This is an optimization exercise on Yosys and OpenROAD, whose aim is small area, a short achievable clock period and few clock cycles per item, not a production implementation.
Where RTL was checked, it was by simulation tests only, not by an equivalence proof against the original.
Not every run is shown, and edits may drop behaviour that the tests do not exercise.
For runs 2 and 3, only the layout was checked, not whether the RTL still works.

==> flow/design.v <==
module led_serial
   (
    clk,
    reset,
    keyi,
    datai,
    dataq,
    start,
    done);
   input          clk;
   input          reset;
   input  [127:0] keyi;
   input  [63:0]  datai;
   output [63:0]  dataq;
   input          start;
   output         done;
   reg  [63:0] state;
   reg  [5:0]  rc;      
   reg  [1:0]  cnt;     
   reg         ksel;    
   reg         busy;
   wire [63:0] k1 = keyi[127:64];
   wire [63:0] k2 = keyi[63:0];
   wire last = (rc == 6'h09);
   function automatic [63:0] addc;
      input [5:0] r;
      begin
         addc = 64'h0;
         addc[63:60] = 4'h8;
         addc[59:56] = {1'b0, r[5:3]};
         addc[47:44] = 4'h9;
         addc[43:40] = {1'b0, r[2:0]};
         addc[31:28] = 4'h2;
         addc[27:24] = {1'b0, r[5:3]};
         addc[15:12] = 4'h3;
         addc[11:8]  = {1'b0, r[2:0]};
      end
   endfunction
   function automatic [3:0] x2;
      input [3:0] d;
      x2 = {d[2], d[1], d[3] ^ d[0], d[3]};
   endfunction
   function automatic [15:0] mcol;
      input [15:0] c;
      reg [3:0] c0, c1, c2, c3, n;
      integer j;
      begin
         c0 = c[15:12]; c1 = c[11:8]; c2 = c[7:4]; c3 = c[3:0];
         for (j = 0; j < 4; j = j + 1) begin
            n = x2(x2(c0)) ^ c1 ^ x2(c2 ^ c3);
            c0 = c1; c1 = c2; c2 = c3; c3 = n;
         end
         mcol = {c0, c1, c2, c3};
      end
   endfunction
   wire [63:0] s;    
   wire [63:0] t;    
   genvar i, r, c;
   generate
      for (i = 0; i < 16; i = i + 1) begin : g_sb
         led_sbox u_sb (.x(state[63-4*i -: 4]), .y(s[63-4*i -: 4]));
      end
      for (r = 0; r < 4; r = r + 1) begin : g_sr_r
         for (c = 0; c < 4; c = c + 1) begin : g_sr_c
            assign t[63-4*(r*4+c) -: 4] = s[63-4*(r*4 + (c+r)%4) -: 4];
         end
      end
   endgenerate
   wire [63:0] mc;
   generate
      for (c = 0; c < 4; c = c + 1) begin : g_mc
         wire [15:0] o = mcol({t[63-4*c -: 4], t[63-4*(4+c) -: 4], t[63-4*(8+c) -: 4], t[63-4*(12+c) -: 4]});
         assign mc[63-4*c -: 4]      = o[15:12];
         assign mc[63-4*(4+c) -: 4]  = o[11:8];
         assign mc[63-4*(8+c) -: 4]  = o[7:4];
         assign mc[63-4*(12+c) -: 4] = o[3:0];
      end
   endgenerate
   wire [5:0] rc_next = {rc[4:0], rc[5] ^ rc[4] ^ 1'b1};
   wire       step_end = (cnt == 2'd3);
   wire [63:0] kmask = step_end ? (ksel ? k2 : k1) : 64'h0;
   wire [63:0] mask  = kmask ^ (last ? 64'h0 : addc(rc));
   always @(posedge clk)
     if (busy) begin
        state <= mc ^ mask;
        rc    <= rc_next;
        cnt   <= cnt + 2'd1;
        if (step_end) ksel <= ~ksel;
     end else if (start) begin
        state <= datai ^ k1 ^ addc(6'h01);
        rc    <= 6'h03;
        cnt   <= 2'd0;
        ksel  <= 1'b1;
     end
   always @(posedge clk, posedge reset)
     if (reset)
       busy <= 1'b0;
     else if (busy)
       busy <= ~last;
     else
       busy <= start;
   assign done  = ~busy;
   assign dataq = state;
endmodule
module led_sbox (x, y);
   input  [3:0] x;
   output [3:0] y;
   localparam [15:0] T0 = 16'h659A, T1 = 16'hA74C, T2 = 16'h3687, T3 = 16'h0ED9;
   assign y = {T3[x], T2[x], T1[x], T0[x]};
endmodule
==> flow/run.sh <==
#!/bin/bash
# synth_recipe.tcl (not shown) runs the flow's synth.tcl, then flattens the netlist and writes it again
# the make line also repeats each setting of config.mk as NAME=value (left out here)
make -C /OpenROAD-flow-scripts/flow DESIGN_CONFIG=/design/flow/config.mk WORK_HOME=/design/flow/orfs CLKGATE_MAP_FILE= SYNTH_SCRIPT=/design/flow/synth_recipe.tcl finish
==> flow/config.mk <==
export PLATFORM = sky130hd
export DESIGN_NAME = led_serial
export DESIGN_NICKNAME = led_serial
export VERILOG_FILES = /design/flow/design.v
export SDC_FILE = /design/flow/constraint.sdc
export NUM_CORES = 4
export LEC_CHECK = 0
export CAP_MARGIN = 20
export CORE_MARGIN = 2
export CORE_UTILIZATION = 40
export PLACE_DENSITY = 0.6
export SLEW_MARGIN = 20
==> flow/constraint.sdc <==
create_clock -name core_clock -period 10.0 [get_ports {clk}]
set_input_delay 2.0000 -clock core_clock [delete_from_list [all_inputs] [get_ports {clk}]]
set_output_delay 2.0000 -clock core_clock [all_outputs]
set_load 0.01 [all_outputs]
==> results.toml, run 1 <==
[floorplan]
die_area_um2 = 27500
io_pins = 260
initial_core_util = 0.405

[route]
drtIter0Drc = 414
drt-pass1-iter-count = 4
drc = 0
final_antenna_net_count = 0
vias_per_cell = 4.87

[placed_design]
gp_congestion = 0.806
dp.cells = 1598
hpwl_um = 22800
post-place-ws_ns = 5.99
numPortBuffers = 259

[sta]
relSlewSlack = 0.449
worst_slew_pin_slew_ns = 0.827
slew_viol_final = 0
whs_ns = 0.569
hold_viol_final = 0
rsz0062_at_grt = "no"
fin_crit_sh = 0.364
fin_crit_ns = 3.64
fin_ws_ns = 6.36
finalSetupTns_ns = 0
fmax_ghz = 0.275
finalSetupViolCount = 0

[final_layout]
antenna-diode-count = 0
drive_above_1_share = 0.121
final_cells = 1613
nets = 1555
syn2layout_area_growth_pct = 29.9

[worst_hold_path]
hold_start = "cnt[0]"
min_to = "cnt[0]"
hp-class = "reg2reg"
min_path_cells = 1

[critical_path]
slowest_delay_ns = 0.68
crit_type = "reg2out"
reg2reg_from = "state[37]"
cp_max_fo = 8
reg2reg_slack_ns = 6.52
cp_slowest_cell = "clkdlybuf4s50_1"
worst_setup_path_end_kind = "output pin"
cp.arrival_ns = 1.64
ff2ff_path_depth = 8
cp-start-kind = "flip-flop"
path_delay_family = "buffers and inverters"
crit_path_cell_trace = "clkdlybuf4s50_1"
worstPathBufferInverterCount = 1
timing.rr.end = "state[25]"
cp.required_ns = 8.00

[clocking]
cts.sinks = 74
numCtsBuffers = 9
cts_hold_buf = 0
cts_max_path_buffers = 2
cts_max_level = 3
cts_setup_buffers = 0
cts_root_buf = "clkbuf_16"
cts_resized = 0
clkTransAtPathRegs_ns = 0.06
cts_tree = "yes"

[synth]
synth_edf_count = 73
synth.avg_cell_area_um2 = 10.0
yosysUniqueCellTypes = 44
synth_top_area_frac = 0.209
async_reset_ff_frac = 0.0135
yosysWarnings = 1
synthesis.nets = 1323
synth_top_area_cell = "edfxtp_1"
synth.area.top_cells = "edfxtp_1 21%, xnor2_1 17%, ha_1 10%"
seq_area_frac_synth = 0.212
syn_area_um2 = 10500
synth-main-ff-cell = "edfxtp_1"
ys_ff_latch = 74
synthCells = 1042
yosysMostFrequentCell = "xnor2_1"
synthTopCellsByCount = "198 x xnor2_1, 116 x xor2_1, 107 x nand2_1, 86 x ha_1, 73 x edfxtp_1"

[global_routing]
grt_max_degree = 72
antenna_found_initial = 0
grt_pass1_wl_um = 45300
grt_overflow = 0
grt_pass1_vias = 7950

[flow_run]
maxCapViolCount = 0

[status]
status = "timing/DRC/antenna clean"
Testbench counts for the RTL of run 1, summed over its fixed seeds: cycles 2,352, items 48.
==> run 1: routing by layer <==
metal,global-route usage,share of wire,vias up
met3,0.0336,0.048,17
li1,-,-,3962
met2,0.353,0.48,191
met4,0.0408,0.010,0
met1,0.288,0.46,3679
met5,0,0,-
==> run 1: logic make-up (layout without fill, tap and decap cells) <==
logic type	Yosys count	in the layout	share of synthesized area
AOI/OAI and AO/OA	115	115	0.0623
buffers and inverters	107	343	0.0426
DFF	74	74	0.212
and+or+nand+nor	181	181	0.0684
adders and majority gates	86	86	0.103
muxes	119	119	0.160
xor gates and xnor gates	360	360	0.352
==> run 1: cells in the final DEF (no fill, tap or decap), types with 15 or more instances in the layout <==
master and n:
a21oi_1 39, clkdlybuf4s50_1 259, edfxtp_1 73, ha_1 85
inv_1 58, mux2_2 67, mux2i_1 19, mux4_2 32
nand2_1 107, nor2_1 59, o21ai_0 20, o21ai_1 35
xnor2_1 198, xnor3_1 15, xor2_1 116
==> run 1: per-stage QoR <==
step | util | area, µm²
after floorplan | - | 10500
after global placement | 0.516 | 13300
after detailed placement | 0.516 | 13300
after CTS | 0.526 | 13600
after global routing | 0.526 | 13600
final | 0.526 | 13600
==> run 1: flip-flops by register name, summed over array words and instances, names as in the netlist <==
signal	cells
rc	6
ksel	1
state	64
cnt	2
busy	1
==> run 1: cell type report <==
cell class,instances,area (µm²)
multi-input cells,861,7810
well taps,335,419
clock buffers,11,233
inverters,62,233
flip-flops and latches,74,2220
clock inverters,4,43.8
fillers,2449,12200
repair buffers,266,2650
==> run 1: worst max-delay path by stage <==
| stage | from | endpoint | slack [ns] | cells past startpoint |
|---|---|---|---|---|
| finish | state[23] | dataq[23] | 6.36 | 1 |
| global route | keyi[74] | state[10] | 6.26 | 9 |
| CTS | start | state[6] | 6.35 | 3 |
| detailed placement | start | state[54] | 5.99 | 3 |
| global placement | keyi[74] | state[10] | 6.01 | 9 |
| floorplan | keyi[10] | state[10] | 6.56 | 8 |
run_1/pdn.png
Pins as bars on the die edge. Tap cells in grey.
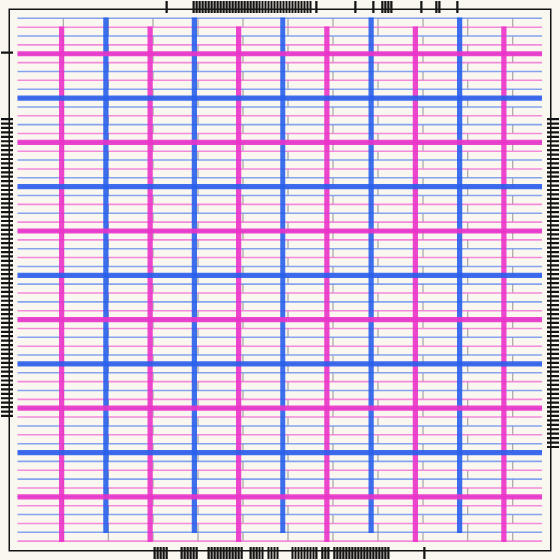
VDD -> blue
VSS -> magenta
rows = 59
met5 straps = 11
die height: 166 µm
Die X: 166 µm
Core Area: 25800 µm²

run_1/cell_classes.png
Bar = 50 µm. Fill, decap, tap and diode cells in grey.
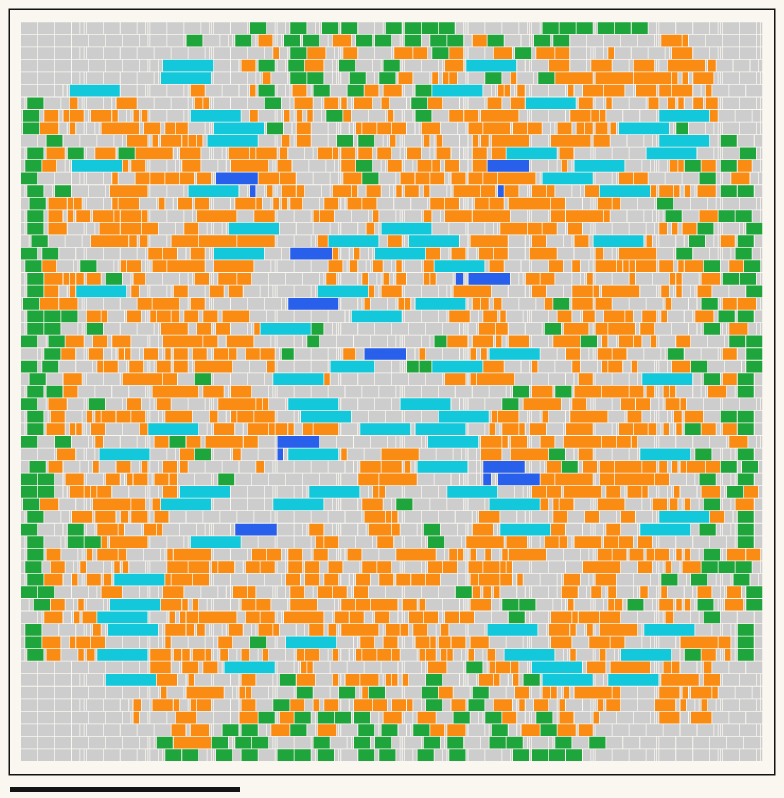
flip-flops -> cyan  # cells 74, share of their area 17%
all other logic -> orange  # cells 923, share of their area 61%
other buffers and delay cells -> green  # cells 266, share of their area 20%
clock drivers and dummy loads -> blue  # cells 15, share of their area 2.1%
Cell Rows: 59
final instance area: 13600 µm²
Seq area share: 0.163

run_1/clock_map.png
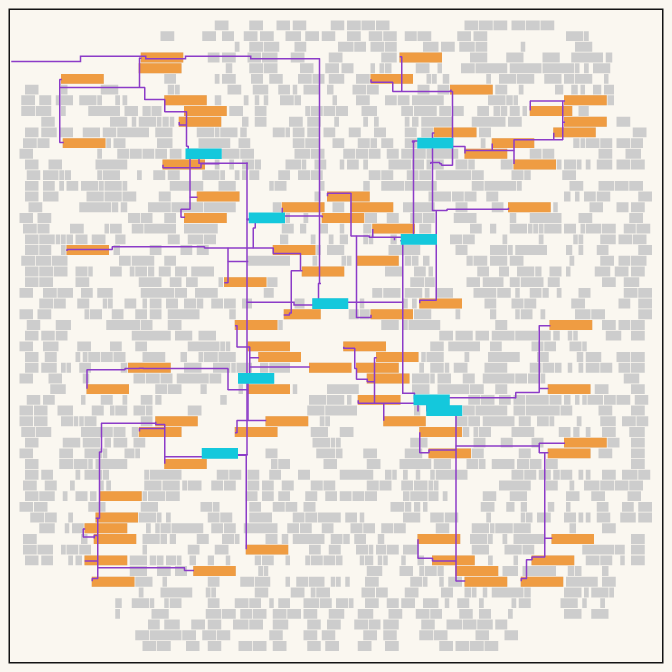
clock wires -> purple  # length 1390 µm
cells driving clock nets -> cyan  # count 9
flip-flops -> orange  # count 74
flops lie = all over the die
Clock Skews: 0.00716 ns
Worst-Skew Late Latency: 0.34 ns

run_1/metal_stack.png
Bar = 50 µm. Only two layers are drawn.
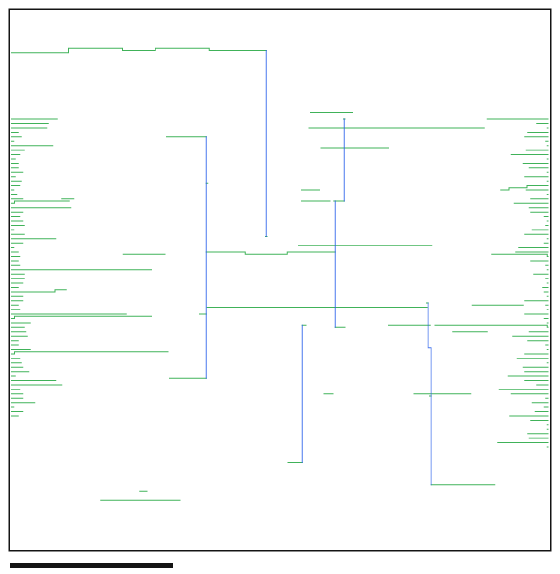
met4 -> blue  # wire length 294 µm
met3 -> green  # wire length 1370 µm
DR WL/cell: 17.8 µm
DR vias: 7849
final wirelength: 28800 µm
Tot GR Track Use: 0.210

run_1/final_worst_path.png
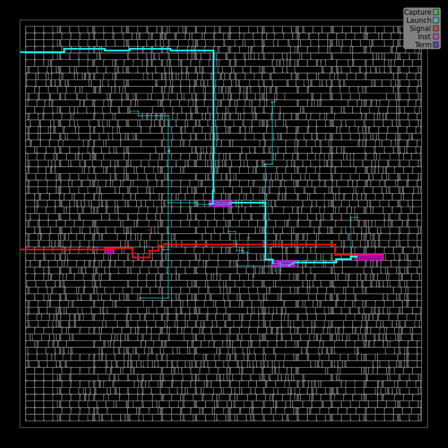

==> run 2, diff against run 1 <==
--- a/flow/design.v
+++ b/flow/design.v
@@ -21,19 +21,3 @@
    reg         busy;
-   wire [63:0] k1 = keyi[127:64];
-   wire [63:0] k2 = keyi[63:0];
    wire last = (rc == 6'h09);
-   function automatic [63:0] addc;
-      input [5:0] r;
-      begin
-         addc = 64'h0;
-         addc[63:60] = 4'h8;
-         addc[59:56] = {1'b0, r[5:3]};
-         addc[47:44] = 4'h9;
-         addc[43:40] = {1'b0, r[2:0]};
-         addc[31:28] = 4'h2;
-         addc[27:24] = {1'b0, r[5:3]};
-         addc[15:12] = 4'h3;
-         addc[11:8]  = {1'b0, r[2:0]};
-      end
-   endfunction
    function automatic [3:0] x2;
@@ -55,4 +39,4 @@
    endfunction
-   wire [63:0] s;    
-   wire [63:0] t;    
+   wire [63:0] s;
+   wire [63:0] t;
    genvar i, r, c;
@@ -71,3 +55,4 @@
       for (c = 0; c < 4; c = c + 1) begin : g_mc
-         wire [15:0] o = mcol({t[63-4*c -: 4], t[63-4*(4+c) -: 4], t[63-4*(8+c) -: 4], t[63-4*(12+c) -: 4]});
+         wire [15:0] o = mcol({t[63-4*c -: 4], t[63-4*(4+c) -: 4],
+                               t[63-4*(8+c) -: 4], t[63-4*(12+c) -: 4]});
          assign mc[63-4*c -: 4]      = o[15:12];
@@ -78,17 +63,25 @@
    endgenerate
-   wire [5:0] rc_next = {rc[4:0], rc[5] ^ rc[4] ^ 1'b1};
    wire       step_end = (cnt == 2'd3);
-   wire [63:0] kmask = step_end ? (ksel ? k2 : k1) : 64'h0;
-   wire [63:0] mask  = kmask ^ (last ? 64'h0 : addc(rc));
+   wire       use_k1 = ~busy | (step_end & ~ksel);
+   wire       use_k2 = busy & step_end & ksel;
+   wire [5:0] rca = busy ? rc : 6'h01;
+   wire       addc = ~(busy & last);
+   wire [63:0] cmask = addc ? {4'h8, 1'b0, rca[5:3], 8'h0,
+                                4'h9, 1'b0, rca[2:0], 8'h0,
+                                4'h2, 1'b0, rca[5:3], 8'h0,
+                                4'h3, 1'b0, rca[2:0], 8'h0} : 64'h0;
+   wire [63:0] mask = ({64{use_k1}} & keyi[127:64]) | ({64{use_k2}} & keyi[63:0]);
+   wire [63:0] state_next = (busy ? mc : datai) ^ mask ^ cmask;
    always @(posedge clk)
-     if (busy) begin
-        state <= mc ^ mask;
-        rc    <= rc_next;
-        cnt   <= cnt + 2'd1;
+     if (busy | start)
+       state <= state_next;
+   always @(posedge clk)
+     if (start & ~busy) begin
+        rc   <= 6'h03;
+        cnt  <= 2'd0;
+        ksel <= 1'b1;
+     end else begin
+        rc   <= {rc[4:0], rc[5] ^ rc[4] ^ 1'b1};
+        cnt  <= cnt + 2'd1;
         if (step_end) ksel <= ~ksel;
-     end else if (start) begin
-        state <= datai ^ k1 ^ addc(6'h01);
-        rc    <= 6'h03;
-        cnt   <= 2'd0;
-        ksel  <= 1'b1;
      end
@@ -107,4 +100,13 @@
    output [3:0] y;
-   localparam [15:0] T0 = 16'h659A, T1 = 16'hA74C, T2 = 16'h3687, T3 = 16'h0ED9;
-   assign y = {T3[x], T2[x], T1[x], T0[x]};
+   wire a = x[0] & ~x[2];
+   wire b = x[3] & ~a;
+   wire e = x[0] & x[1];
+   wire f = x[2] | ~x[1];
+   wire g = ~((f & ~x[0]) | x[3]) & ~e;
+   wire h = x[3] ^ x[0];
+   wire k = ~((~(x[3] & x[0]) | f) & (x[3] | x[1]));
+   assign y[0] = h ^ (x[2] & ~x[1]);
+   assign y[1] = ~((h & x[2]) | k);
+   assign y[2] = ((b | ~e) & ~(b & ~x[1])) ^ x[2];
+   assign y[3] = ~((f & b) | g);
 endmodule
run_2/final_worst_path.png
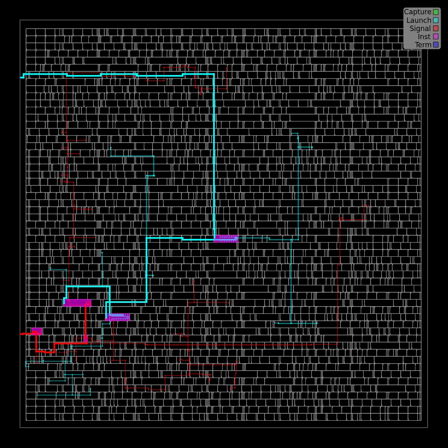
PnR worst setup slack: 5.77 ns
post-route minimum period: 4.23 ns
Final Util: 0.541
Final Non-Filler Cells: 1465
aggregate negative setup slack: 0 ns

run_2/clock_map.png
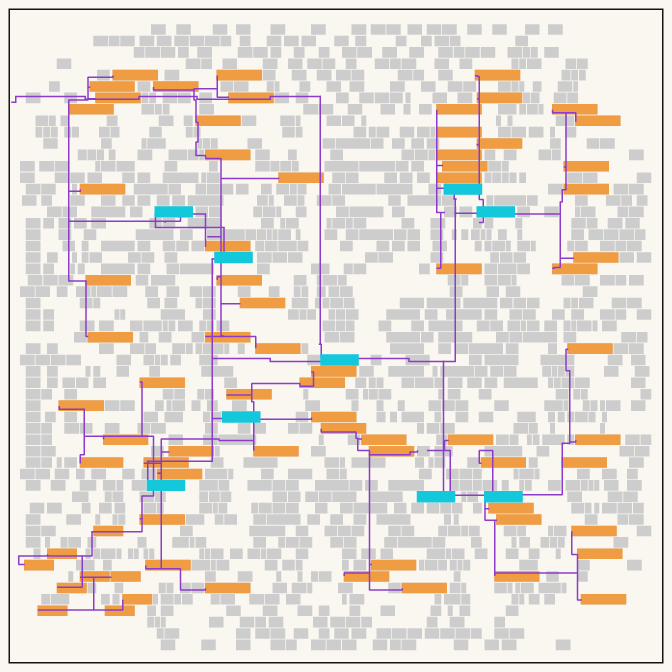
Worst-Skew Late Latency: 0.36 ns

run_2/metal_stack.png
Bar = 50 µm. Only two layers are drawn.
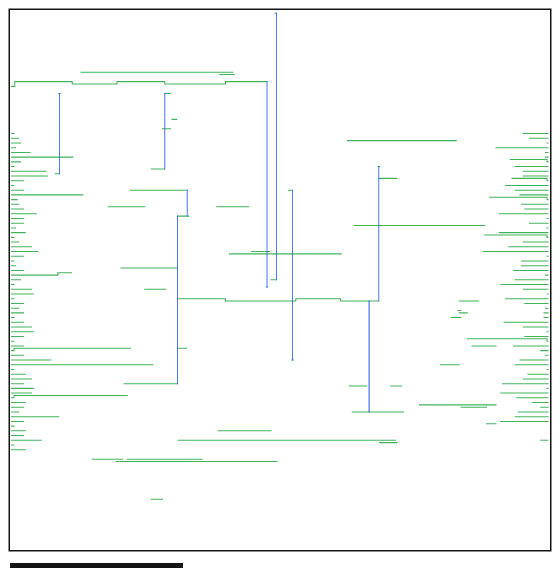
Tot GR Track Use: 0.223
DR WL/cell: 18.9 µm
DR vias: 7724
final wirelength: 27700 µm

run_2/pdn.png
Pins as bars on the die edge. Tap cells in grey.
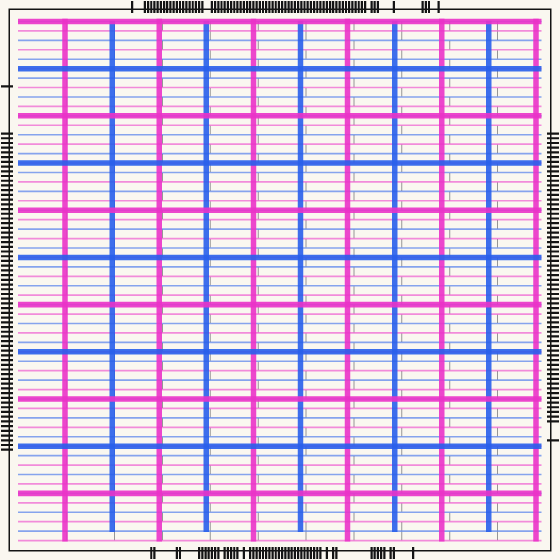
VDD -> blue
VSS -> magenta
met1 rails = 56
rows = 55
signal pins = 260
tap cells = 285
Core Area: 22600 µm²
die height: 156 µm

==> results.toml, run 2 <==
[status]
status = "timing/DRC/antenna clean"

[critical_path]
cp.required_ns = 8.00
reg2reg_slack_ns = 6.27
ff2ff_path_depth = 10
cp.arrival_ns = 2.23
crit_type = "reg2out"
worst_setup_path_end_kind = "output pin"
reg2reg_from = "state[15]"
timing.rr.end = "state[10]"
cp-start-kind = "flip-flop"

[sta]
finalClockSkew_ns = 0.0153
finalSetupViolCount = 0
fmax_ghz = 0.237
slew_viol_final = 0
hold_viol_final = 0
fin_crit_sh = 0.423
rsz0062_at_grt = "no"
relSlewSlack = 0.299
worst_slew_pin_slew_ns = 1.05

[clocking]
clkTransAtPathRegs_ns = 0.07
cts_resized = 0
cts_max_level = 3
cts.sinks = 74
numCtsBuffers = 9
cts_tree = "yes"
cts_hold_buf = 0
cts_setup_buffers = 0
cts_max_path_buffers = 2
cts_root_buf = "clkbuf_16"

[final_layout]
nets = 1387
syn2layout_area_growth_pct = 32.7
fin_area_um2 = 12200
regMostFlops = "state"
drive_above_1_share = 0.0492
layout.cells.most_common_list = "259 x clkdlybuf4s50_1, 150 x xnor2_1, 99 x xor2_1, 64 x a22oi_1, 64 x edfxtp_1"
final_common_cell = "clkdlybuf4s50_1"
largest_reg_flops = 64
reg.largest.list = "state x64, rc x6, cnt x2"

[synth]
synth-main-ff-cell = "edfxtp_1"
syn_area_um2 = 9200
async_reset_ff_frac = 0.0135
synthTopCellsByCount = "150 x xnor2_1, 99 x xor2_1, 64 x a22oi_1, 64 x edfxtp_1, 58 x a21oi_1"
synthCells = 967
synth_top_area_cell = "edfxtp_1"
ys_ff_latch = 74
yosysWarnings = 1
synth.avg_cell_area_um2 = 9.51
synthesis.nets = 1180
yosysUniqueCellTypes = 78
synth_edf_count = 64
seq_area_frac_synth = 0.231
yosysMostFrequentCell = "xnor2_1"
synth_top_area_frac = 0.209

[route]
vias_per_cell = 5.27
drc = 0
drt-pass1-iter-count = 5
drtIter0Drc = 369
final_antenna_net_count = 0

[placed_design]
place_area_um2 = 11900
hpwl_um = 21700
gp_congestion = 0.845

[global_routing]
grt_pass1_wl_um = 41600
grt_pass1_vias = 7275
grt_overflow = 0
grt_max_degree = 66

[worst_hold_path]
min_to = "cnt[0]"
min_path_cells = 1
hold_start = "cnt[0]"
hp-class = "reg2reg"

[flow_run]
maxCapViolCount = 0

[floorplan]
fp.dieW_um = 156
rows = 55
initial_core_util = 0.407
io_pins = 260
die_area_um2 = 24200
-- run 2: per-layer routing --
metal,global-route usage,up-vias,share of wire
met5,0,-,0
met4,0.0494,0,0.013
met3,0.0394,21,0.054
met2,0.372,212,0.47
met1,0.304,3587,0.46
li1,-,3904,-
-- run 2: area by class of cell --
| class | count | area [µm²] |
|---|---|---|
| Antenna cell | 1 | 2.50 |
| Inverter | 18 | 67.6 |
| Clock inverter | 4 | 32.5 |
| Clock buffer | 12 | 300 |
| Tap cell | 285 | 357 |
| Timing Repair Buffer | 262 | 2620 |
| Fill cell | 2064 | 10400 |
| Multi-Input combinational cell | 809 | 6700 |
| Sequential cell | 74 | 2130 |
-- run 2: worst max-delay path, cell delays in order, from the launching register on --
cell and delay [ns]:
dfrtp_4 0.89, inv_1 0.40, clkdlybuf4s50_1 0.58
-- run 2: worst max-delay path by stage --
stage | cells past startpoint | from | end
finish | 2 | busy | done
global route | 2 | busy | done
CTS | 2 | busy | done
detailed placement | 2 | busy | done
global placement | 2 | busy | done
floorplan | 10 | state[11] | state[5]
-- run 2: logic make-up (layout without fill, tap and decap cells) --
group	Yosys count	count (layout)	synth area share
buffers and inverters	84	296	0.0405
adder cells (fa/ha/maj)	18	18	0.0245
multiplexers	42	42	0.0476
AO/OA/AOI/OAI	238	238	0.174
XOR/XNOR	297	297	0.351
AND/OR/NAND/NOR	214	214	0.131
flip-flops	74	74	0.231
other	0	1	0
-- run 2: through the flow --
step                utilization  hold slack [ns]  setup WS (ns)  std cells
floorplan                     -            0.395           6.75        967
global placement          0.526            0.434           6.14       1448
detailed placement        0.526            0.426           6.15       1448
CTS                       0.541            0.437           5.74       1464
global route              0.541            0.446           5.64       1465
finish                    0.541            0.429           5.77       1465
run_2/cell_classes.png
Bar = 50 µm. Fill, decap, tap and diode cells in grey.
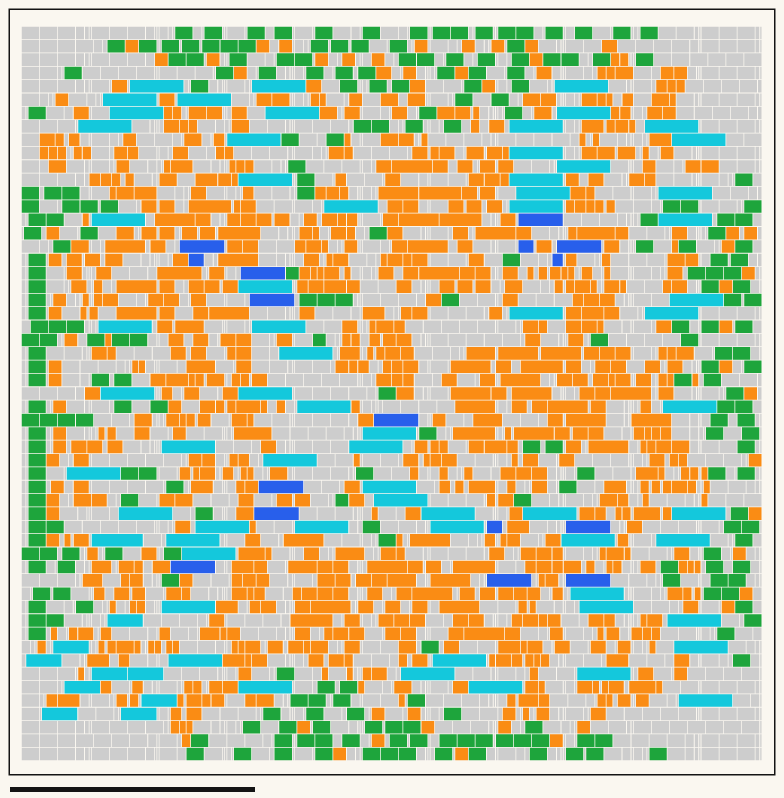

==> run 3, diff against run 2 <==
--- a/flow/design.v
+++ b/flow/design.v
@@ -22,19 +22,2 @@
    wire last = (rc == 6'h09);
-   function automatic [3:0] x2;
-      input [3:0] d;
-      x2 = {d[2], d[1], d[3] ^ d[0], d[3]};
-   endfunction
-   function automatic [15:0] mcol;
-      input [15:0] c;
-      reg [3:0] c0, c1, c2, c3, n;
-      integer j;
-      begin
-         c0 = c[15:12]; c1 = c[11:8]; c2 = c[7:4]; c3 = c[3:0];
-         for (j = 0; j < 4; j = j + 1) begin
-            n = x2(x2(c0)) ^ c1 ^ x2(c2 ^ c3);
-            c0 = c1; c1 = c2; c2 = c3; c3 = n;
-         end
-         mcol = {c0, c1, c2, c3};
-      end
-   endfunction
    wire [63:0] s;
@@ -55,4 +38,5 @@
       for (c = 0; c < 4; c = c + 1) begin : g_mc
-         wire [15:0] o = mcol({t[63-4*c -: 4], t[63-4*(4+c) -: 4],
-                               t[63-4*(8+c) -: 4], t[63-4*(12+c) -: 4]});
+         wire [15:0] o;
+         led_mcol u_mc (.i({t[63-4*c -: 4], t[63-4*(4+c) -: 4],
+                            t[63-4*(8+c) -: 4], t[63-4*(12+c) -: 4]}), .o(o));
          assign mc[63-4*c -: 4]      = o[15:12];
@@ -112 +96,78 @@
 endmodule
+module led_mcol (i, o);
+   input  [15:0] i;
+   output [15:0] o;
+   wire x0 = i[15] ^ i[7];
+   wire x1 = i[10] ^ i[5];
+   wire x2 = i[4] ^ i[3];
+   wire x3 = i[9] ^ x0;
+   wire x4 = i[6] ^ i[2];
+   wire x5 = i[11] ^ i[0];
+   wire x6 = i[14] ^ i[8];
+   wire x7 = i[12] ^ i[1];
+   wire x8 = x1 ^ x7;
+   wire x9 = i[13] ^ x4;
+   wire x10 = i[6] ^ x5;
+   wire x11 = i[1] ^ x2;
+   wire x12 = i[7] ^ x6;
+   wire x13 = i[12] ^ i[4];
+   wire x14 = i[14] ^ i[0];
+   wire x15 = x3 ^ x8;
+   wire x16 = i[5] ^ x11;
+   wire x17 = x3 ^ x6;
+   wire x18 = i[11] ^ x9;
+   wire x19 = i[13] ^ i[9];
+   wire x20 = i[9] ^ i[10];
+   wire x21 = i[13] ^ i[6];
+   wire x22 = i[12] ^ i[2];
+   wire x23 = i[8] ^ i[3];
+   wire x24 = i[15] ^ i[8];
+   wire x25 = x4 ^ x14;
+   wire x26 = x1 ^ x23;
+   wire x27 = x2 ^ x5;
+   wire x28 = x4 ^ x13;
+   wire x29 = i[13] ^ x5;
+   wire x30 = x13 ^ x20;
+   wire x31 = x2 ^ x14;
+   wire x32 = x22 ^ x24;
+   wire x33 = i[10] ^ x2;
+   wire x34 = i[0] ^ x1;
+   wire x35 = i[4] ^ x1;
+   wire x36 = x10 ^ x30;
+   wire x37 = x3 ^ x31;
+   wire x38 = x0 ^ x10;
+   wire x39 = i[3] ^ x12;
+   wire x40 = i[5] ^ x28;
+   wire x41 = x12 ^ x34;
+   wire x42 = x27 ^ x32;
+   wire x43 = i[15] ^ x8;
+   wire x44 = x21 ^ x26;
+   wire x45 = x10 ^ x11;
+   wire x46 = x25 ^ x35;
+   wire x47 = x16 ^ x19;
+   wire x48 = x9 ^ x41;
+   wire x49 = x18 ^ x33;
+   wire x50 = x17 ^ x40;
+   wire x51 = x16 ^ x38;
+   wire x52 = i[2] ^ x15;
+   wire x53 = x15 ^ x29;
+   wire x54 = x12 ^ x36;
+   wire x55 = x3 ^ x44;
+   wire x56 = x17 ^ x45;
+   assign o[12] = x39;
+   assign o[13] = x37;
+   assign o[14] = x43;
+   assign o[15] = x18;
+   assign o[8] = x49;
+   assign o[9] = x48;
+   assign o[10] = x56;
+   assign o[11] = x52;
+   assign o[4] = x53;
+   assign o[5] = x50;
+   assign o[6] = x55;
+   assign o[7] = x54;
+   assign o[0] = x51;
+   assign o[1] = x42;
+   assign o[2] = x47;
+   assign o[3] = x46;
+endmodule
run_3/cell_classes.png
Bar = 50 µm. Fill, decap, tap and diode cells in grey.
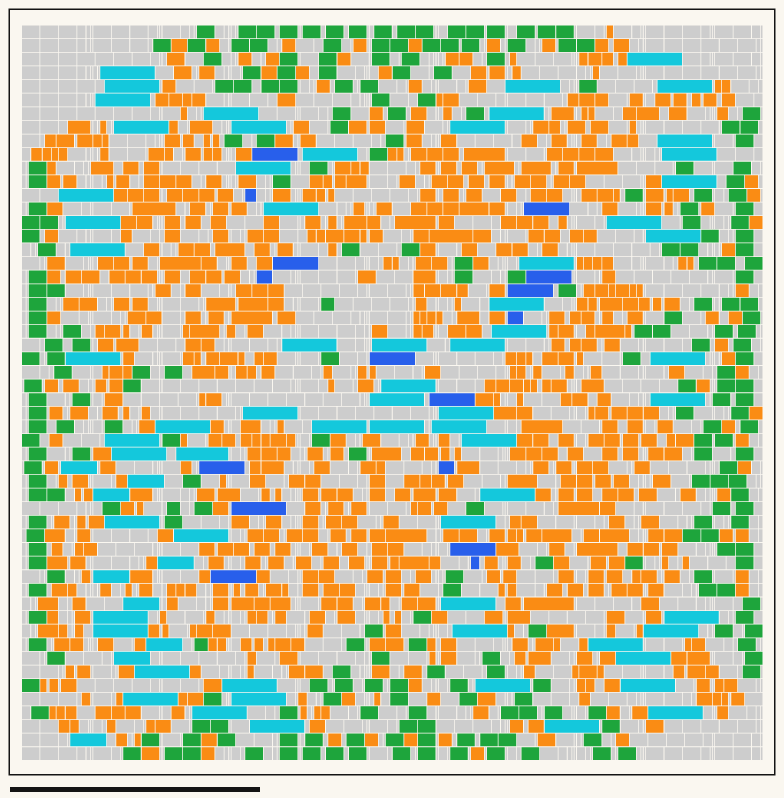
flip-flops -> cyan  # cells 74, share of their area 18%
other buffers and delay cells -> green  # cells 262, share of their area 23%
all other logic -> orange  # cells 815, share of their area 56%
clock drivers and dummy loads -> blue  # cells 16, share of their area 2.7%
Final Util: 0.548
Cell Rows: 54
Core Area: 21800 µm²
final instance area: 11900 µm²
Seq area share: 0.179

run_3/pdn.png
Pins as bars on the die edge. Tap cells in grey.
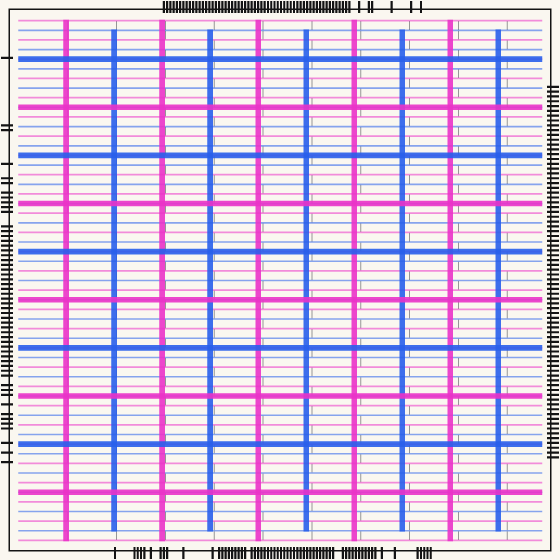
VDD -> blue
VSS -> magenta
rows = 54
met1 rails = 55
met5 straps = 10
Die X: 153 µm
die height: 153 µm

run_3/final_worst_path.png
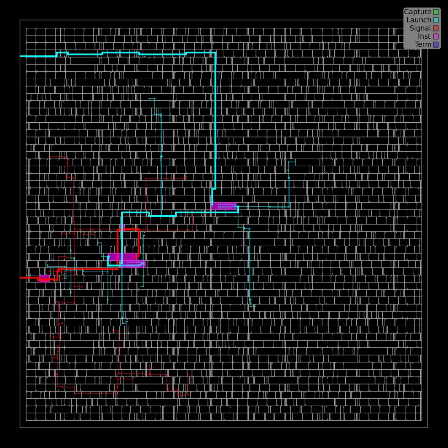
PnR worst setup slack: 6.00 ns
post-route minimum period: 4.00 ns
Final Non-Filler Cells: 1447

run_3/clock_map.png
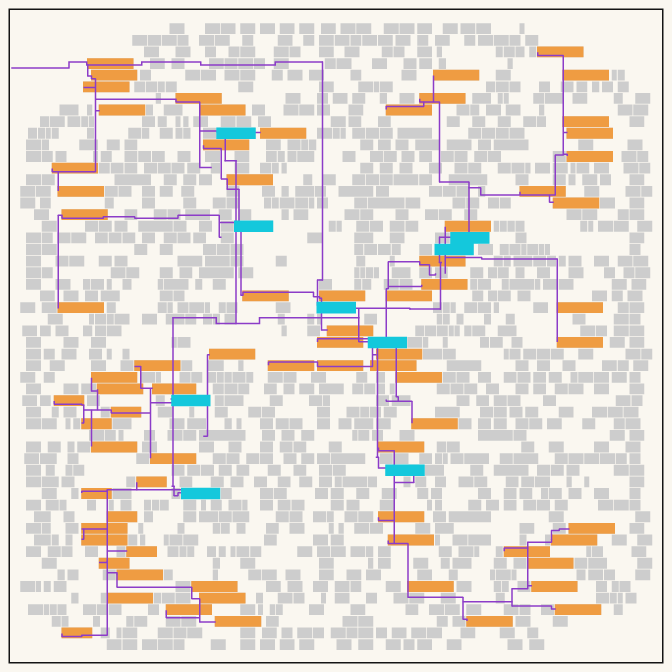
clock wires -> purple  # length 1300 µm
cells driving clock nets -> cyan  # count 9
flip-flops -> orange  # count 74
flops lie = all over the die
routed clock nets = 10
Clock Skews: 0.0142 ns
Worst-Skew Late Latency: 0.35 ns

==> results.toml, run 3 <==
[status]
status = "timing/DRC/antenna clean"

[final_layout]
layout.cells.most_common_list = "259 x clkdlybuf4s50_1, 201 x xnor2_1, 106 x xor2_1, 65 x a22oi_1, 64 x edfxtp_1"
largest_reg_flops = 64
drive_above_1_share = 0.0471
regMostFlops = "state"
syn2layout_area_growth_pct = 34.9
final_common_cell = "clkdlybuf4s50_1"
antenna-diode-count = 0
nets = 1375
reg.largest.list = "state x64, rc x6, cnt x2"

[floorplan]
initial_core_util = 0.406
die_area_um2 = 23300
io_pins = 260

[placed_design]
hpwl_um = 20900
post-place-ws_ns = 6.23
numPortBuffers = 259
gp_congestion = 0.869

[clocking]
cts_setup_buffers = 0
cts_max_level = 3
cts_max_path_buffers = 2
numCtsBuffers = 9
cts_hold_buf = 0
clkTransAtPathRegs_ns = 0.06
cts_tree = "yes"

[critical_path]
reg2reg_from = "state[0]"
cp-start-kind = "flip-flop"
crit_start = "busy"
cp.required_ns = 8.00
cp.arrival_ns = 2.00
worst_setup_path_end_kind = "output pin"
crit_type = "reg2out"

[sta]
slew_viol_final = 0
whs_ns = 0.451
relSlewSlack = 0.350
fmax_ghz = 0.250
worst_slew_pin_slew_ns = 0.974
hold_viol_final = 0
finalSetupViolCount = 0
rsz0062_at_grt = "no"

[route]
vias = 7535
drtIter0Drc = 420
routed_wl_um = 26800
drt-pass1-iter-count = 5
drc = 0
wl_per_cell_um = 18.5
final_antenna_net_count = 0
vias_per_cell = 5.21

[global_routing]
grt_overflow = 0
grt_util_met2 = 0.373
grt_pass1_vias = 7216
grt_max_degree = 68
gr-usage-all-layers = 0.224
use_met3 = 0.0367
grt_pass1_wl_um = 41000
use_met1 = 0.308
busiest_layer = "met2"

[synth]
yosysMostFrequentCell = "xnor2_1"
synthCells = 940
synth_edf_count = 64
synth_top_area_cell = "edfxtp_1"
synthTopCellsByCount = "201 x xnor2_1, 106 x xor2_1, 65 x a22oi_1, 64 x edfxtp_1, 45 x mux2i_1"
yosysUniqueCellTypes = 61
synth_top_area_frac = 0.218
synthesis.nets = 1153
synth.avg_cell_area_um2 = 9.40
async_reset_ff_frac = 0.0135
yosysWarnings = 1
synth-main-ff-cell = "edfxtp_1"
syn_area_um2 = 8830

[worst_hold_path]
hold_start = "cnt[0]"
hp-class = "reg2reg"

[flow_run]
maxCapViolCount = 0
-- run 3: metrics by stage --
step	area (µm²)
after floorplan	8830
after global placement	11600
after CTS	11900
after global routing	11900
final	11900
after detailed placement	11600
-- run 3: layout make-up --
cell class | instances | area (µm²)
Clock buffer | 10 | 250
Clock inverter | 6 | 67.6
Fill cell | 2062 | 9840
Inverter | 12 | 45.0
Multi-Input combinational cell | 803 | 6460
Sequential cell | 74 | 2130
Tap cell | 280 | 350
Timing Repair Buffer | 262 | 2620
-- run 3: routing by layer --
layer | part of all wire | vias up | wire, µm
met2 | 0.47 | 200 | 12600
met5 | 0.00049 | - | 13
met3 | 0.050 | 20 | 1340
li1 | - | 3789 | -
met4 | 0.0099 | 2 | 265
met1 | 0.47 | 3524 | 12600
-- run 3: critical path, stage by stage, from the launching register on --
cell and delay, ns:
dfrtp_4 0.69, clkinv_1 0.38, clkdlybuf4s50_1 0.58
-- run 3: final timing paths --
kind | slack, ns | end | cells after the start
max | 6.00 | done | 2
max reg2reg | 6.81 | state[47] | 8
min reg2reg | 0.45 | cnt[0] | 1
max in group asynchronous | 8.11 | busy | 2
min | 0.45 | cnt[0] | 1
min in group asynchronous | 1.79 | busy | 2
-- run 3: logic make-up after synthesis --
kind of cell	synth area share
xor+xnor	0.360
compound gates	0.172
simple gates	0.113
flops	0.241
buf+inv	0.0287
mux	0.0599
fa+ha+maj	0.0255
==> run 4, diff against run 3 <==
--- a/flow/design.v
+++ b/flow/design.v
@@ -21,2 +21,3 @@
    reg         busy;
+   reg         done_r;  
    wire last = (rc == 6'h09);
@@ -71,10 +72,12 @@
      end
+   wire busy_next = busy ? ~last : start;
    always @(posedge clk, posedge reset)
-     if (reset)
-       busy <= 1'b0;
-     else if (busy)
-       busy <= ~last;
-     else
-       busy <= start;
-   assign done  = ~busy;
+     if (reset) begin
+        busy   <= 1'b0;
+        done_r <= 1'b1;
+     end else begin
+        busy   <= busy_next;
+        done_r <= ~busy_next;
+     end
+   assign done  = done_r;
    assign dataq = state;
run_4/metal_stack.png
Bar = 50 µm. Only two layers are drawn.
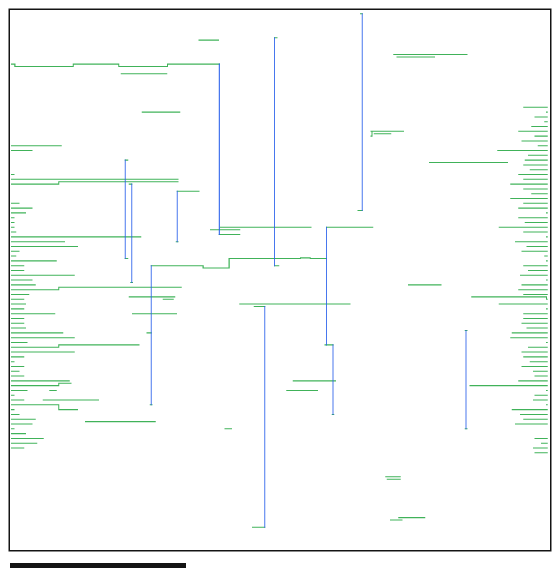
DR vias: 7515
Tot GR Track Use: 0.227
final wirelength: 27000 µm

run_4/clock_map.png
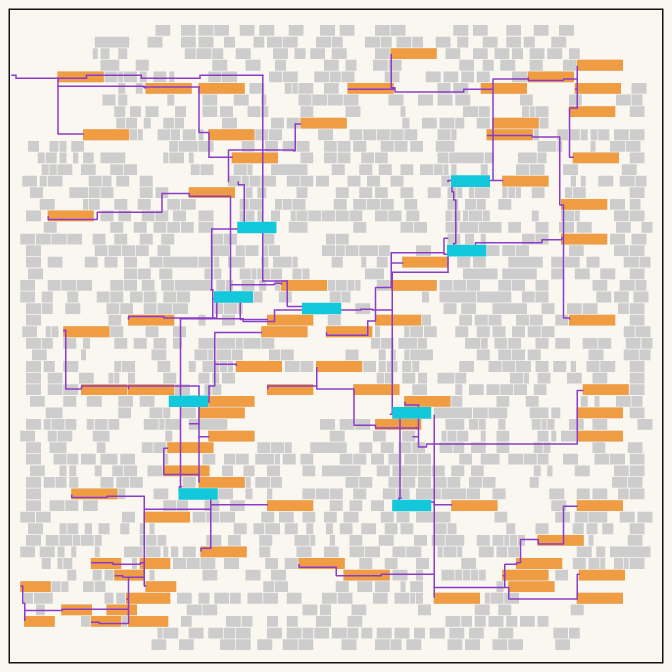
flip-flops -> orange  # count 75
clock wires -> purple  # length 1450 µm
cells driving clock nets -> cyan  # count 9
routed clock nets = 10
Clock Skews: 0.00602 ns

==> results.toml, run 4 <==
[critical_path]
timing.rr.end = "state[16]"
worstPathBufferInverterCount = 1
worst_setup_path_end_kind = "output pin"
cp.required_ns = 8.00
reg2reg_slack_ns = 6.68
cp_slowest_cell = "clkdlybuf4s50_1"
cp-start-kind = "flip-flop"
reg2reg_from = "state[24]"
crit_type = "reg2out"
cp_max_fo = 12
path_delay_family = "buffers and inverters"
cp.arrival_ns = 1.65
slowest_delay_ns = 0.67
ff2ff_path_depth = 8
crit_path_cell_trace = "clkdlybuf4s50_1"

[synth]
syn_area_um2 = 8890
ys_ff_latch = 75
synthCells = 940
synthesis.nets = 1153
yosysUniqueCellTypes = 67
yosysMostFrequentCell = "xnor2_1"
synth-main-ff-cell = "edfxtp_1"
synth_edf_count = 64
seq_area_frac_synth = 0.242
synthTopCellsByCount = "218 x xnor2_1, 98 x xor2_1, 66 x a22oi_1, 64 x edfxtp_1, 46 x mux2i_1"
synth_top_area_frac = 0.216
async_reset_ff_frac = 0.0267
synth.avg_cell_area_um2 = 9.45
yosysWarnings = 1
synth_top_area_cell = "edfxtp_1"
synth.area.top_cells = "edfxtp_1 22%, xnor2_1 21%, xor2_1 9.7%"

[final_layout]
final_common_cell = "clkdlybuf4s50_1"
final-seq-area_um2 = 2160
syn2layout_area_growth_pct = 34.0
antenna-diode-count = 0
nets = 1370
regMostFlops = "state"
largest_reg_flops = 64
layout.cells.most_common_list = "259 x clkdlybuf4s50_1, 218 x xnor2_1, 98 x xor2_1, 66 x a22oi_1, 64 x edfxtp_1"
multi_input_area_um2 = 6390
nFillCells = 2102
drive_above_1_share = 0.0439
reg.largest.list = "state x64, rc x6, cnt x2"

[placed_design]
post-place-ws_ns = 6.24
place_area_um2 = 11600
numPortBuffers = 259
gp_congestion = 0.892
hpwl_um = 20900

[clocking]
cts_hold_buf = 0
cts_max_level = 3
cts_root_buf = "clkbuf_16"
cts_setup_buffers = 0
cts_max_path_buffers = 2
insertion_delay_ns = 0.35
cts_tree = "yes"
cts_resized = 0
cts.sinks = 75
clkTransAtPathRegs_ns = 0.07
numCtsBuffers = 9

[route]
drt-pass1-iter-count = 5
drtIter0Drc = 419
wl_per_cell_um = 18.7
vias_per_cell = 5.21
final_antenna_net_count = 0
drc = 0

[sta]
worst_slew_pin_slew_ns = 1.05
finalSetupTns_ns = 0
hold_viol_final = 0
fin_crit_sh = 0.365
finalSetupViolCount = 0
fin_ws_ns = 6.35
slew_viol_final = 0
fmax_ghz = 0.274
relSlewSlack = 0.303
rsz0062_at_grt = "no"
fin_crit_ns = 3.65

[global_routing]
grt_pass1_vias = 7193
antenna_found_initial = 1
grt_overflow = 0
grt_pass1_wl_um = 41700
grt_max_degree = 66

[flow_run]
maxCapViolCount = 0

[status]
status = "timing/DRC/antenna clean"

[worst_hold_path]
hp-class = "reg2reg"
hold_start = "cnt[0]"
min_path_cells = 1
min_to = "cnt[0]"

[floorplan]
initial_core_util = 0.407
io_pins = 260
die_area_um2 = 23400
rows = 54
Testbench counts for the RTL of run 4, summed over its fixed seeds: cycles 2,352, items 48.
run_4/pdn.png
Pins as bars on the die edge. Tap cells in grey.
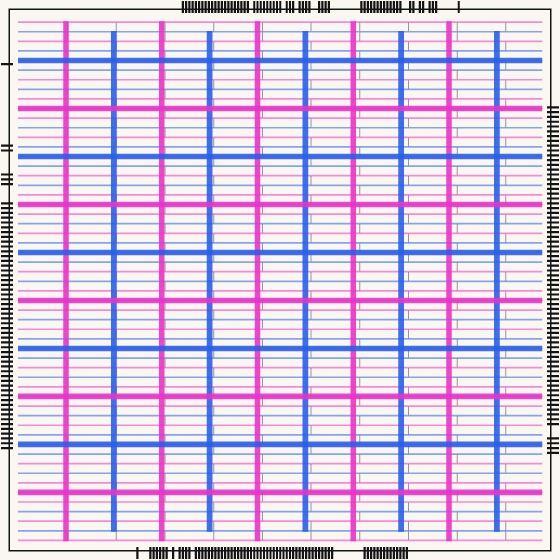
Die X: 153 µm
Core Area: 21800 µm²
die height: 153 µm

run_4/cell_classes.png
Bar = 50 µm. Fill, decap, tap and diode cells in grey.
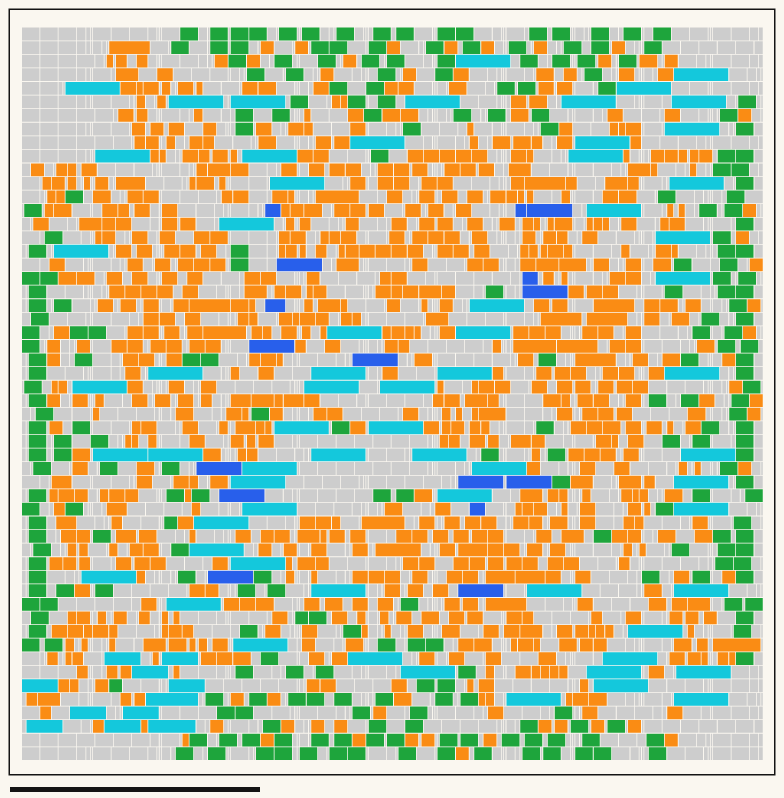
Final Util: 0.546
final instance area: 11900 µm²
Seq area share: 0.181

==> run 4: area by class of cell <==
cell class	instances	share of cell area
repair buffers	262	0.220
inverters	20	0.00630
clock buffers	11	0.0231
multi-input cells	789	0.537
well taps	280	0.0294
clock inverters	5	0.00368
flip-flops and latches	75	0.181
==> run 4: through the flow <==
step	cells	hold WS, ns
finish	1442	0.425
global placement	1426	0.416
floorplan	940	0.398
CTS	1442	0.428
global route	1442	0.447
detailed placement	1426	0.417
==> run 4: how the worst max path moves through the flow <==
stage              start   endpoint  slack [ns]  depth (start not counted)
6_report       state[25]  dataq[25]        6.35                          1
3_3_place_gp       start  state[48]        6.27                          2
5_1_grt        state[25]  dataq[25]        6.28                          1
4_1_cts        state[25]  dataq[25]        6.35                          1
2_1_floorplan      start   state[0]        6.77                          1
3_5_place_dp       start  state[48]        6.24                          2
==> run 4: per-layer routing <==
layer	vias to the layer above	GRT usage	wire length (µm)
met5	-	0	0
met4	0	0.0556	421
met3	24	0.0408	1420
met2	202	0.369	12500
met1	3510	0.313	12600
li1	3779	-	-
==> run 4: cells by family (layout without fill, tap and decap cells) <==
logic type,count (synthesis),in the layout,share of synthesized area
xor gates and xnor gates,332,332,0.350
and+or+nand+nor,170,170,0.110
muxes,57,57,0.0700
buffers and inverters,76,298,0.0387
AOI/OAI and AO/OA,212,212,0.163
DFF,75,75,0.242
adders and majority gates,18,18,0.0253
run_4/final_worst_path.png
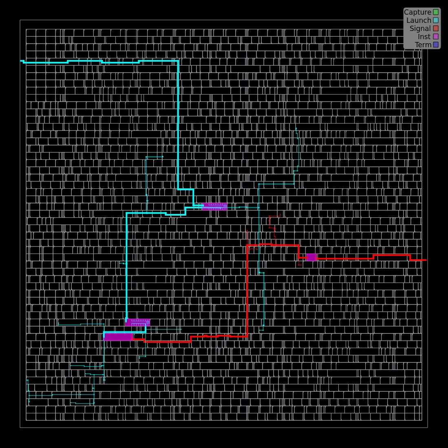

==> run 5, diff against run 4 <==
==> flow/flow/run.sh (new file) <==
#!/bin/bash
# Layout flow: the standard flow, with the ports buffered by the smallest
# buffer instead of the one buffer_ports picks by default.
set -euo pipefail
bash standard.sh synth > synth.log 2>&1
bash standard.sh "BUFFER_PORTS_ARGS=-buffer_cell sky130_fd_sc_hd__buf_1" finish > layout.log 2>&1
==> flow/standard.sh (new file) <==
#!/bin/bash
# synth_recipe.tcl (not shown) runs the flow's synth.tcl, then flattens the netlist and writes it again
# the make line also repeats each setting of config.mk as NAME=value (left out here)
make -C /OpenROAD-flow-scripts/flow DESIGN_CONFIG=/design/flow/config.mk WORK_HOME=/design/flow/orfs CLKGATE_MAP_FILE= SYNTH_SCRIPT=/design/flow/synth_recipe.tcl "${@:-finish}"
removed: flow/run.sh
run_5/final_worst_path.png
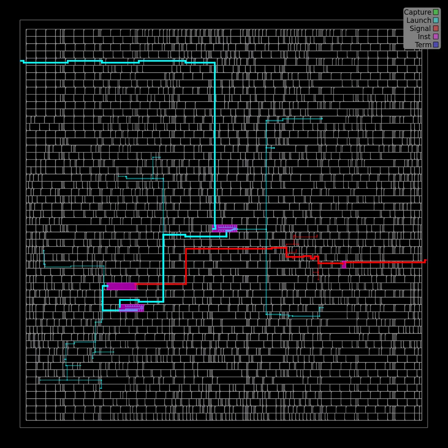
PnR worst setup slack: 6.79 ns
Final Util: 0.471

run_5/cell_classes.png
Bar = 50 µm. Fill, decap, tap and diode cells in grey.
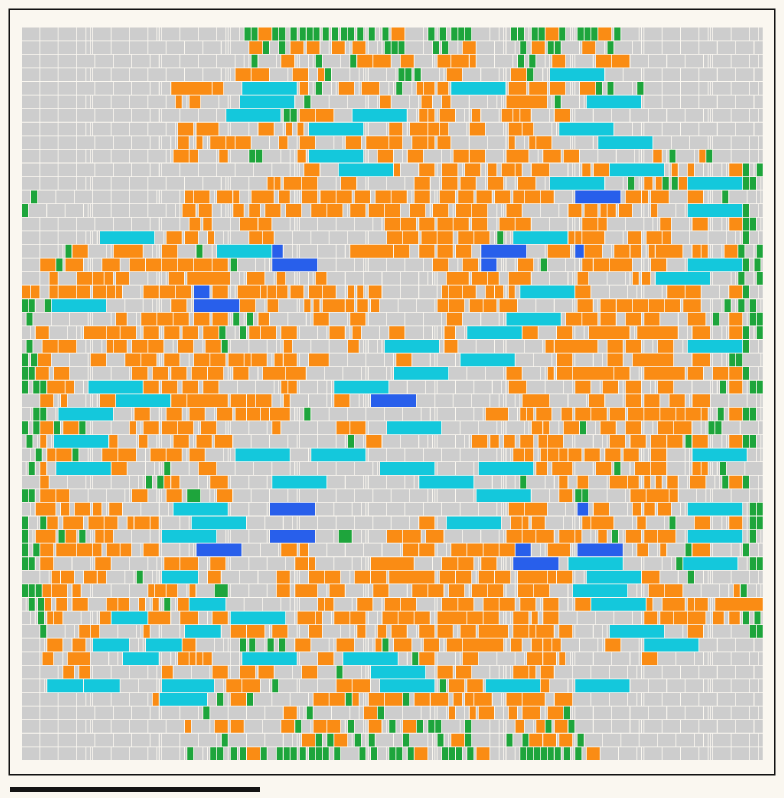
Seq area share: 0.210
final instance area: 10300 µm²

run_5/metal_stack.png
Bar = 50 µm. Only two layers are drawn.
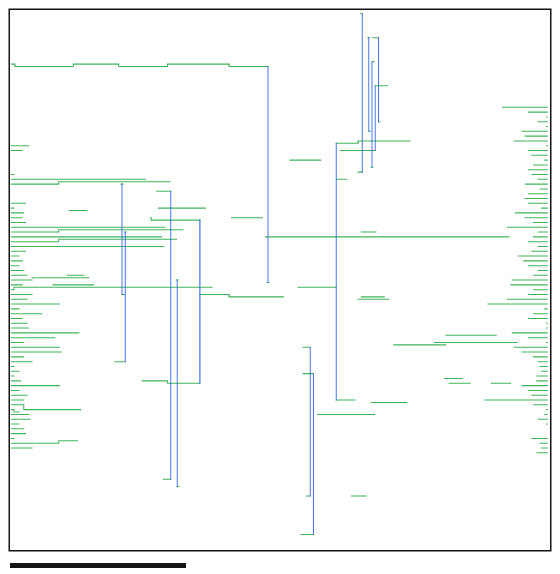
DR vias: 7500
final wirelength: 25200 µm
Tot GR Track Use: 0.211

run_5/clock_map.png
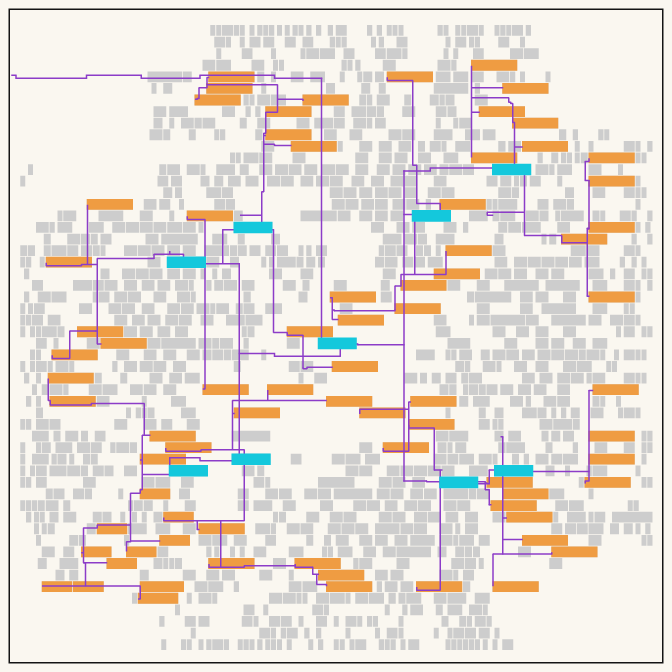
flip-flops -> orange  # count 75
cells driving clock nets -> cyan  # count 9
clock wires -> purple  # length 1400 µm
routed clock nets = 10
Clock Skews: 0.00728 ns

==> results.toml, run 5 <==
[status]
status = "timing/DRC/antenna clean"

[global_routing]
grt_overflow = 0
grt_pass1_wl_um = 38800
grt_pass1_vias = 7092
antenna_found_initial = 1
grt_max_degree = 67

[placed_design]
hpwl_um = 19800
place_area_um2 = 9970

[critical_path]
ff2ff_path_depth = 8
reg2reg_from = "state[4]"
cp_max_fo = 12
reg2reg_slack_ns = 6.83
worst_setup_path_end_kind = "output pin"
cp.arrival_ns = 1.21
worstPathBufferInverterCount = 1
cp-start-kind = "flip-flop"
timing.rr.end = "state[16]"
cp.depth = 1
crit_start = "state[25]"

[route]
vias_per_cell = 5.20
drt-pass1-iter-count = 5
final_antenna_net_count = 0
wl_per_cell_um = 17.5

[final_layout]
reg.largest.list = "state x64, rc x6, cnt x2"
layout.cells.most_common_list = "259 x buf_1, 218 x xnor2_1, 98 x xor2_1, 66 x a22oi_1, 64 x edfxtp_1"
nets = 1370
largest_reg_flops = 64
drive_above_1_share = 0.0439

[floorplan]
io_pins = 260
initial_core_util = 0.407
design.core.area_um2 = 21800
rows = 54
die_y_um = 153

[clocking]
clkTransAtPathRegs_ns = 0.07
numCtsBuffers = 9
cts_max_level = 3
cts_tree = "yes"
insertion_delay_ns = 0.35

[synth]
synth.avg_cell_area_um2 = 9.45
synth.area.top_cells = "edfxtp_1 22%, xnor2_1 21%, xor2_1 9.7%"
synth_edf_count = 64
synthAdderAreaFrac = 0.0253
synth_top_area_frac = 0.216
yosysMostFrequentCell = "xnor2_1"
synth_compound_area_frac = 0.163
ys_ff_latch = 75
synthMuxAreaShare = 0.0700
synth-main-ff-cell = "edfxtp_1"
synthCells = 940
synth_top_family_by_area = "XOR/XNOR gates"
yosysWarnings = 1

[worst_hold_path]
min_path_cells = 1

[sta]
hold_viol_final = 0
fmax_ghz = 0.312
fin_crit_sh = 0.321
finalSetupViolCount = 0
slew_viol_final = 0
fin_crit_ns = 3.21
whs_ns = 0.429

[flow_run]
maxCapViolCount = 0
[run 5: changes by cell type in the layout (fill, tap and decap cells not counted), sizes merged]
cell,change
buf,+259
inv,-1
clkbuf,-1
clkinv,+2
diode,+1
clkdlybuf4s50,-259
[run 5: per-layer routing]
metal  share of wire  up-vias  track usage  wire length, µm
li1                -     3775            -                -
met5               0        -            0                0
met1            0.46     3492        0.285            11600
met2            0.46      202        0.339            11500
met3           0.057       31       0.0459             1440
met4           0.025        0       0.0657              619
[run 5: layout make-up]
type | instances | area, µm² | area share
Antenna cell | 1 | 2.50 | 0.000244
Multi-Input combinational cell | 789 | 6390 | 0.623
Sequential cell | 75 | 2160 | 0.210
Inverter | 20 | 75.1 | 0.00731
Tap cell | 280 | 350 | 0.0341
Clock buffer | 10 | 250 | 0.0244
Clock inverter | 6 | 43.8 | 0.00426
Timing Repair Buffer | 262 | 995 | 0.0969
[run 5: worst min-delay path by stage]
stage | slack (ns) | start | end
2_1_floorplan | 0.40 | cnt[0] | cnt[0]
3_3_place_gp | 0.41 | cnt[0] | cnt[0]
3_5_place_dp | 0.41 | cnt[0] | cnt[0]
4_1_cts | 0.43 | cnt[0] | cnt[0]
5_1_grt | 0.45 | cnt[0] | cnt[0]
6_report | 0.43 | cnt[0] | cnt[0]
[run 5: cells by family after synthesis]
group	after synthesis
compound gates	212
simple gates	170
fa+ha+maj	18
xor+xnor	332
mux	57
buf+inv	76
flops	75
[run 5: metrics by stage]
stage | setup slack (ns) | instances
5_1_grt | 6.65 | 1442
2_1_floorplan | 6.77 | 940
3_3_place_gp | 6.67 | 1426
4_1_cts | 6.79 | 1442
6_report | 6.79 | 1443
3_5_place_dp | 6.66 | 1426
==> run 6, diff against run 5 <==
==> flow/flow/run.sh (replaced) <==
#!/bin/bash
# Layout flow: the standard flow, with two changes.
#  1. Synthesis maps the logic with the ABC script flow/abc.script in place of
#     ORFS's abc_speed.script (same Yosys script, registers untouched).
#  2. The ports are buffered by the smallest buffer, sky130_fd_sc_hd__buf_1,
#     instead of the one buffer_ports picks by default.
set -euo pipefail
here=$(pwd)
rm -rf "$here/scripts_abc"
cp -r "$FLOW_HOME/scripts" "$here/scripts_abc"
cp "$here/flow/abc.script" "$here/scripts_abc/abc_speed.script"
bash standard.sh "SCRIPTS_DIR=$here/scripts_abc" synth > synth.log 2>&1
bash standard.sh "BUFFER_PORTS_ARGS=-buffer_cell sky130_fd_sc_hd__buf_1" finish > layout.log 2>&1
==> flow/flow/abc.script (new file) <==
&get -n
&st
&syn2
&dch
&nf
&put
run_6/clock_map.png
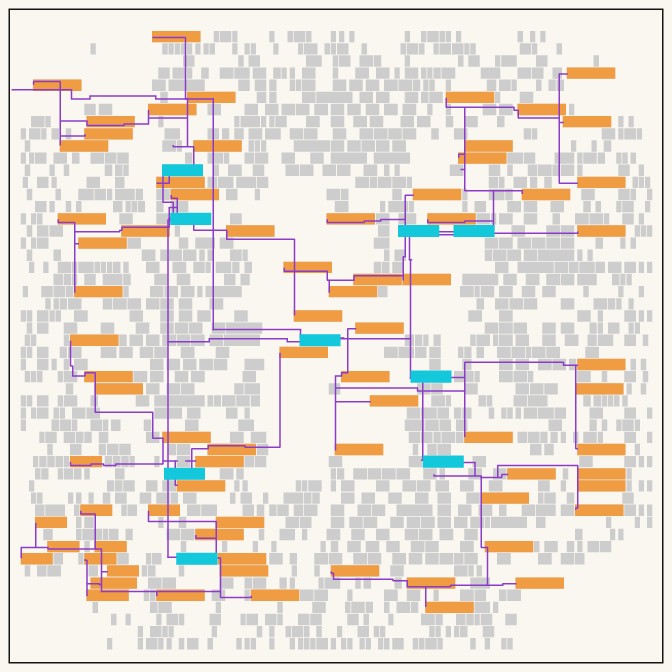
flip-flops -> orange  # count 75
cells driving clock nets -> cyan  # count 9
clock wires -> purple  # length 1320 µm
routed clock nets = 10
Clock Skews: 0.00511 ns

run_6/metal_stack.png
Bar = 50 µm. Only two layers are drawn.
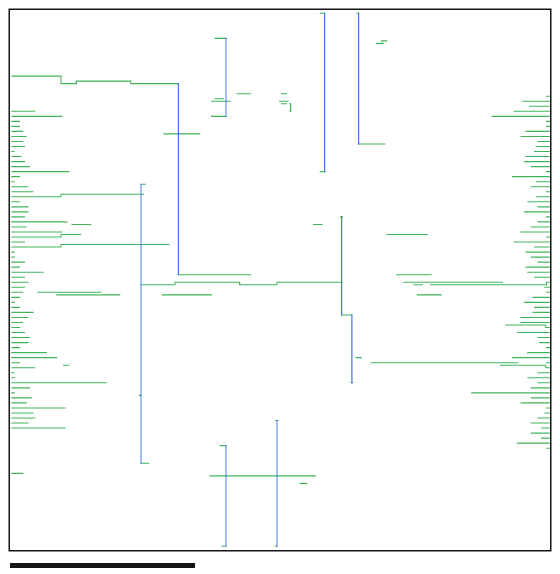
final wirelength: 23000 µm
DR vias: 7178

run_6/final_worst_path.png
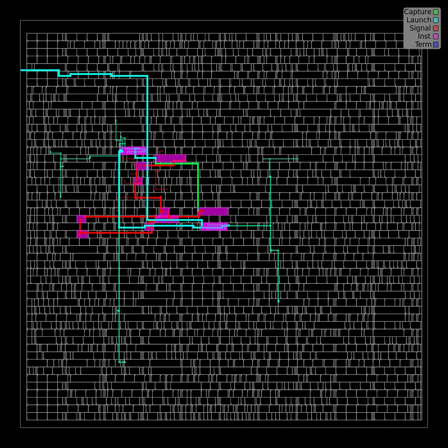
Final Non-Filler Cells: 1406
Final Util: 0.494
post-route minimum period: 3.14 ns
PnR worst setup slack: 6.86 ns

run_6/cell_classes.png
Bar = 50 µm. Fill, decap, tap and diode cells in grey.
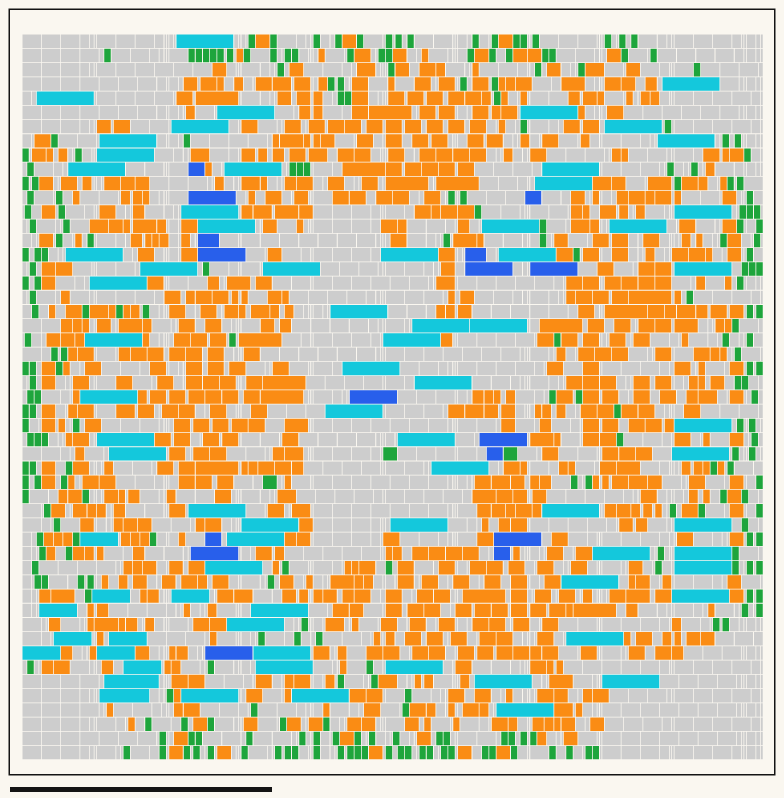
flip-flops -> cyan  # cells 75, share of their area 23%
other buffers and delay cells -> green  # cells 262, share of their area 11%
clock drivers and dummy loads -> blue  # cells 16, share of their area 3.1%
all other logic -> orange  # cells 788, share of their area 63%
Cell Rows: 51
final instance area: 9700 µm²
Core Area: 19700 µm²

==> results.toml, run 6 <==
[critical_path]
crit_type = "reg2reg"
timing.rr.end = "state[26]"
cp.depth = 7
reg2reg_from = "state[16]"
cp.arrival_ns = 3.29
crit_start = "state[16]"
ff2ff_path_depth = 7
crit_path_cell_trace = "ha_1 -> a211oi_1 -> xnor2_1 -> xnor3_1 -> xnor2_1 -> mux2i_1 -> xnor2_1"
worst_setup_path_end_kind = "flip-flop"
cp.required_ns = 10.15
slowest_delay_ns = 0.77
cp-endpoint = "state[26]"
cp-start-kind = "flip-flop"
worstPathBufferInverterCount = 0
path_delay_family = "XOR/XNOR gates"
cp_max_fo = 7
cp_slowest_cell = "a211oi_1"
reg2reg_slack_ns = 6.86
path_common_cell = "xnor2_1"

[synth]
syn_area_um2 = 8070
synth_top_area_cell = "xnor2_1"
yosysMostFrequentCell = "xnor2_1"
synthesis.nets = 1076
synth.avg_cell_area_um2 = 9.35
yosysUniqueCellTypes = 38
ys_ff_latch = 75
synthCells = 863
yosysWarnings = 1
synth_edf_count = 64
synth-main-ff-cell = "edfxtp_1"
seq_area_frac_synth = 0.267
synthTopCellsByCount = "244 x xnor2_1, 79 x xor2_1, 72 x a21oi_1, 69 x nor2_1"
synth.area.top_cells = "xnor2_1 26%, edfxtp_1 24%, xor2_1 8.6%"
async_reset_ff_frac = 0.0267
synth_top_area_frac = 0.265

[clocking]
cts_tree = "yes"
cts.sinks = 75
numCtsBuffers = 9
cts_setup_buffers = 0
insertion_delay_ns = 0.35
clkTransAtPathRegs_ns = 0.07
cts_hold_buf = 0
cts_max_level = 3
cts_max_path_buffers = 2
cts_root_buf = "clkbuf_16"
cts_resized = 0

[sta]
rsz0062_at_grt = "no"
fin_crit_sh = 0.314
fmax_ghz = 0.318
finalSetupViolCount = 0
slew_viol_final = 0
relSlewSlack = 0.344
worst_slew_pin_slew_ns = 0.985
hold_viol_final = 0
finalSetupTns_ns = 0

[route]
vias_per_cell = 5.11
drtIter0Drc = 368
final_antenna_net_count = 0
wl_per_cell_um = 16.3
drt-pass1-iter-count = 5
drc = 0

[floorplan]
die_y_um = 146
fp.dieW_um = 146
io_pins = 260
die_area_um2 = 21300
initial_core_util = 0.411

[final_layout]
drive_above_1_share = 0.0210
antenna-diode-count = 0
regMostFlops = "state"
final_common_cell = "buf_1"
syn2layout_area_growth_pct = 20.2
layout.cells.most_common_list = "259 x buf_1, 244 x xnor2_1, 79 x xor2_1, 72 x a21oi_1, 69 x nor2_1"
largest_reg_flops = 64
nFillCells = 1980
nets = 1349
reg.largest.list = "state x64, rc x6, cnt x2"

[global_routing]
grt_pass1_vias = 6713
grt_max_degree = 71
grt_pass1_wl_um = 35700
antenna_found_initial = 0
grt_overflow = 0
gr-usage-all-layers = 0.210

[worst_hold_path]
hold_start = "cnt[0]"
hp-class = "reg2reg"

[flow_run]
maxCapViolCount = 0

[placed_design]
gp_congestion = 0.885
numPortBuffers = 259
hpwl_um = 17800
dp.cells = 1390

[status]
status = "timing/DRC/antenna clean"
==> run 6: cell type report <==
type                       instances  area [µm²]  share of cell area
inverter                          10        37.5             0.00387
sequential                        75        2160               0.222
clock inverter                     7        66.3             0.00684
timing repair buffer             262         995               0.103
tap                              265         332              0.0342
multi-input combinational        778        5890               0.607
clock buffer                       9         225              0.0232
==> run 6: logic make-up (layout without fill, tap and decap cells) <==
| logic type | count (synthesis) | count (layout) | synth area share |
|---|---|---|---|
| xor gates and xnor gates | 337 | 337 | 0.389 |
| AOI/OAI and AO/OA | 225 | 225 | 0.177 |
| and+or+nand+nor | 188 | 188 | 0.122 |
| DFF | 75 | 75 | 0.267 |
| adders and majority gates | 18 | 18 | 0.0279 |
| muxes | 10 | 10 | 0.0124 |
| buffers and inverters | 10 | 288 | 0.00465 |
==> run 6: per-layer routing <==
layer / vias to the layer above / routed length, µm / track usage
li1: 3651 / - / -
met2: 206 / 10700 / 0.348
met4: 0 / 332 / 0.0510
met3: 21 / 1160 / 0.0322
met5: - / 0 / 0
met1: 3300 / 10800 / 0.289
==> run 6: how the worst min path moves through the flow <==
stage | cells after the start | slack (ns) | end
floorplan | 1 | 0.40 | cnt[0]
detailed placement | 1 | 0.42 | cnt[0]
CTS | 1 | 0.44 | cnt[0]
global route | 1 | 0.44 | cnt[0]
finish | 1 | 0.43 | cnt[0]
global placement | 1 | 0.42 | cnt[0]
==> run 6: per-stage QoR <==
stage | setup WS [ns] | util | area (µm²) | hold WS [ns]
floorplan | 4.78 | - | 8070 | 0.398
global placement | 6.68 | 0.479 | 9410 | 0.419
detailed placement | 6.67 | 0.479 | 9410 | 0.424
CTS | 6.84 | 0.494 | 9700 | 0.436
global route | 6.68 | 0.494 | 9700 | 0.439
finish | 6.86 | 0.494 | 9700 | 0.431
run_6/pdn.png
Pins as bars on the die edge. Tap cells in grey.
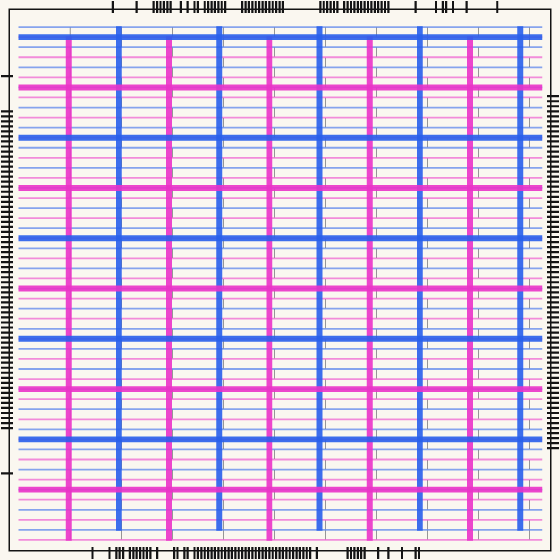

==> run 7, diff against run 6 <==
==> flow/flow/abc.script (replaced) <==
strash
&get -n
&fraig -x
&put
scorr
dc2
dretime
strash
&get -n
&dch -f
&nf
&put
run_7/pdn.png
Pins as bars on the die edge. Tap cells in grey.
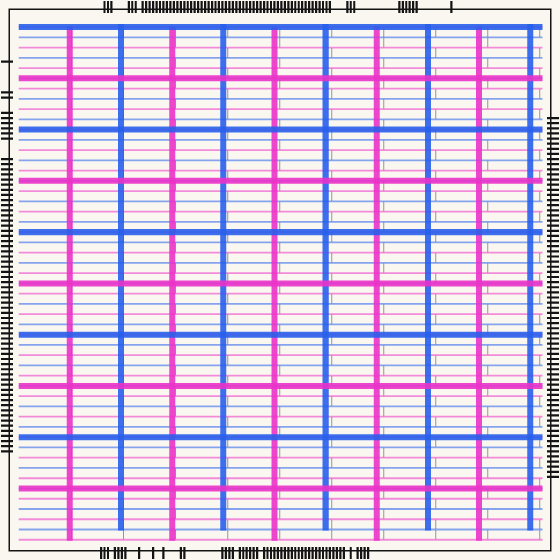
VSS -> magenta
VDD -> blue
signal pins = 260
met5 straps = 10
die height: 143 µm
Core Area: 18900 µm²
Die X: 143 µm

run_7/clock_map.png
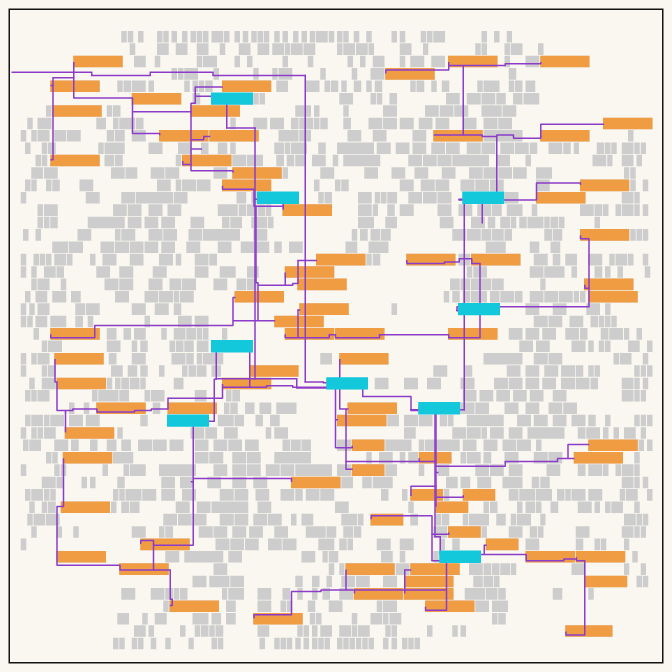
flip-flops -> orange  # count 75
cells driving clock nets -> cyan  # count 9
clock wires -> purple  # length 1440 µm
flops lie = all over the die
Clock Skews: 0.00847 ns

==> results.toml, run 7 <==
[status]
status = "timing/DRC/antenna clean"

[synth]
yosys.area_share.simple = 0.0884
async_reset_ff_frac = 0.0267
seq_area_frac_synth = 0.278
synth_compound_area_frac = 0.168
synthAdderAreaFrac = 0.0290
synthesis.nets = 1038
synth_top_family_by_area = "XOR/XNOR gates"
synth_top_area_frac = 0.278
synth_top_area_cell = "xnor2_1"
yosysWarnings = 1
synthMuxAreaShare = 0.0245
synthTopCellsByCount = "246 x xnor2_1, 75 x a22oi_1, 69 x xor2_1, 65 x nor2_1, 64 x edfxtp_1"
yosysUniqueCellTypes = 34
synth.avg_cell_area_um2 = 9.40
ys_ff_latch = 75
synth-xor-area-share = 0.400
synth.area.top_cells = "xnor2_1 28%, edfxtp_1 25%, xor2_1 7.8%"
synthCells = 825
yosysMostFrequentCell = "xnor2_1"
synth_edf_count = 64
synth-main-ff-cell = "edfxtp_1"
syn_area_um2 = 7750

[final_layout]
syn2layout_area_growth_pct = 21.1
regMostFlops = "state"
largest_reg_flops = 64
layout.cells.most_common_list = "259 x buf_1, 246 x xnor2_1, 75 x a22oi_1, 69 x xor2_1, 65 x nor2_1"
drive_above_1_share = 0.0227
reg.largest.list = "state x64, rc x6, cnt x2"
nets = 1311
final_common_cell = "buf_1"
nFillCells = 1886
antenna-diode-count = 0

[critical_path]
reg2reg_slack_ns = 6.68
crit_start = "state[36]"
timing.rr.end = "state[41]"
cp-endpoint = "state[41]"
ff2ff_path_depth = 8
cp_slowest_cell = "edfxtp_1"
cp.depth = 8
cp.required_ns = 10.10
crit_path_cell_trace = "ha_1 -> xnor2_1 -> xor3_1 -> xor2_1 -> xnor3_1 -> xor2_1 -> a21oi_1 -> xnor2_1"
worstPathBufferInverterCount = 0
reg2reg_from = "state[36]"
worst_setup_path_end_kind = "flip-flop"
crit_type = "reg2reg"
slowest_delay_ns = 0.49
cp.arrival_ns = 3.42
cp_max_fo = 5
cp-start-kind = "flip-flop"
path_delay_family = "XOR/XNOR gates"

[clocking]
numCtsBuffers = 9
cts_max_level = 3
insertion_delay_ns = 0.35
cts.sinks = 75
cts_hold_buf = 0
cts_setup_buffers = 0
cts_root_buf = "clkbuf_16"
clkTransAtPathRegs_ns = 0.07
cts_max_path_buffers = 2
cts_resized = 0
cts_tree = "yes"

[route]
vias = 6788
drt-pass1-iter-count = 5
drc = 0
drtIter0Drc = 359
routed_wl_um = 22700
vias_per_cell = 4.98
wl_per_cell_um = 16.7
final_antenna_net_count = 0

[floorplan]
rows = 50
initial_core_util = 0.410
die_area_um2 = 20500
io_pins = 260

[worst_hold_path]
hp-class = "reg2reg"

[global_routing]
grt_pass1_wl_um = 34100
grt_max_degree = 73
grt_pass1_vias = 6220
antenna_found_initial = 0
gr-usage-all-layers = 0.219
grt_overflow = 0

[sta]
relSlewSlack = 0.329
hold_viol_final = 0
fin_crit_sh = 0.332
worst_slew_pin_slew_ns = 1.01
finalSetupTns_ns = 0
slew_viol_final = 0
finalSetupViolCount = 0
fmax_ghz = 0.301
rsz0062_at_grt = "no"

[placed_design]
gp_congestion = 0.892
post-place-ws_ns = 6.55
hpwl_um = 17900
numPortBuffers = 259

[flow_run]
maxCapViolCount = 0
run_7/cell_classes.png
Bar = 50 µm. Fill, decap, tap and diode cells in grey.
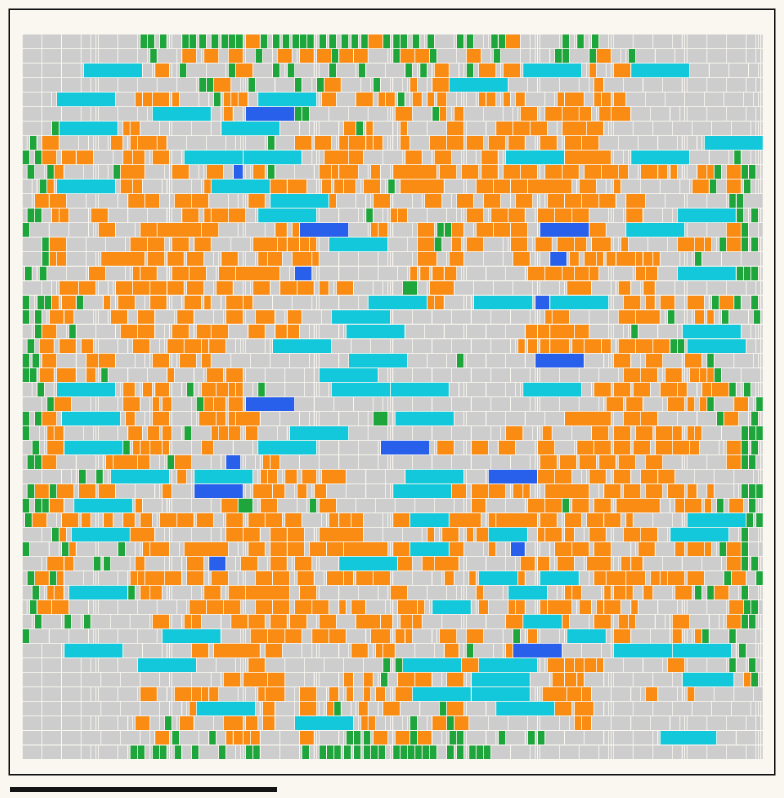
flip-flops -> cyan  # cells 75, share of their area 24%
clock drivers and dummy loads -> blue  # cells 16, share of their area 3.1%
other buffers and delay cells -> green  # cells 262, share of their area 11%
all other logic -> orange  # cells 750, share of their area 62%
final instance area: 9390 µm²
Final Util: 0.497

run_7/final_worst_path.png
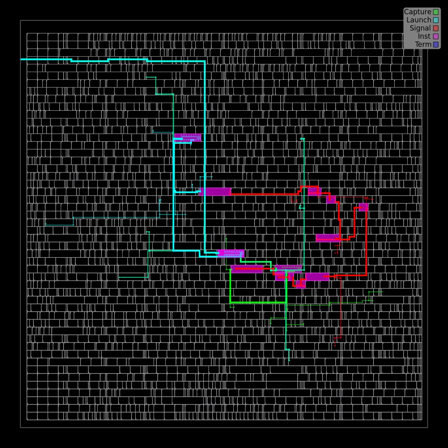
Final Non-Filler Cells: 1363
PnR worst setup slack: 6.68 ns
post-route minimum period: 3.32 ns

[run 7: changes by cell type after synthesis, sizes merged, moves of 8 or more]
cell,previous run,this run
a22oi,64,75
o22ai,0,18
a21oi,72,61
nand3b,12,0
or4b,11,0
o211ai,22,1
clkinv,10,25
nand2,37,29
xor2,79,69
mux2i,10,19
[run 7: kinds of logic (layout without fill, tap and decap cells)]
group,Yosys count,count (layout)
and+or+nand+nor,147,147
buffers and inverters,25,303
xor gates and xnor gates,330,330
AOI/OAI and AO/OA,211,211
adders and majority gates,18,18
DFF,75,75
muxes,19,19
[run 7: how the worst min path moves through the flow]
stage	from	end	slack, ns	cells past startpoint
2_1_floorplan	cnt[0]	cnt[0]	0.40	1
3_3_place_gp	cnt[0]	cnt[0]	0.42	1
3_5_place_dp	cnt[0]	cnt[0]	0.43	1
4_1_cts	cnt[0]	cnt[0]	0.43	1
5_1_grt	cnt[0]	cnt[0]	0.44	1
6_report	cnt[0]	cnt[0]	0.43	1
[run 7: layout make-up]
class	count	area, µm²	area share
Clock buffer	9	225	0.0240
Clock inverter	7	53.8	0.00573
Inverter	25	93.8	0.0100
Multi-Input combinational cell	725	5540	0.590
Sequential cell	75	2160	0.230
Tap cell	260	325	0.0347
Timing Repair Buffer	262	995	0.106
[run 7: layer usage]
layer  vias up  share of wire  GRT usage
li1       3480              -          -
met1      3080           0.47      0.306
met2       204           0.46      0.347
met3        24          0.054     0.0376
met4         0          0.018     0.0691
met5         -              0          0
[run 7: through the flow]
stage                     hold slack [ns]  utilization  cell area [µm²]  std cells
after floorplan                     0.395            -             7750        825
after global placement              0.424        0.482             9100       1347
after detailed placement            0.425        0.482             9110       1347
after CTS                           0.435        0.497             9390       1363
after global routing                0.437        0.497             9390       1363
final                               0.430        0.497             9390       1363
run_7/metal_stack.png
Bar = 50 µm. Only two layers are drawn.
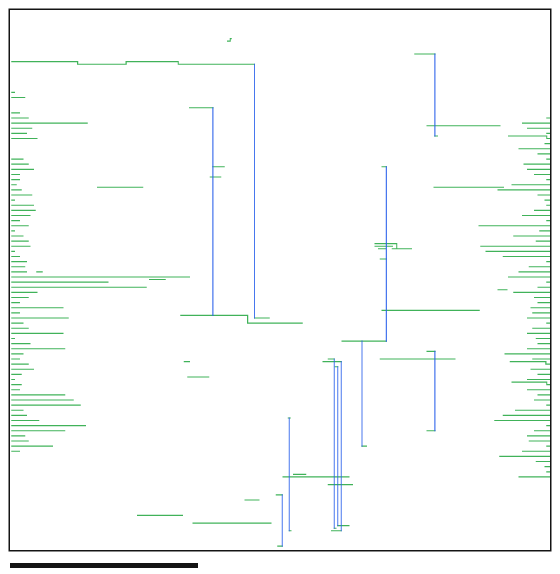

==> run 8, diff against run 7 <==
==> flow/flow/abc.script (replaced) <==
&get -n
&st
&deepsyn -T 60
&dch
&nf
&put
run_8/metal_stack.png
Bar = 50 µm. Only two layers are drawn.
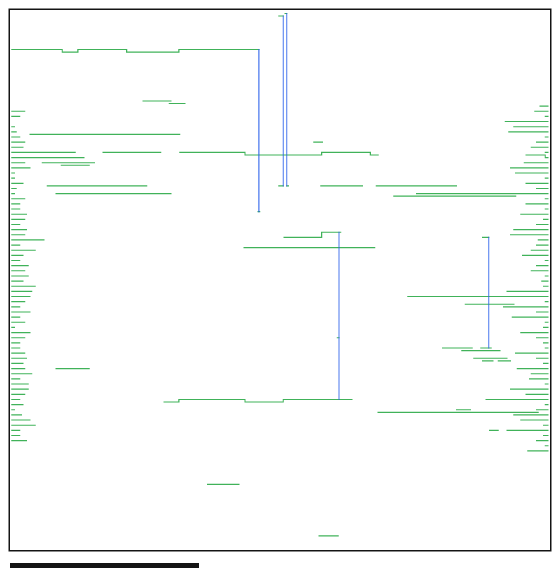
DR vias: 6725
final wirelength: 21900 µm

run_8/final_worst_path.png
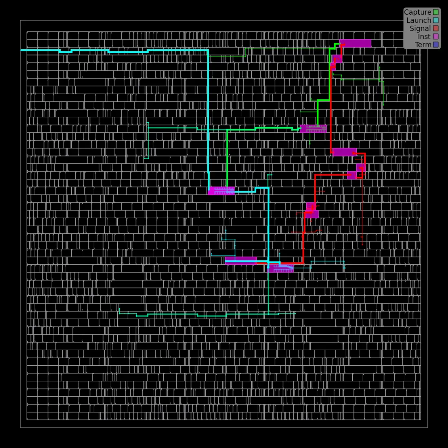
Final Util: 0.498
PnR worst setup slack: 6.81 ns
Final Non-Filler Cells: 1337
post-route minimum period: 3.19 ns

==> results.toml, run 8 <==
[critical_path]
cp-start-kind = "flip-flop"
crit_type = "reg2reg"
cp.arrival_ns = 3.29
ff2ff_path_depth = 7
cp_max_fo = 6
timing.rr.end = "state[21]"
cp.required_ns = 10.10
worst_setup_path_end_kind = "flip-flop"
reg2reg_from = "state[35]"
reg2reg_slack_ns = 6.81

[route]
vias_per_cell = 5.03
drc = 0
drtIter0Drc = 236
drt-pass1-iter-count = 5
final_antenna_net_count = 0
wl_per_cell_um = 16.4

[floorplan]
rows = 50
design.core.area_um2 = 18800
io_pins = 260
initial_core_util = 0.410
die_area_um2 = 20400

[final_layout]
antenna-diode-count = 0
largest_reg_flops = 64
reg.largest.list = "state x64, rc x6, cnt x2"
regMostFlops = "state"
layout.cells.most_common_list = "259 x buf_1, 241 x xnor2_1, 83 x xor2_1, 75 x a22oi_1, 75 x a21oi_1"
syn2layout_area_growth_pct = 21.4
drive_above_1_share = 0.0227
final_common_cell = "buf_1"
nets = 1311
fin_area_um2 = 9350

[sta]
hold_viol_final = 0
finalSetupTns_ns = 0
finalSetupViolCount = 0
rsz0062_at_grt = "no"
worst_slew_pin_slew_ns = 0.990
fmax_ghz = 0.313
whs_ns = 0.442
slew_viol_final = 0
fin_crit_sh = 0.319
relSlewSlack = 0.340

[worst_hold_path]
min_path_cells = 1
hold_start = "cnt[0]"
hp-class = "reg2reg"
min_to = "cnt[0]"

[global_routing]
grt_max_degree = 69
antenna_found_initial = 0
grt_pass1_wl_um = 32500
grt_pass1_vias = 6151
grt_overflow = 0
gr-usage-all-layers = 0.209

[synth]
yosysWarnings = 1
synth.area.top_cells = "xnor2_1 27%, edfxtp_1 25%, xor2_1 9.4%"
synth.avg_cell_area_um2 = 9.34
synth_edf_count = 64
synth-main-ff-cell = "edfxtp_1"
synthTopCellsByCount = "241 x xnor2_1, 83 x xor2_1, 75 x a21oi_1, 75 x a22oi_1, 70 x nor2_1"
syn_area_um2 = 7690
ys_ff_latch = 75
yosysUniqueCellTypes = 29
seq_area_frac_synth = 0.280
async_reset_ff_frac = 0.0267
synthCells = 824
synth_top_area_frac = 0.274
synth_top_area_cell = "xnor2_1"
yosysMostFrequentCell = "xnor2_1"
synthesis.nets = 1037

[clocking]
cts_max_level = 3
cts.sinks = 75
cts_resized = 0
cts_tree = "yes"
clkTransAtPathRegs_ns = 0.07
cts_root_buf = "clkbuf_16"
cts_setup_buffers = 0
cts_max_path_buffers = 2
numCtsBuffers = 9
cts_hold_buf = 0

[status]
status = "timing/DRC/antenna clean"

[placed_design]
hpwl_um = 17500
gp_congestion = 0.881
numPortBuffers = 259
place_area_um2 = 9010

[flow_run]
maxCapViolCount = 0
run_8/pdn.png
Pins as bars on the die edge. Tap cells in grey.
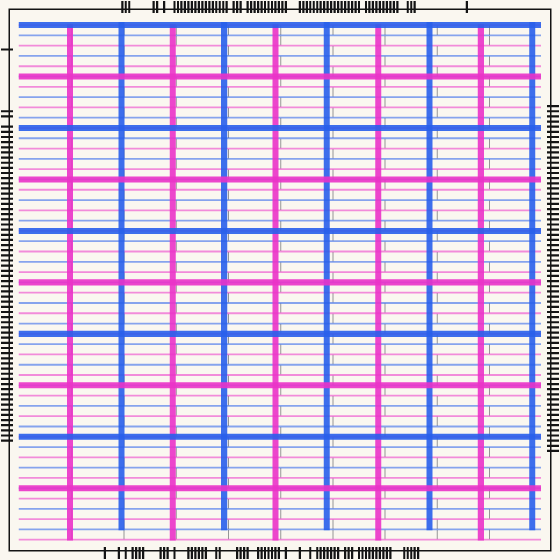
VSS -> magenta
VDD -> blue
met4 straps = 10
met5 straps = 10
tap cells = 234
met1 rails = 51
signal pins = 260
die height: 143 µm
Die X: 143 µm

run_8/clock_map.png
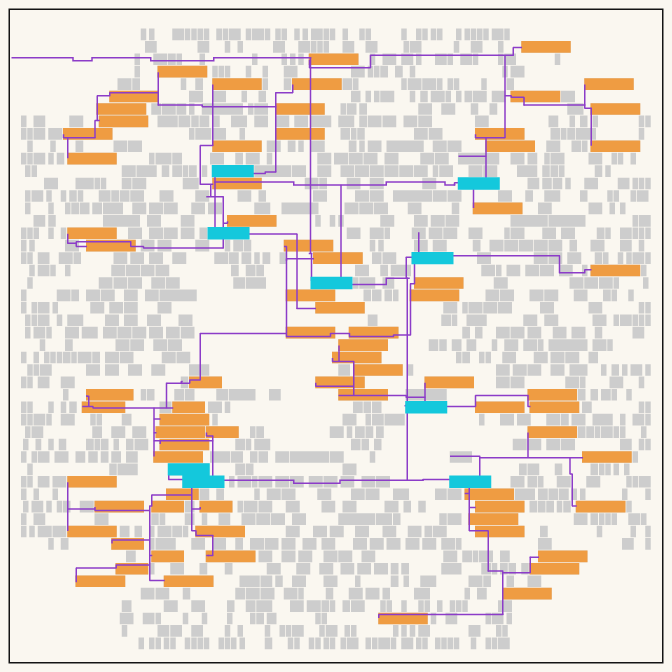
Worst-Skew Late Latency: 0.34 ns
Clock Skews: 0.0124 ns

run 8: per-layer routing:
metal | up-vias | global-route usage | wire, µm | share of wire
met2 | 203 | 0.348 | 10300 | 0.47
met1 | 3056 | 0.290 | 10200 | 0.47
met5 | - | 0 | 0 | 0
met3 | 11 | 0.0298 | 1170 | 0.053
li1 | 3455 | - | - | -
met4 | 0 | 0.0396 | 206 | 0.0094
run 8: worst max path at each step:
stage          slack (ns)       from        end  cells after the start
2_1_floorplan        3.25       busy  state[40]                      4
3_3_place_gp         6.67      start     done_r                      4
3_5_place_dp         6.62      start     done_r                      4
4_1_cts              6.80  state[54]  state[21]                      9
5_1_grt              6.59  state[54]  state[21]                      9
6_report             6.81  state[35]  state[21]                      7
run 8: cell families (layout without fill, tap and decap cells):
family	count (synthesis)	in the layout	share of synthesized area
multiplexers	17	17	0.0224
AND/OR/NAND/NOR	153	153	0.0940
XOR/XNOR	335	335	0.401
AO/OA/AOI/OAI	210	210	0.165
buffers and inverters	16	295	0.00781
adder cells (fa/ha/maj)	18	18	0.0293
flip-flops	75	75	0.280
run 8: worst max-delay path: stages, from the launching register on:
cell	delay, ns
edfxtp_1	0.49
ha_1	0.35
a221oi_1	0.63
xor2_1	0.49
xor2_1	0.27
xnor3_1	0.46
a21oi_1	0.19
xnor2_1	0.08
run 8: layout make-up:
type	instances	area, µm²
well taps	234	293
inverters	16	60.1
flip-flops and latches	75	2160
clock inverters	3	22.5
repair buffers	263	1000
clock buffers	13	314
fillers	1897	9420
multi-input cells	733	5500
run 8: stage by stage:
| stage | instances | utilization | setup slack, ns |
|---|---|---|---|
| after CTS | 1337 | 0.498 | 6.80 |
| after detailed placement | 1321 | 0.480 | 6.62 |
| after floorplan | 824 | - | 3.25 |
| final | 1337 | 0.498 | 6.81 |
| after global placement | 1321 | 0.480 | 6.67 |
| after global routing | 1337 | 0.498 | 6.59 |
run_8/cell_classes.png
Bar = 50 µm. Fill, decap, tap and diode cells in grey.
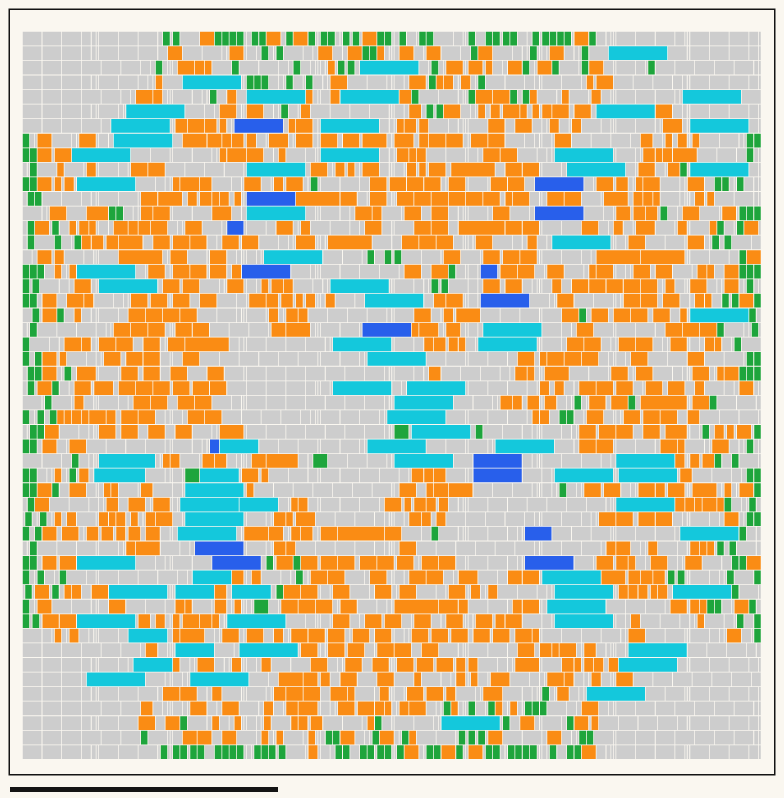

==> run 9, diff against run 8 <==
--- a/flow/flow/run.sh
+++ b/flow/flow/run.sh
@@ -12,2 +12,2 @@
 bash standard.sh "SCRIPTS_DIR=$here/scripts_abc" synth > synth.log 2>&1
-bash standard.sh "BUFFER_PORTS_ARGS=-buffer_cell sky130_fd_sc_hd__buf_1" finish > layout.log 2>&1
+bash standard.sh "BUFFER_PORTS_ARGS=-buffer_cell sky130_fd_sc_hd__buf_1" SETUP_SLACK_MARGIN=7.2 finish > layout.log 2>&1
run_9/cell_classes.png
Bar = 50 µm. Fill, decap, tap and diode cells in grey.
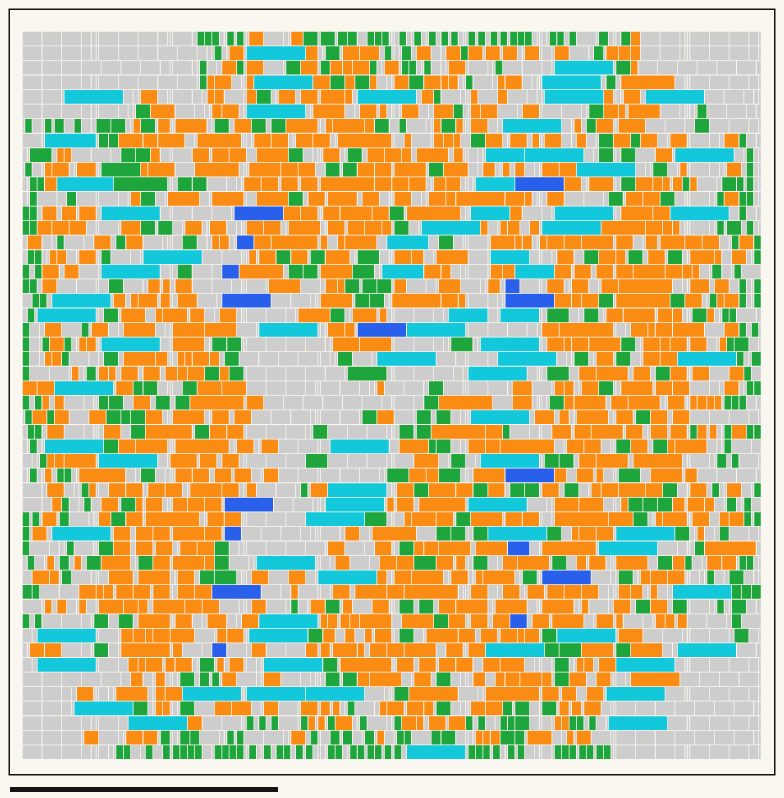
flip-flops -> cyan  # cells 75, share of their area 18%
all other logic -> orange  # cells 750, share of their area 58%
other buffers and delay cells -> green  # cells 436, share of their area 21%
clock drivers and dummy loads -> blue  # cells 16, share of their area 2.4%
Cell Rows: 50
Seq area share: 0.179
final instance area: 12000 µm²
Final Util: 0.642
Core Area: 18800 µm²

run_9/pdn.png
Pins as bars on the die edge. Tap cells in grey.
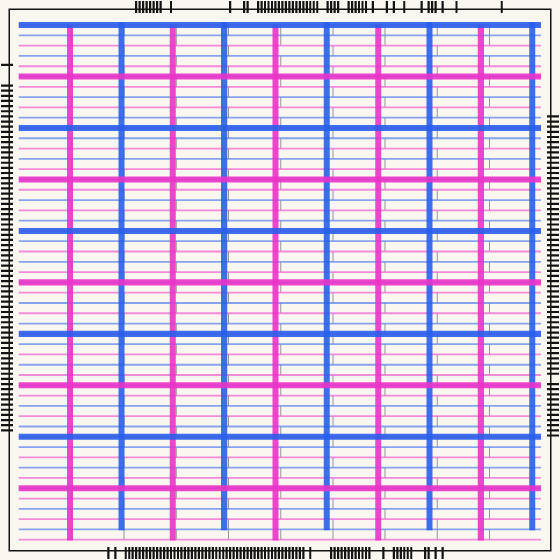

run_9/metal_stack.png
Bar = 50 µm. Only two layers are drawn.
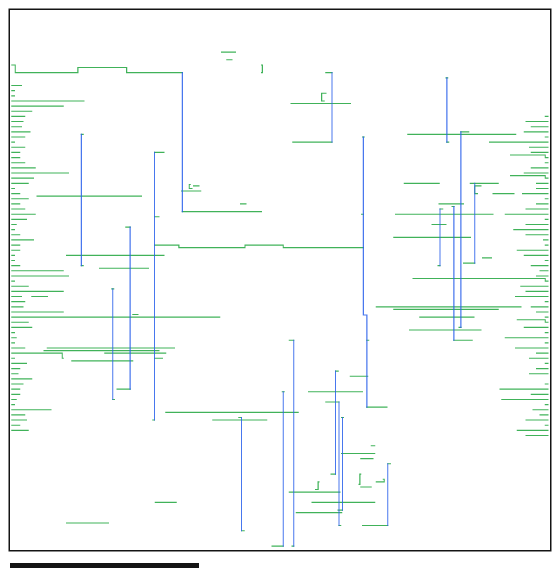
met3 -> green  # wire length 1430 µm
met4 -> blue  # wire length 671 µm
Tot GR Track Use: 0.243
final wirelength: 28100 µm
DR WL/cell: 18.6 µm
DR vias: 7940

run_9/clock_map.png
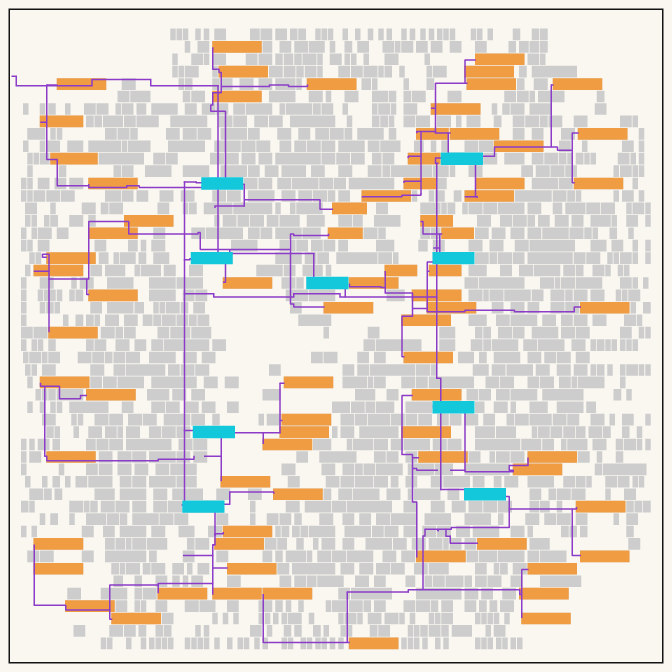
Clock Skews: 0.0129 ns
Worst-Skew Late Latency: 0.35 ns

==> results.toml, run 9 <==
[placed_design]
hpwl_um = 17900
post-place-ws_ns = 6.43
dp.cells = 1320
numPortBuffers = 259
gp_congestion = 0.926

[synth]
synth_top_area_cell = "xnor2_1"
ys_ff_latch = 75
synthesis.nets = 1037
syn_area_um2 = 7690
synth-main-ff-cell = "edfxtp_1"
synth.area.top_cells = "xnor2_1 27%, edfxtp_1 25%, xor2_1 9.4%"
async_reset_ff_frac = 0.0267
synthCells = 824
yosysUniqueCellTypes = 29
synth_top_area_frac = 0.274
yosysMostFrequentCell = "xnor2_1"
synthTopCellsByCount = "241 x xnor2_1, 83 x xor2_1, 75 x a21oi_1, 75 x a22oi_1, 70 x nor2_1"
yosysWarnings = 1
seq_area_frac_synth = 0.280
synth.avg_cell_area_um2 = 9.34
synth_edf_count = 64

[worst_hold_path]
hp-class = "reg2reg"

[route]
drtIter0Drc = 387
vias_per_cell = 5.25
drc = 0
drt-pass1-iter-count = 5
final_antenna_net_count = 0

[final_layout]
layout.cells.most_common_list = "202 x buf_1, 186 x xnor2_1, 171 x buf_4, 70 x a22oi_1, 69 x nor2_1"
nFillCells = 1586
syn2layout_area_growth_pct = 56.6
nets = 1485
final_cells = 1511
reg.largest.list = "state x64, rc x6, cnt x2"
antenna-diode-count = 0
drive_above_1_share = 0.340
regMostFlops = "state"
largest_reg_flops = 64
final_common_cell = "buf_1"

[critical_path]
worstPathBufferInverterCount = 1
crit_type = "reg2out"
crit_path_cell_trace = "buf_1"
slowest_delay_ns = 0.50
path_delay_family = "flip-flops"
cp.required_ns = 8.00
cp_slowest_cell = "edfxtp_1"
cp-start-kind = "flip-flop"
cp.arrival_ns = 1.02
worst_setup_path_end_kind = "output pin"
cp_max_fo = 5

[sta]
fmax_ghz = 0.331
finalSetupTns_ns = 0
finalSetupViolCount = 0
slew_viol_final = 0
fin_crit_sh = 0.302
hold_viol_final = 0
relSlewSlack = 0.386
fin_ws_ns = 6.98
worst_slew_pin_slew_ns = 0.911
rsz0062_at_grt = "yes"
fin_crit_ns = 3.02

[clocking]
cts.sinks = 75
cts_max_path_buffers = 2
cts_tree = "yes"
clkTransAtPathRegs_ns = 0.07
cts_hold_buf = 0
cts_root_buf = "clkbuf_16"
numCtsBuffers = 9
cts_max_level = 3

[flow_run]
maxCapViolCount = 0

[global_routing]
use_met3 = 0.0319
busiest_layer = "met2"
grt_pass1_vias = 7185
grt_overflow = 0
antenna_found_initial = 0
grt_pass1_wl_um = 37800
use_met1 = 0.313
grt_util_met2 = 0.427
grt_max_degree = 69

[floorplan]
initial_core_util = 0.410
die_area_um2 = 20400
fp.dieW_um = 143
io_pins = 260
die_y_um = 143

[status]
status = "timing/DRC/antenna clean"
## run 9: cell counts after synthesis
No cell type changed its count.
## run 9: timing repair
action / 4_1_cts / 5_1_grt
pin swaps: 18 / 59
setup endpoints to repair: 195 / 117
gates cloned: 1 / 0
gates resized for setup: 96 / 214
buffers inserted: 89 / 85
## run 9: through the flow
| step | hold WS, ns | area, µm² | utilization |
|---|---|---|---|
| 3_5_place_dp | 0.423 | 9020 | 0.480 |
| 4_1_cts | 0.434 | 10500 | 0.557 |
| 6_report | 0.432 | 12000 | 0.642 |
| 3_3_place_gp | 0.419 | 9020 | 0.480 |
| 2_1_floorplan | 0.407 | 7710 | - |
| 5_1_grt | 0.456 | 12000 | 0.642 |
## run 9: layout make-up
| cell class | count | area, µm² | share of cell area |
|---|---|---|---|
| inverters | 16 | 61.3 | 0.00509 |
| multi-input cells | 734 | 6750 | 0.560 |
| repair buffers | 436 | 2500 | 0.207 |
| well taps | 234 | 293 | 0.0243 |
| clock inverters | 7 | 61.3 | 0.00509 |
| clock buffers | 9 | 225 | 0.0187 |
| flip-flops and latches | 75 | 2160 | 0.179 |
## run 9: routing by layer
layer  vias up  wire (µm)
li1       3795          -
met1      3831      11900
met2       270      14200
met3        44       1430
met4         0        670
met5         -          0
## run 9: path summary, 6_finish.rpt
path / cells past startpoint / start / slack, ns / end
max in group asynchronous: 2 / reset / 8.36 / done_r
max reg2reg: 13 / state[53] / 7.09 / state[39]
min: 1 / cnt[0] / 0.43 / cnt[0]
min in group asynchronous: 2 / reset / 1.45 / busy
max: 1 / state[16] / 6.98 / dataq[16]
min reg2reg: 1 / cnt[0] / 0.43 / cnt[0]
## run 9: logic make-up (layout without fill, tap and decap cells)
logic type / after synthesis / count (layout) / share of synthesized area
AO/OA/AOI/OAI: 210 / 210 / 0.165
buffers and inverters: 16 / 468 / 0.00781
flip-flops: 75 / 75 / 0.280
XOR/XNOR: 335 / 335 / 0.401
multiplexers: 17 / 17 / 0.0224
adder cells (fa/ha/maj): 18 / 18 / 0.0293
AND/OR/NAND/NOR: 153 / 154 / 0.0940
run_9/final_worst_path.png
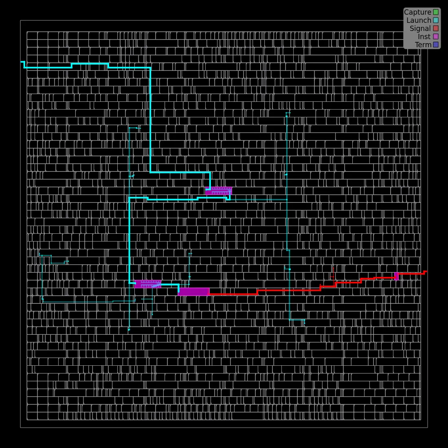

==> run 10, diff against run 9 <==
--- a/flow/flow/run.sh
+++ b/flow/flow/run.sh
@@ -12,2 +12,2 @@
 bash standard.sh "SCRIPTS_DIR=$here/scripts_abc" synth > synth.log 2>&1
-bash standard.sh "BUFFER_PORTS_ARGS=-buffer_cell sky130_fd_sc_hd__buf_1" SETUP_SLACK_MARGIN=7.2 finish > layout.log 2>&1
+bash standard.sh "BUFFER_PORTS_ARGS=-buffer_cell sky130_fd_sc_hd__buf_1" SETUP_SLACK_MARGIN=7.0 finish > layout.log 2>&1
run_10/final_worst_path.png
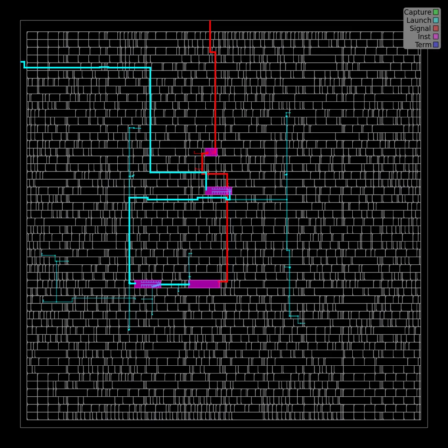
PnR worst setup slack: 6.98 ns
Final Non-Filler Cells: 1432
post-route minimum period: 3.02 ns
Final Util: 0.561

run_10/clock_map.png
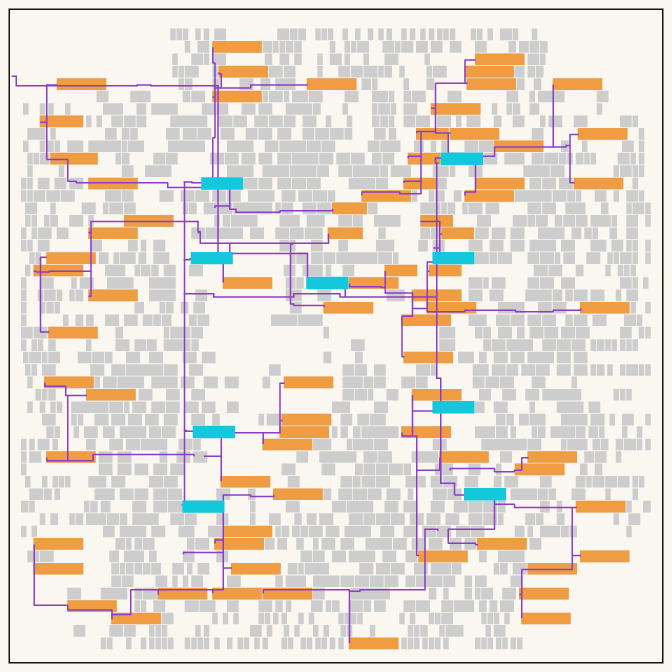
Clock Skews: 0.00993 ns

==> results.toml, run 10 <==
[final_layout]
reg.largest.list = "state x64, rc x6, cnt x2"
final_common_cell = "buf_1"
nets = 1404
syn2layout_area_growth_pct = 36.9
drive_above_1_share = 0.171
regMostFlops = "state"
layout.cells.most_common_list = "238 x buf_1, 209 x xnor2_1, 93 x buf_4, 75 x a22oi_1, 74 x a21oi_1"
largest_reg_flops = 64

[synth]
synth.avg_cell_area_um2 = 9.34
synthCells = 824
synth_edf_count = 64
synth-main-ff-cell = "edfxtp_1"
synth_top_area_cell = "xnor2_1"
synthMuxAreaShare = 0.0224
synth-xor-area-share = 0.401
synth_top_area_frac = 0.274
yosysUniqueCellTypes = 29
synth_compound_area_frac = 0.165
ys_ff_latch = 75
seq_area_frac_synth = 0.280
synthAdderAreaFrac = 0.0293
synthTopCellsByCount = "241 x xnor2_1, 83 x xor2_1, 75 x a21oi_1, 75 x a22oi_1, 70 x nor2_1"
syn_area_um2 = 7690
synth.area.top_cells = "xnor2_1 27%, edfxtp_1 25%, xor2_1 9.4%"
async_reset_ff_frac = 0.0267
synthesis.nets = 1037
synth_top_family_by_area = "XOR/XNOR gates"
yosys.area_share.simple = 0.0940
yosysMostFrequentCell = "xnor2_1"
yosysWarnings = 1

[critical_path]
crit_start = "state[23]"
crit_type = "reg2out"
cp-start-kind = "flip-flop"
path_delay_family = "flip-flops"
cp_max_fo = 5
cp_slowest_cell = "edfxtp_1"
cp.required_ns = 8.00
worstPathBufferInverterCount = 1
worst_setup_path_end_kind = "output pin"
crit_path_cell_trace = "buf_6"
cp.arrival_ns = 1.02
reg2reg_from = "state[20]"
slowest_delay_ns = 0.50

[sta]
slew_viol_final = 0
relSlewSlack = 0.365
whs_ns = 0.432
fmax_ghz = 0.332
finalSetupViolCount = 0
fin_crit_sh = 0.302
finalSetupTns_ns = 0
rsz0062_at_grt = "yes"
hold_viol_final = 0
worst_slew_pin_slew_ns = 0.942

[global_routing]
grt_pass1_wl_um = 36000
antenna_found_initial = 2
grt_overflow = 0
grt_max_degree = 68
grt_pass1_vias = 6792

[clocking]
insertion_delay_ns = 0.35
cts.sinks = 75
numCtsBuffers = 9
cts_root_buf = "clkbuf_16"
cts_max_path_buffers = 2
cts_tree = "yes"
cts_max_level = 3
clkTransAtPathRegs_ns = 0.07

[route]
drc = 0
drt-pass1-iter-count = 5
drtIter0Drc = 333
final_antenna_net_count = 0
vias_per_cell = 5.11

[worst_hold_path]
hp-class = "reg2reg"
hold_start = "cnt[0]"

[floorplan]
io_pins = 260
die_y_um = 143
rows = 50
fp.dieW_um = 143
initial_core_util = 0.410
design.core.area_um2 = 18800
die_area_um2 = 20400

[placed_design]
place_area_um2 = 9020
gp_congestion = 0.926
hpwl_um = 17900
numPortBuffers = 259

[flow_run]
maxCapViolCount = 0

[status]
status = "timing/DRC/antenna clean"
run_10/metal_stack.png
Bar = 50 µm. Only two layers are drawn.
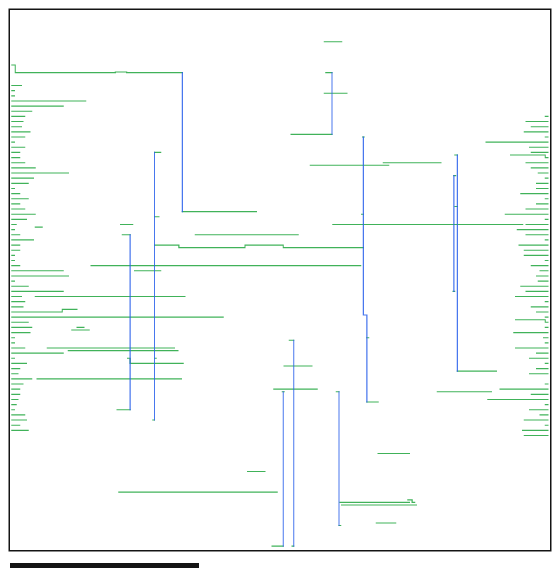
met3 -> green  # wire length 1300 µm
met4 -> blue  # wire length 459 µm
Tot GR Track Use: 0.230
DR vias: 7321
final wirelength: 24800 µm
DR WL/cell: 17.3 µm

run_10/cell_classes.png
Bar = 50 µm. Fill, decap, tap and diode cells in grey.
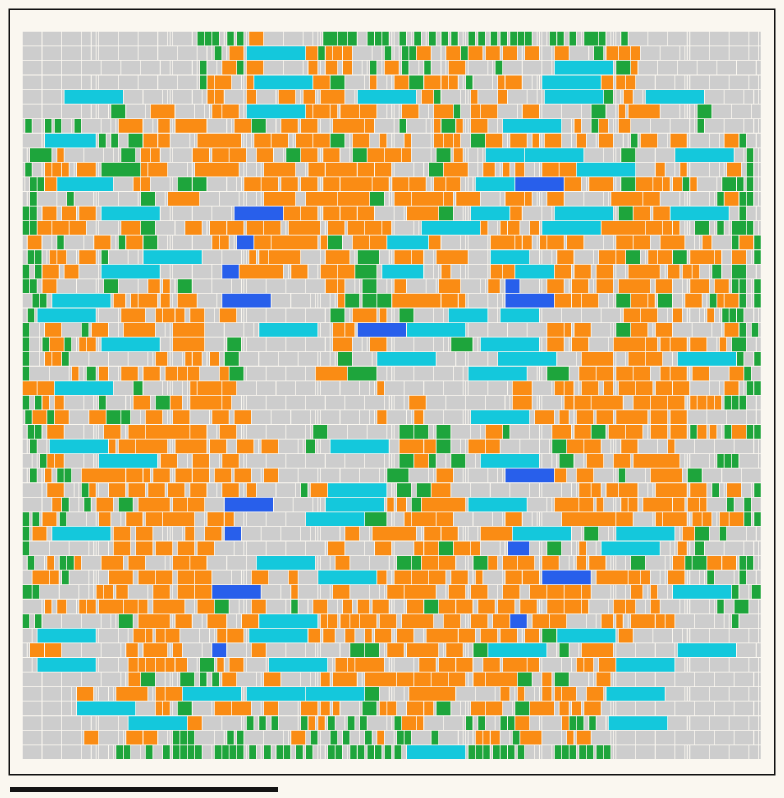
clock drivers and dummy loads -> blue  # cells 16, share of their area 2.8%
flip-flops -> cyan  # cells 75, share of their area 21%
all other logic -> orange  # cells 750, share of their area 59%
other buffers and delay cells -> green  # cells 355, share of their area 17%
final instance area: 10500 µm²
Seq area share: 0.205

==> run 10: metrics by stage <==
step	worst slack, ns	instances
after floorplan	5.08	824
after global placement	6.48	1320
after detailed placement	6.43	1320
after CTS	6.97	1375
after global routing	6.89	1431
final	6.98	1432
==> run 10: layout make-up <==
cell class	count	area, µm²
Sequential cell	75	2160
Tap cell	234	293
Inverter	16	61.3
Antenna cell	2	5.00
Clock inverter	7	61.3
Fill cell	1799	8230
Multi-Input combinational cell	734	5950
Clock buffer	9	225
Timing Repair Buffer	355	1780
==> run 10: what timing repair did <==
| item | 4_1_cts | 5_1_grt |
|---|---|---|
| gates resized for setup | 39 | 77 |
| hold buffers | 0 | 0 |
| gates cloned | 0 | 1 |
| buffers inserted | 39 | 54 |
| endpoints found under the setup margin | 93 | 154 |
| pin swaps | 2 | 11 |
==> run 10: final timing paths <==
path / to / slack, ns / cells after the start
hold reg to reg: cnt[0] / 0.43 / 1
hold / removal: cnt[0] / 0.43 / 1
setup reg to reg: state[14] / 7.02 / 8
max in group asynchronous: done_r / 8.36 / 2
setup / recovery: dataq[23] / 6.98 / 1
min in group asynchronous: busy / 1.46 / 2
==> run 10: logic make-up after synthesis <==
group,after synthesis
flops,75
simple gates,153
xor+xnor,335
compound gates,210
fa+ha+maj,18
buf+inv,16
mux,17
==> run 10: metal layers <==
layer	part of all wire	wire, µm	global-route usage	vias to the layer above
li1	-	-	-	3636
met4	0.018	459	0.0657	0
met2	0.49	12100	0.388	216
met3	0.053	1300	0.0319	27
met5	0	0	0	-
met1	0.44	11000	0.309	3442
==> run 11, diff against run 10 <==
--- a/flow/flow/run.sh
+++ b/flow/flow/run.sh
@@ -12,2 +12,2 @@
 bash standard.sh "SCRIPTS_DIR=$here/scripts_abc" synth > synth.log 2>&1
-bash standard.sh "BUFFER_PORTS_ARGS=-buffer_cell sky130_fd_sc_hd__buf_1" SETUP_SLACK_MARGIN=7.0 finish > layout.log 2>&1
+bash standard.sh "BUFFER_PORTS_ARGS=-buffer_cell sky130_fd_sc_hd__buf_1" SETUP_SLACK_MARGIN=7.0 TNS_END_PERCENT=0 finish > layout.log 2>&1
run_11/pdn.png
Pins as bars on the die edge. Tap cells in grey.
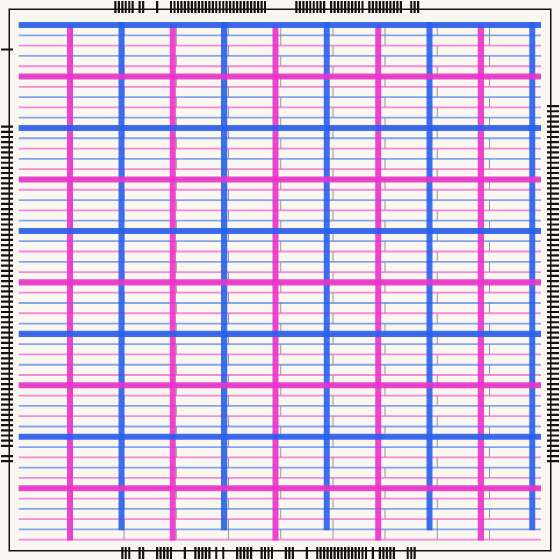
VDD -> blue
VSS -> magenta
signal pins = 260
met4 straps = 10

run_11/final_worst_path.png
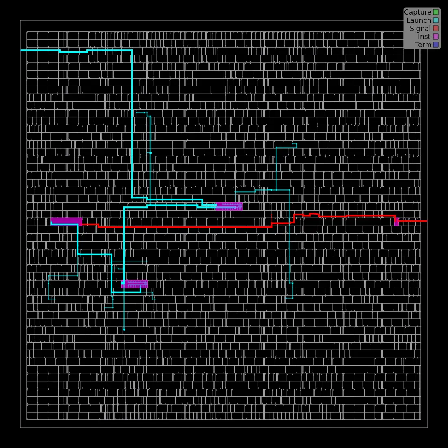
Final Util: 0.522
PnR worst setup slack: 6.93 ns
Final Non-Filler Cells: 1357
post-route minimum period: 3.07 ns

run_11/metal_stack.png
Bar = 50 µm. Only two layers are drawn.
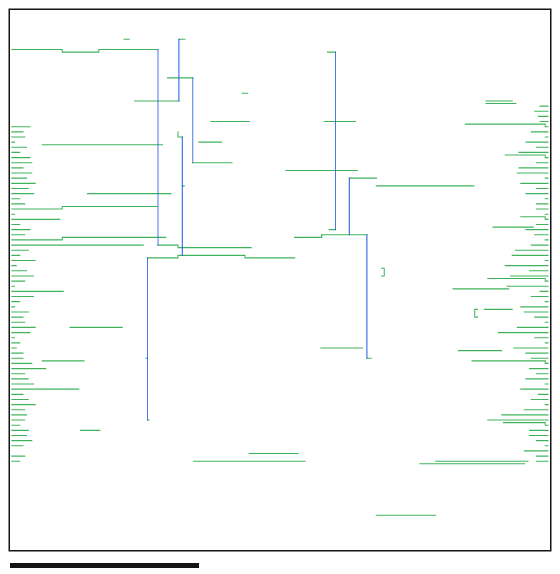
met3 -> green  # wire length 1290 µm
met4 -> blue  # wire length 259 µm
DR vias: 6870
DR WL/cell: 16.7 µm
Tot GR Track Use: 0.212

run_11/clock_map.png
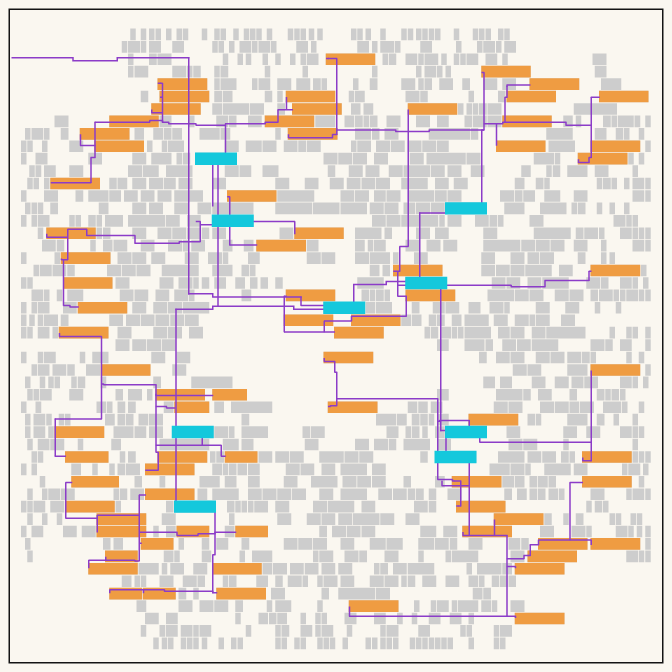
clock wires -> purple  # length 1360 µm
cells driving clock nets -> cyan  # count 9
flip-flops -> orange  # count 75
flops lie = all over the die
routed clock nets = 10
Clock Skews: 0.00749 ns
Worst-Skew Late Latency: 0.34 ns

==> results.toml, run 11 <==
[floorplan]
die_y_um = 143
fp.dieW_um = 143
io_pins = 260
design.core.area_um2 = 18800
initial_core_util = 0.410
rows = 50
die_area_um2 = 20400

[global_routing]
grt_pass1_vias = 6213
grt_overflow = 0
grt_pass1_wl_um = 33200
antenna_found_initial = 0
grt_max_degree = 104

[synth]
synth_top_area_frac = 0.274
yosysWarnings = 1
synth-main-ff-cell = "edfxtp_1"
yosysMostFrequentCell = "xnor2_1"
seq_area_frac_synth = 0.280
synth_top_area_cell = "xnor2_1"
synth.avg_cell_area_um2 = 9.34
ys_ff_latch = 75
synthTopCellsByCount = "241 x xnor2_1, 83 x xor2_1, 75 x a21oi_1, 75 x a22oi_1, 70 x nor2_1"
synth.area.top_cells = "xnor2_1 27%, edfxtp_1 25%, xor2_1 9.4%"
synthesis.nets = 1037
synth_edf_count = 64
async_reset_ff_frac = 0.0267
yosysUniqueCellTypes = 29
syn_area_um2 = 7690
synthCells = 824

[sta]
fmax_ghz = 0.326
finalSetupTns_ns = 0
slew_viol_final = 0
finalSetupViolCount = 0
hold_viol_final = 0
worst_slew_pin_slew_ns = 0.968
relSlewSlack = 0.355
rsz0062_at_grt = "yes"
fin_crit_sh = 0.307

[critical_path]
cp_max_fo = 5
worstPathBufferInverterCount = 1
crit_type = "reg2out"
crit_path_cell_trace = "buf_1"
slowest_delay_ns = 0.52
cp.required_ns = 8.00
worst_setup_path_end_kind = "output pin"
cp.arrival_ns = 1.07
path_delay_family = "flip-flops"
cp-start-kind = "flip-flop"
cp_slowest_cell = "edfxtp_1"
cp.depth = 1
ff2ff_path_depth = 8

[placed_design]
numPortBuffers = 259
hpwl_um = 17500
gp_congestion = 0.907
dp.cells = 1321
post-place-ws_ns = 6.65

[final_layout]
antenna-diode-count = 0
nets = 1331
syn2layout_area_growth_pct = 27.4
layout.cells.most_common_list = "255 x buf_1, 220 x xnor2_1, 75 x a22oi_1, 75 x a21oi_1, 74 x xor2_1"
reg.largest.list = "state x64, rc x6, cnt x2"
largest_reg_flops = 64
final_common_cell = "buf_1"
regMostFlops = "state"
drive_above_1_share = 0.0819

[route]
drt-pass1-iter-count = 5
routed_wl_um = 22600
drtIter0Drc = 310
final_antenna_net_count = 0
drc = 0
vias_per_cell = 5.06

[clocking]
clkTransAtPathRegs_ns = 0.06
cts_hold_buf = 0
numCtsBuffers = 9
cts_root_buf = "clkbuf_16"
cts.sinks = 75
cts_max_level = 3
cts_max_path_buffers = 2
cts_tree = "yes"

[worst_hold_path]
min_path_cells = 1
hp-class = "reg2reg"

[flow_run]
maxCapViolCount = 0

[status]
status = "timing/DRC/antenna clean"
-- run 11: worst paths after layout --
path                            from         to  slack (ns)
max in group asynchronous      reset     done_r        8.35
min                           cnt[0]     cnt[0]        0.43
max                        state[34]  dataq[34]        6.93
min in group asynchronous      reset       busy        1.46
min reg2reg                   cnt[0]     cnt[0]        0.43
max reg2reg                state[43]  state[45]        7.02
-- run 11: stage by stage --
stage | hold WS, ns | area (µm²)
6_report | 0.426 | 9810
3_5_place_dp | 0.418 | 9020
3_3_place_gp | 0.419 | 9020
4_1_cts | 0.429 | 9410
5_1_grt | 0.440 | 9810
2_1_floorplan | 0.407 | 7710
-- run 11: metal layers --
layer	global-route usage	share of wire	vias to the layer above	wire length [µm]
li1	-	-	3490	-
met3	0.0312	0.057	18	1290
met5	0	0	-	0
met2	0.362	0.48	211	10800
met4	0.0485	0.011	0	259
met1	0.284	0.46	3151	10300
-- run 11: logic make-up (layout without fill, tap and decap cells) --
logic type	after synthesis	count (layout)	synth area share
XOR/XNOR	335	335	0.401
AND/OR/NAND/NOR	153	153	0.0940
flip-flops	75	75	0.280
buffers and inverters	16	315	0.00781
multiplexers	17	17	0.0224
adder cells (fa/ha/maj)	18	18	0.0293
AO/OA/AOI/OAI	210	210	0.165
-- run 11: final cells by class --
class	instances	area, µm²
Inverter	16	61.3
Sequential cell	75	2160
Clock buffer	11	275
Multi-Input combinational cell	733	5790
Tap cell	234	293
Fill cell	1803	8960
Timing Repair Buffer	283	1160
Clock inverter	5	62.6
-- run 11: what timing repair did --
item,CTS,global route
pin swaps,0,2
endpoints found under the setup margin,81,172
resized for setup,7,46
setup buffers,0,20

## static timing again, ports no longer ideal
The flow's constraints put no driver on any port. The routed layouts listed below were extracted and timed again, unchanged, in two steps.
Step 1 sets driving cells, clkbuf_16 on the clock port and buf_2 on the other inputs (assumed; they add their load-dependent delay and slew).
Step 2, shift: input delay + t, output delay - t, t = (earliest + latest rising clock arrival at the registers) / 2. This alone moves slack from input paths to output paths.
Slacks: ideal / step 1 / step 2; pairs: ideal / step 1.
| run | t (ns) | setup slack, ns | worst setup path at the end | latest minus earliest clock arrival (ns) | pins driven straight from the clock port |
|---|---|---|---|---|---|
| run 1 | 0.387 | 6.364 / 6.317 / 6.026 | input to register | 0.008 / 0.007 | 1 |
| run 2 | 0.396 | 5.773 / 5.727 / 6.122 | register to output | 0.016 / 0.015 | 1 |
| run 3 | 0.386 | 6.001 / 5.955 / 6.258 | input to register | 0.014 / 0.014 | 1 |
| run 4 | 0.390 | 6.346 / 6.302 / 6.260 | input to register | 0.006 / 0.006 | 1 |
| run 5 | 0.393 | 6.790 / 6.744 / 6.683 | input to register | 0.008 / 0.007 | 1 |
| run 6 | 0.389 | 6.857 / 6.822 / 6.707 | input to register | 0.005 / 0.005 | 1 |
| run 7 | 0.393 | 6.682 / 6.682 / 6.579 | input to register | 0.009 / 0.008 | 1 |
| run 8 | 0.378 | 6.808 / 6.808 / 6.684 | input to register | 0.013 / 0.012 | 1 |
| run 9 | 0.389 | 6.976 / 6.934 / 6.937 | input to register | 0.014 / 0.013 | 1 |
| run 10 | 0.383 | 6.985 / 6.945 / 6.919 | input to register | 0.010 / 0.010 | 1 |
| run 11 | 0.383 | 6.931 / 6.889 / 6.704 | input to register | 0.008 / 0.008 | 1 |
After both steps every run listed still meets setup and hold. The setup slack of run 1, which loses most, moves by -0.047 ns with the drivers and by -0.338 ns with both steps.
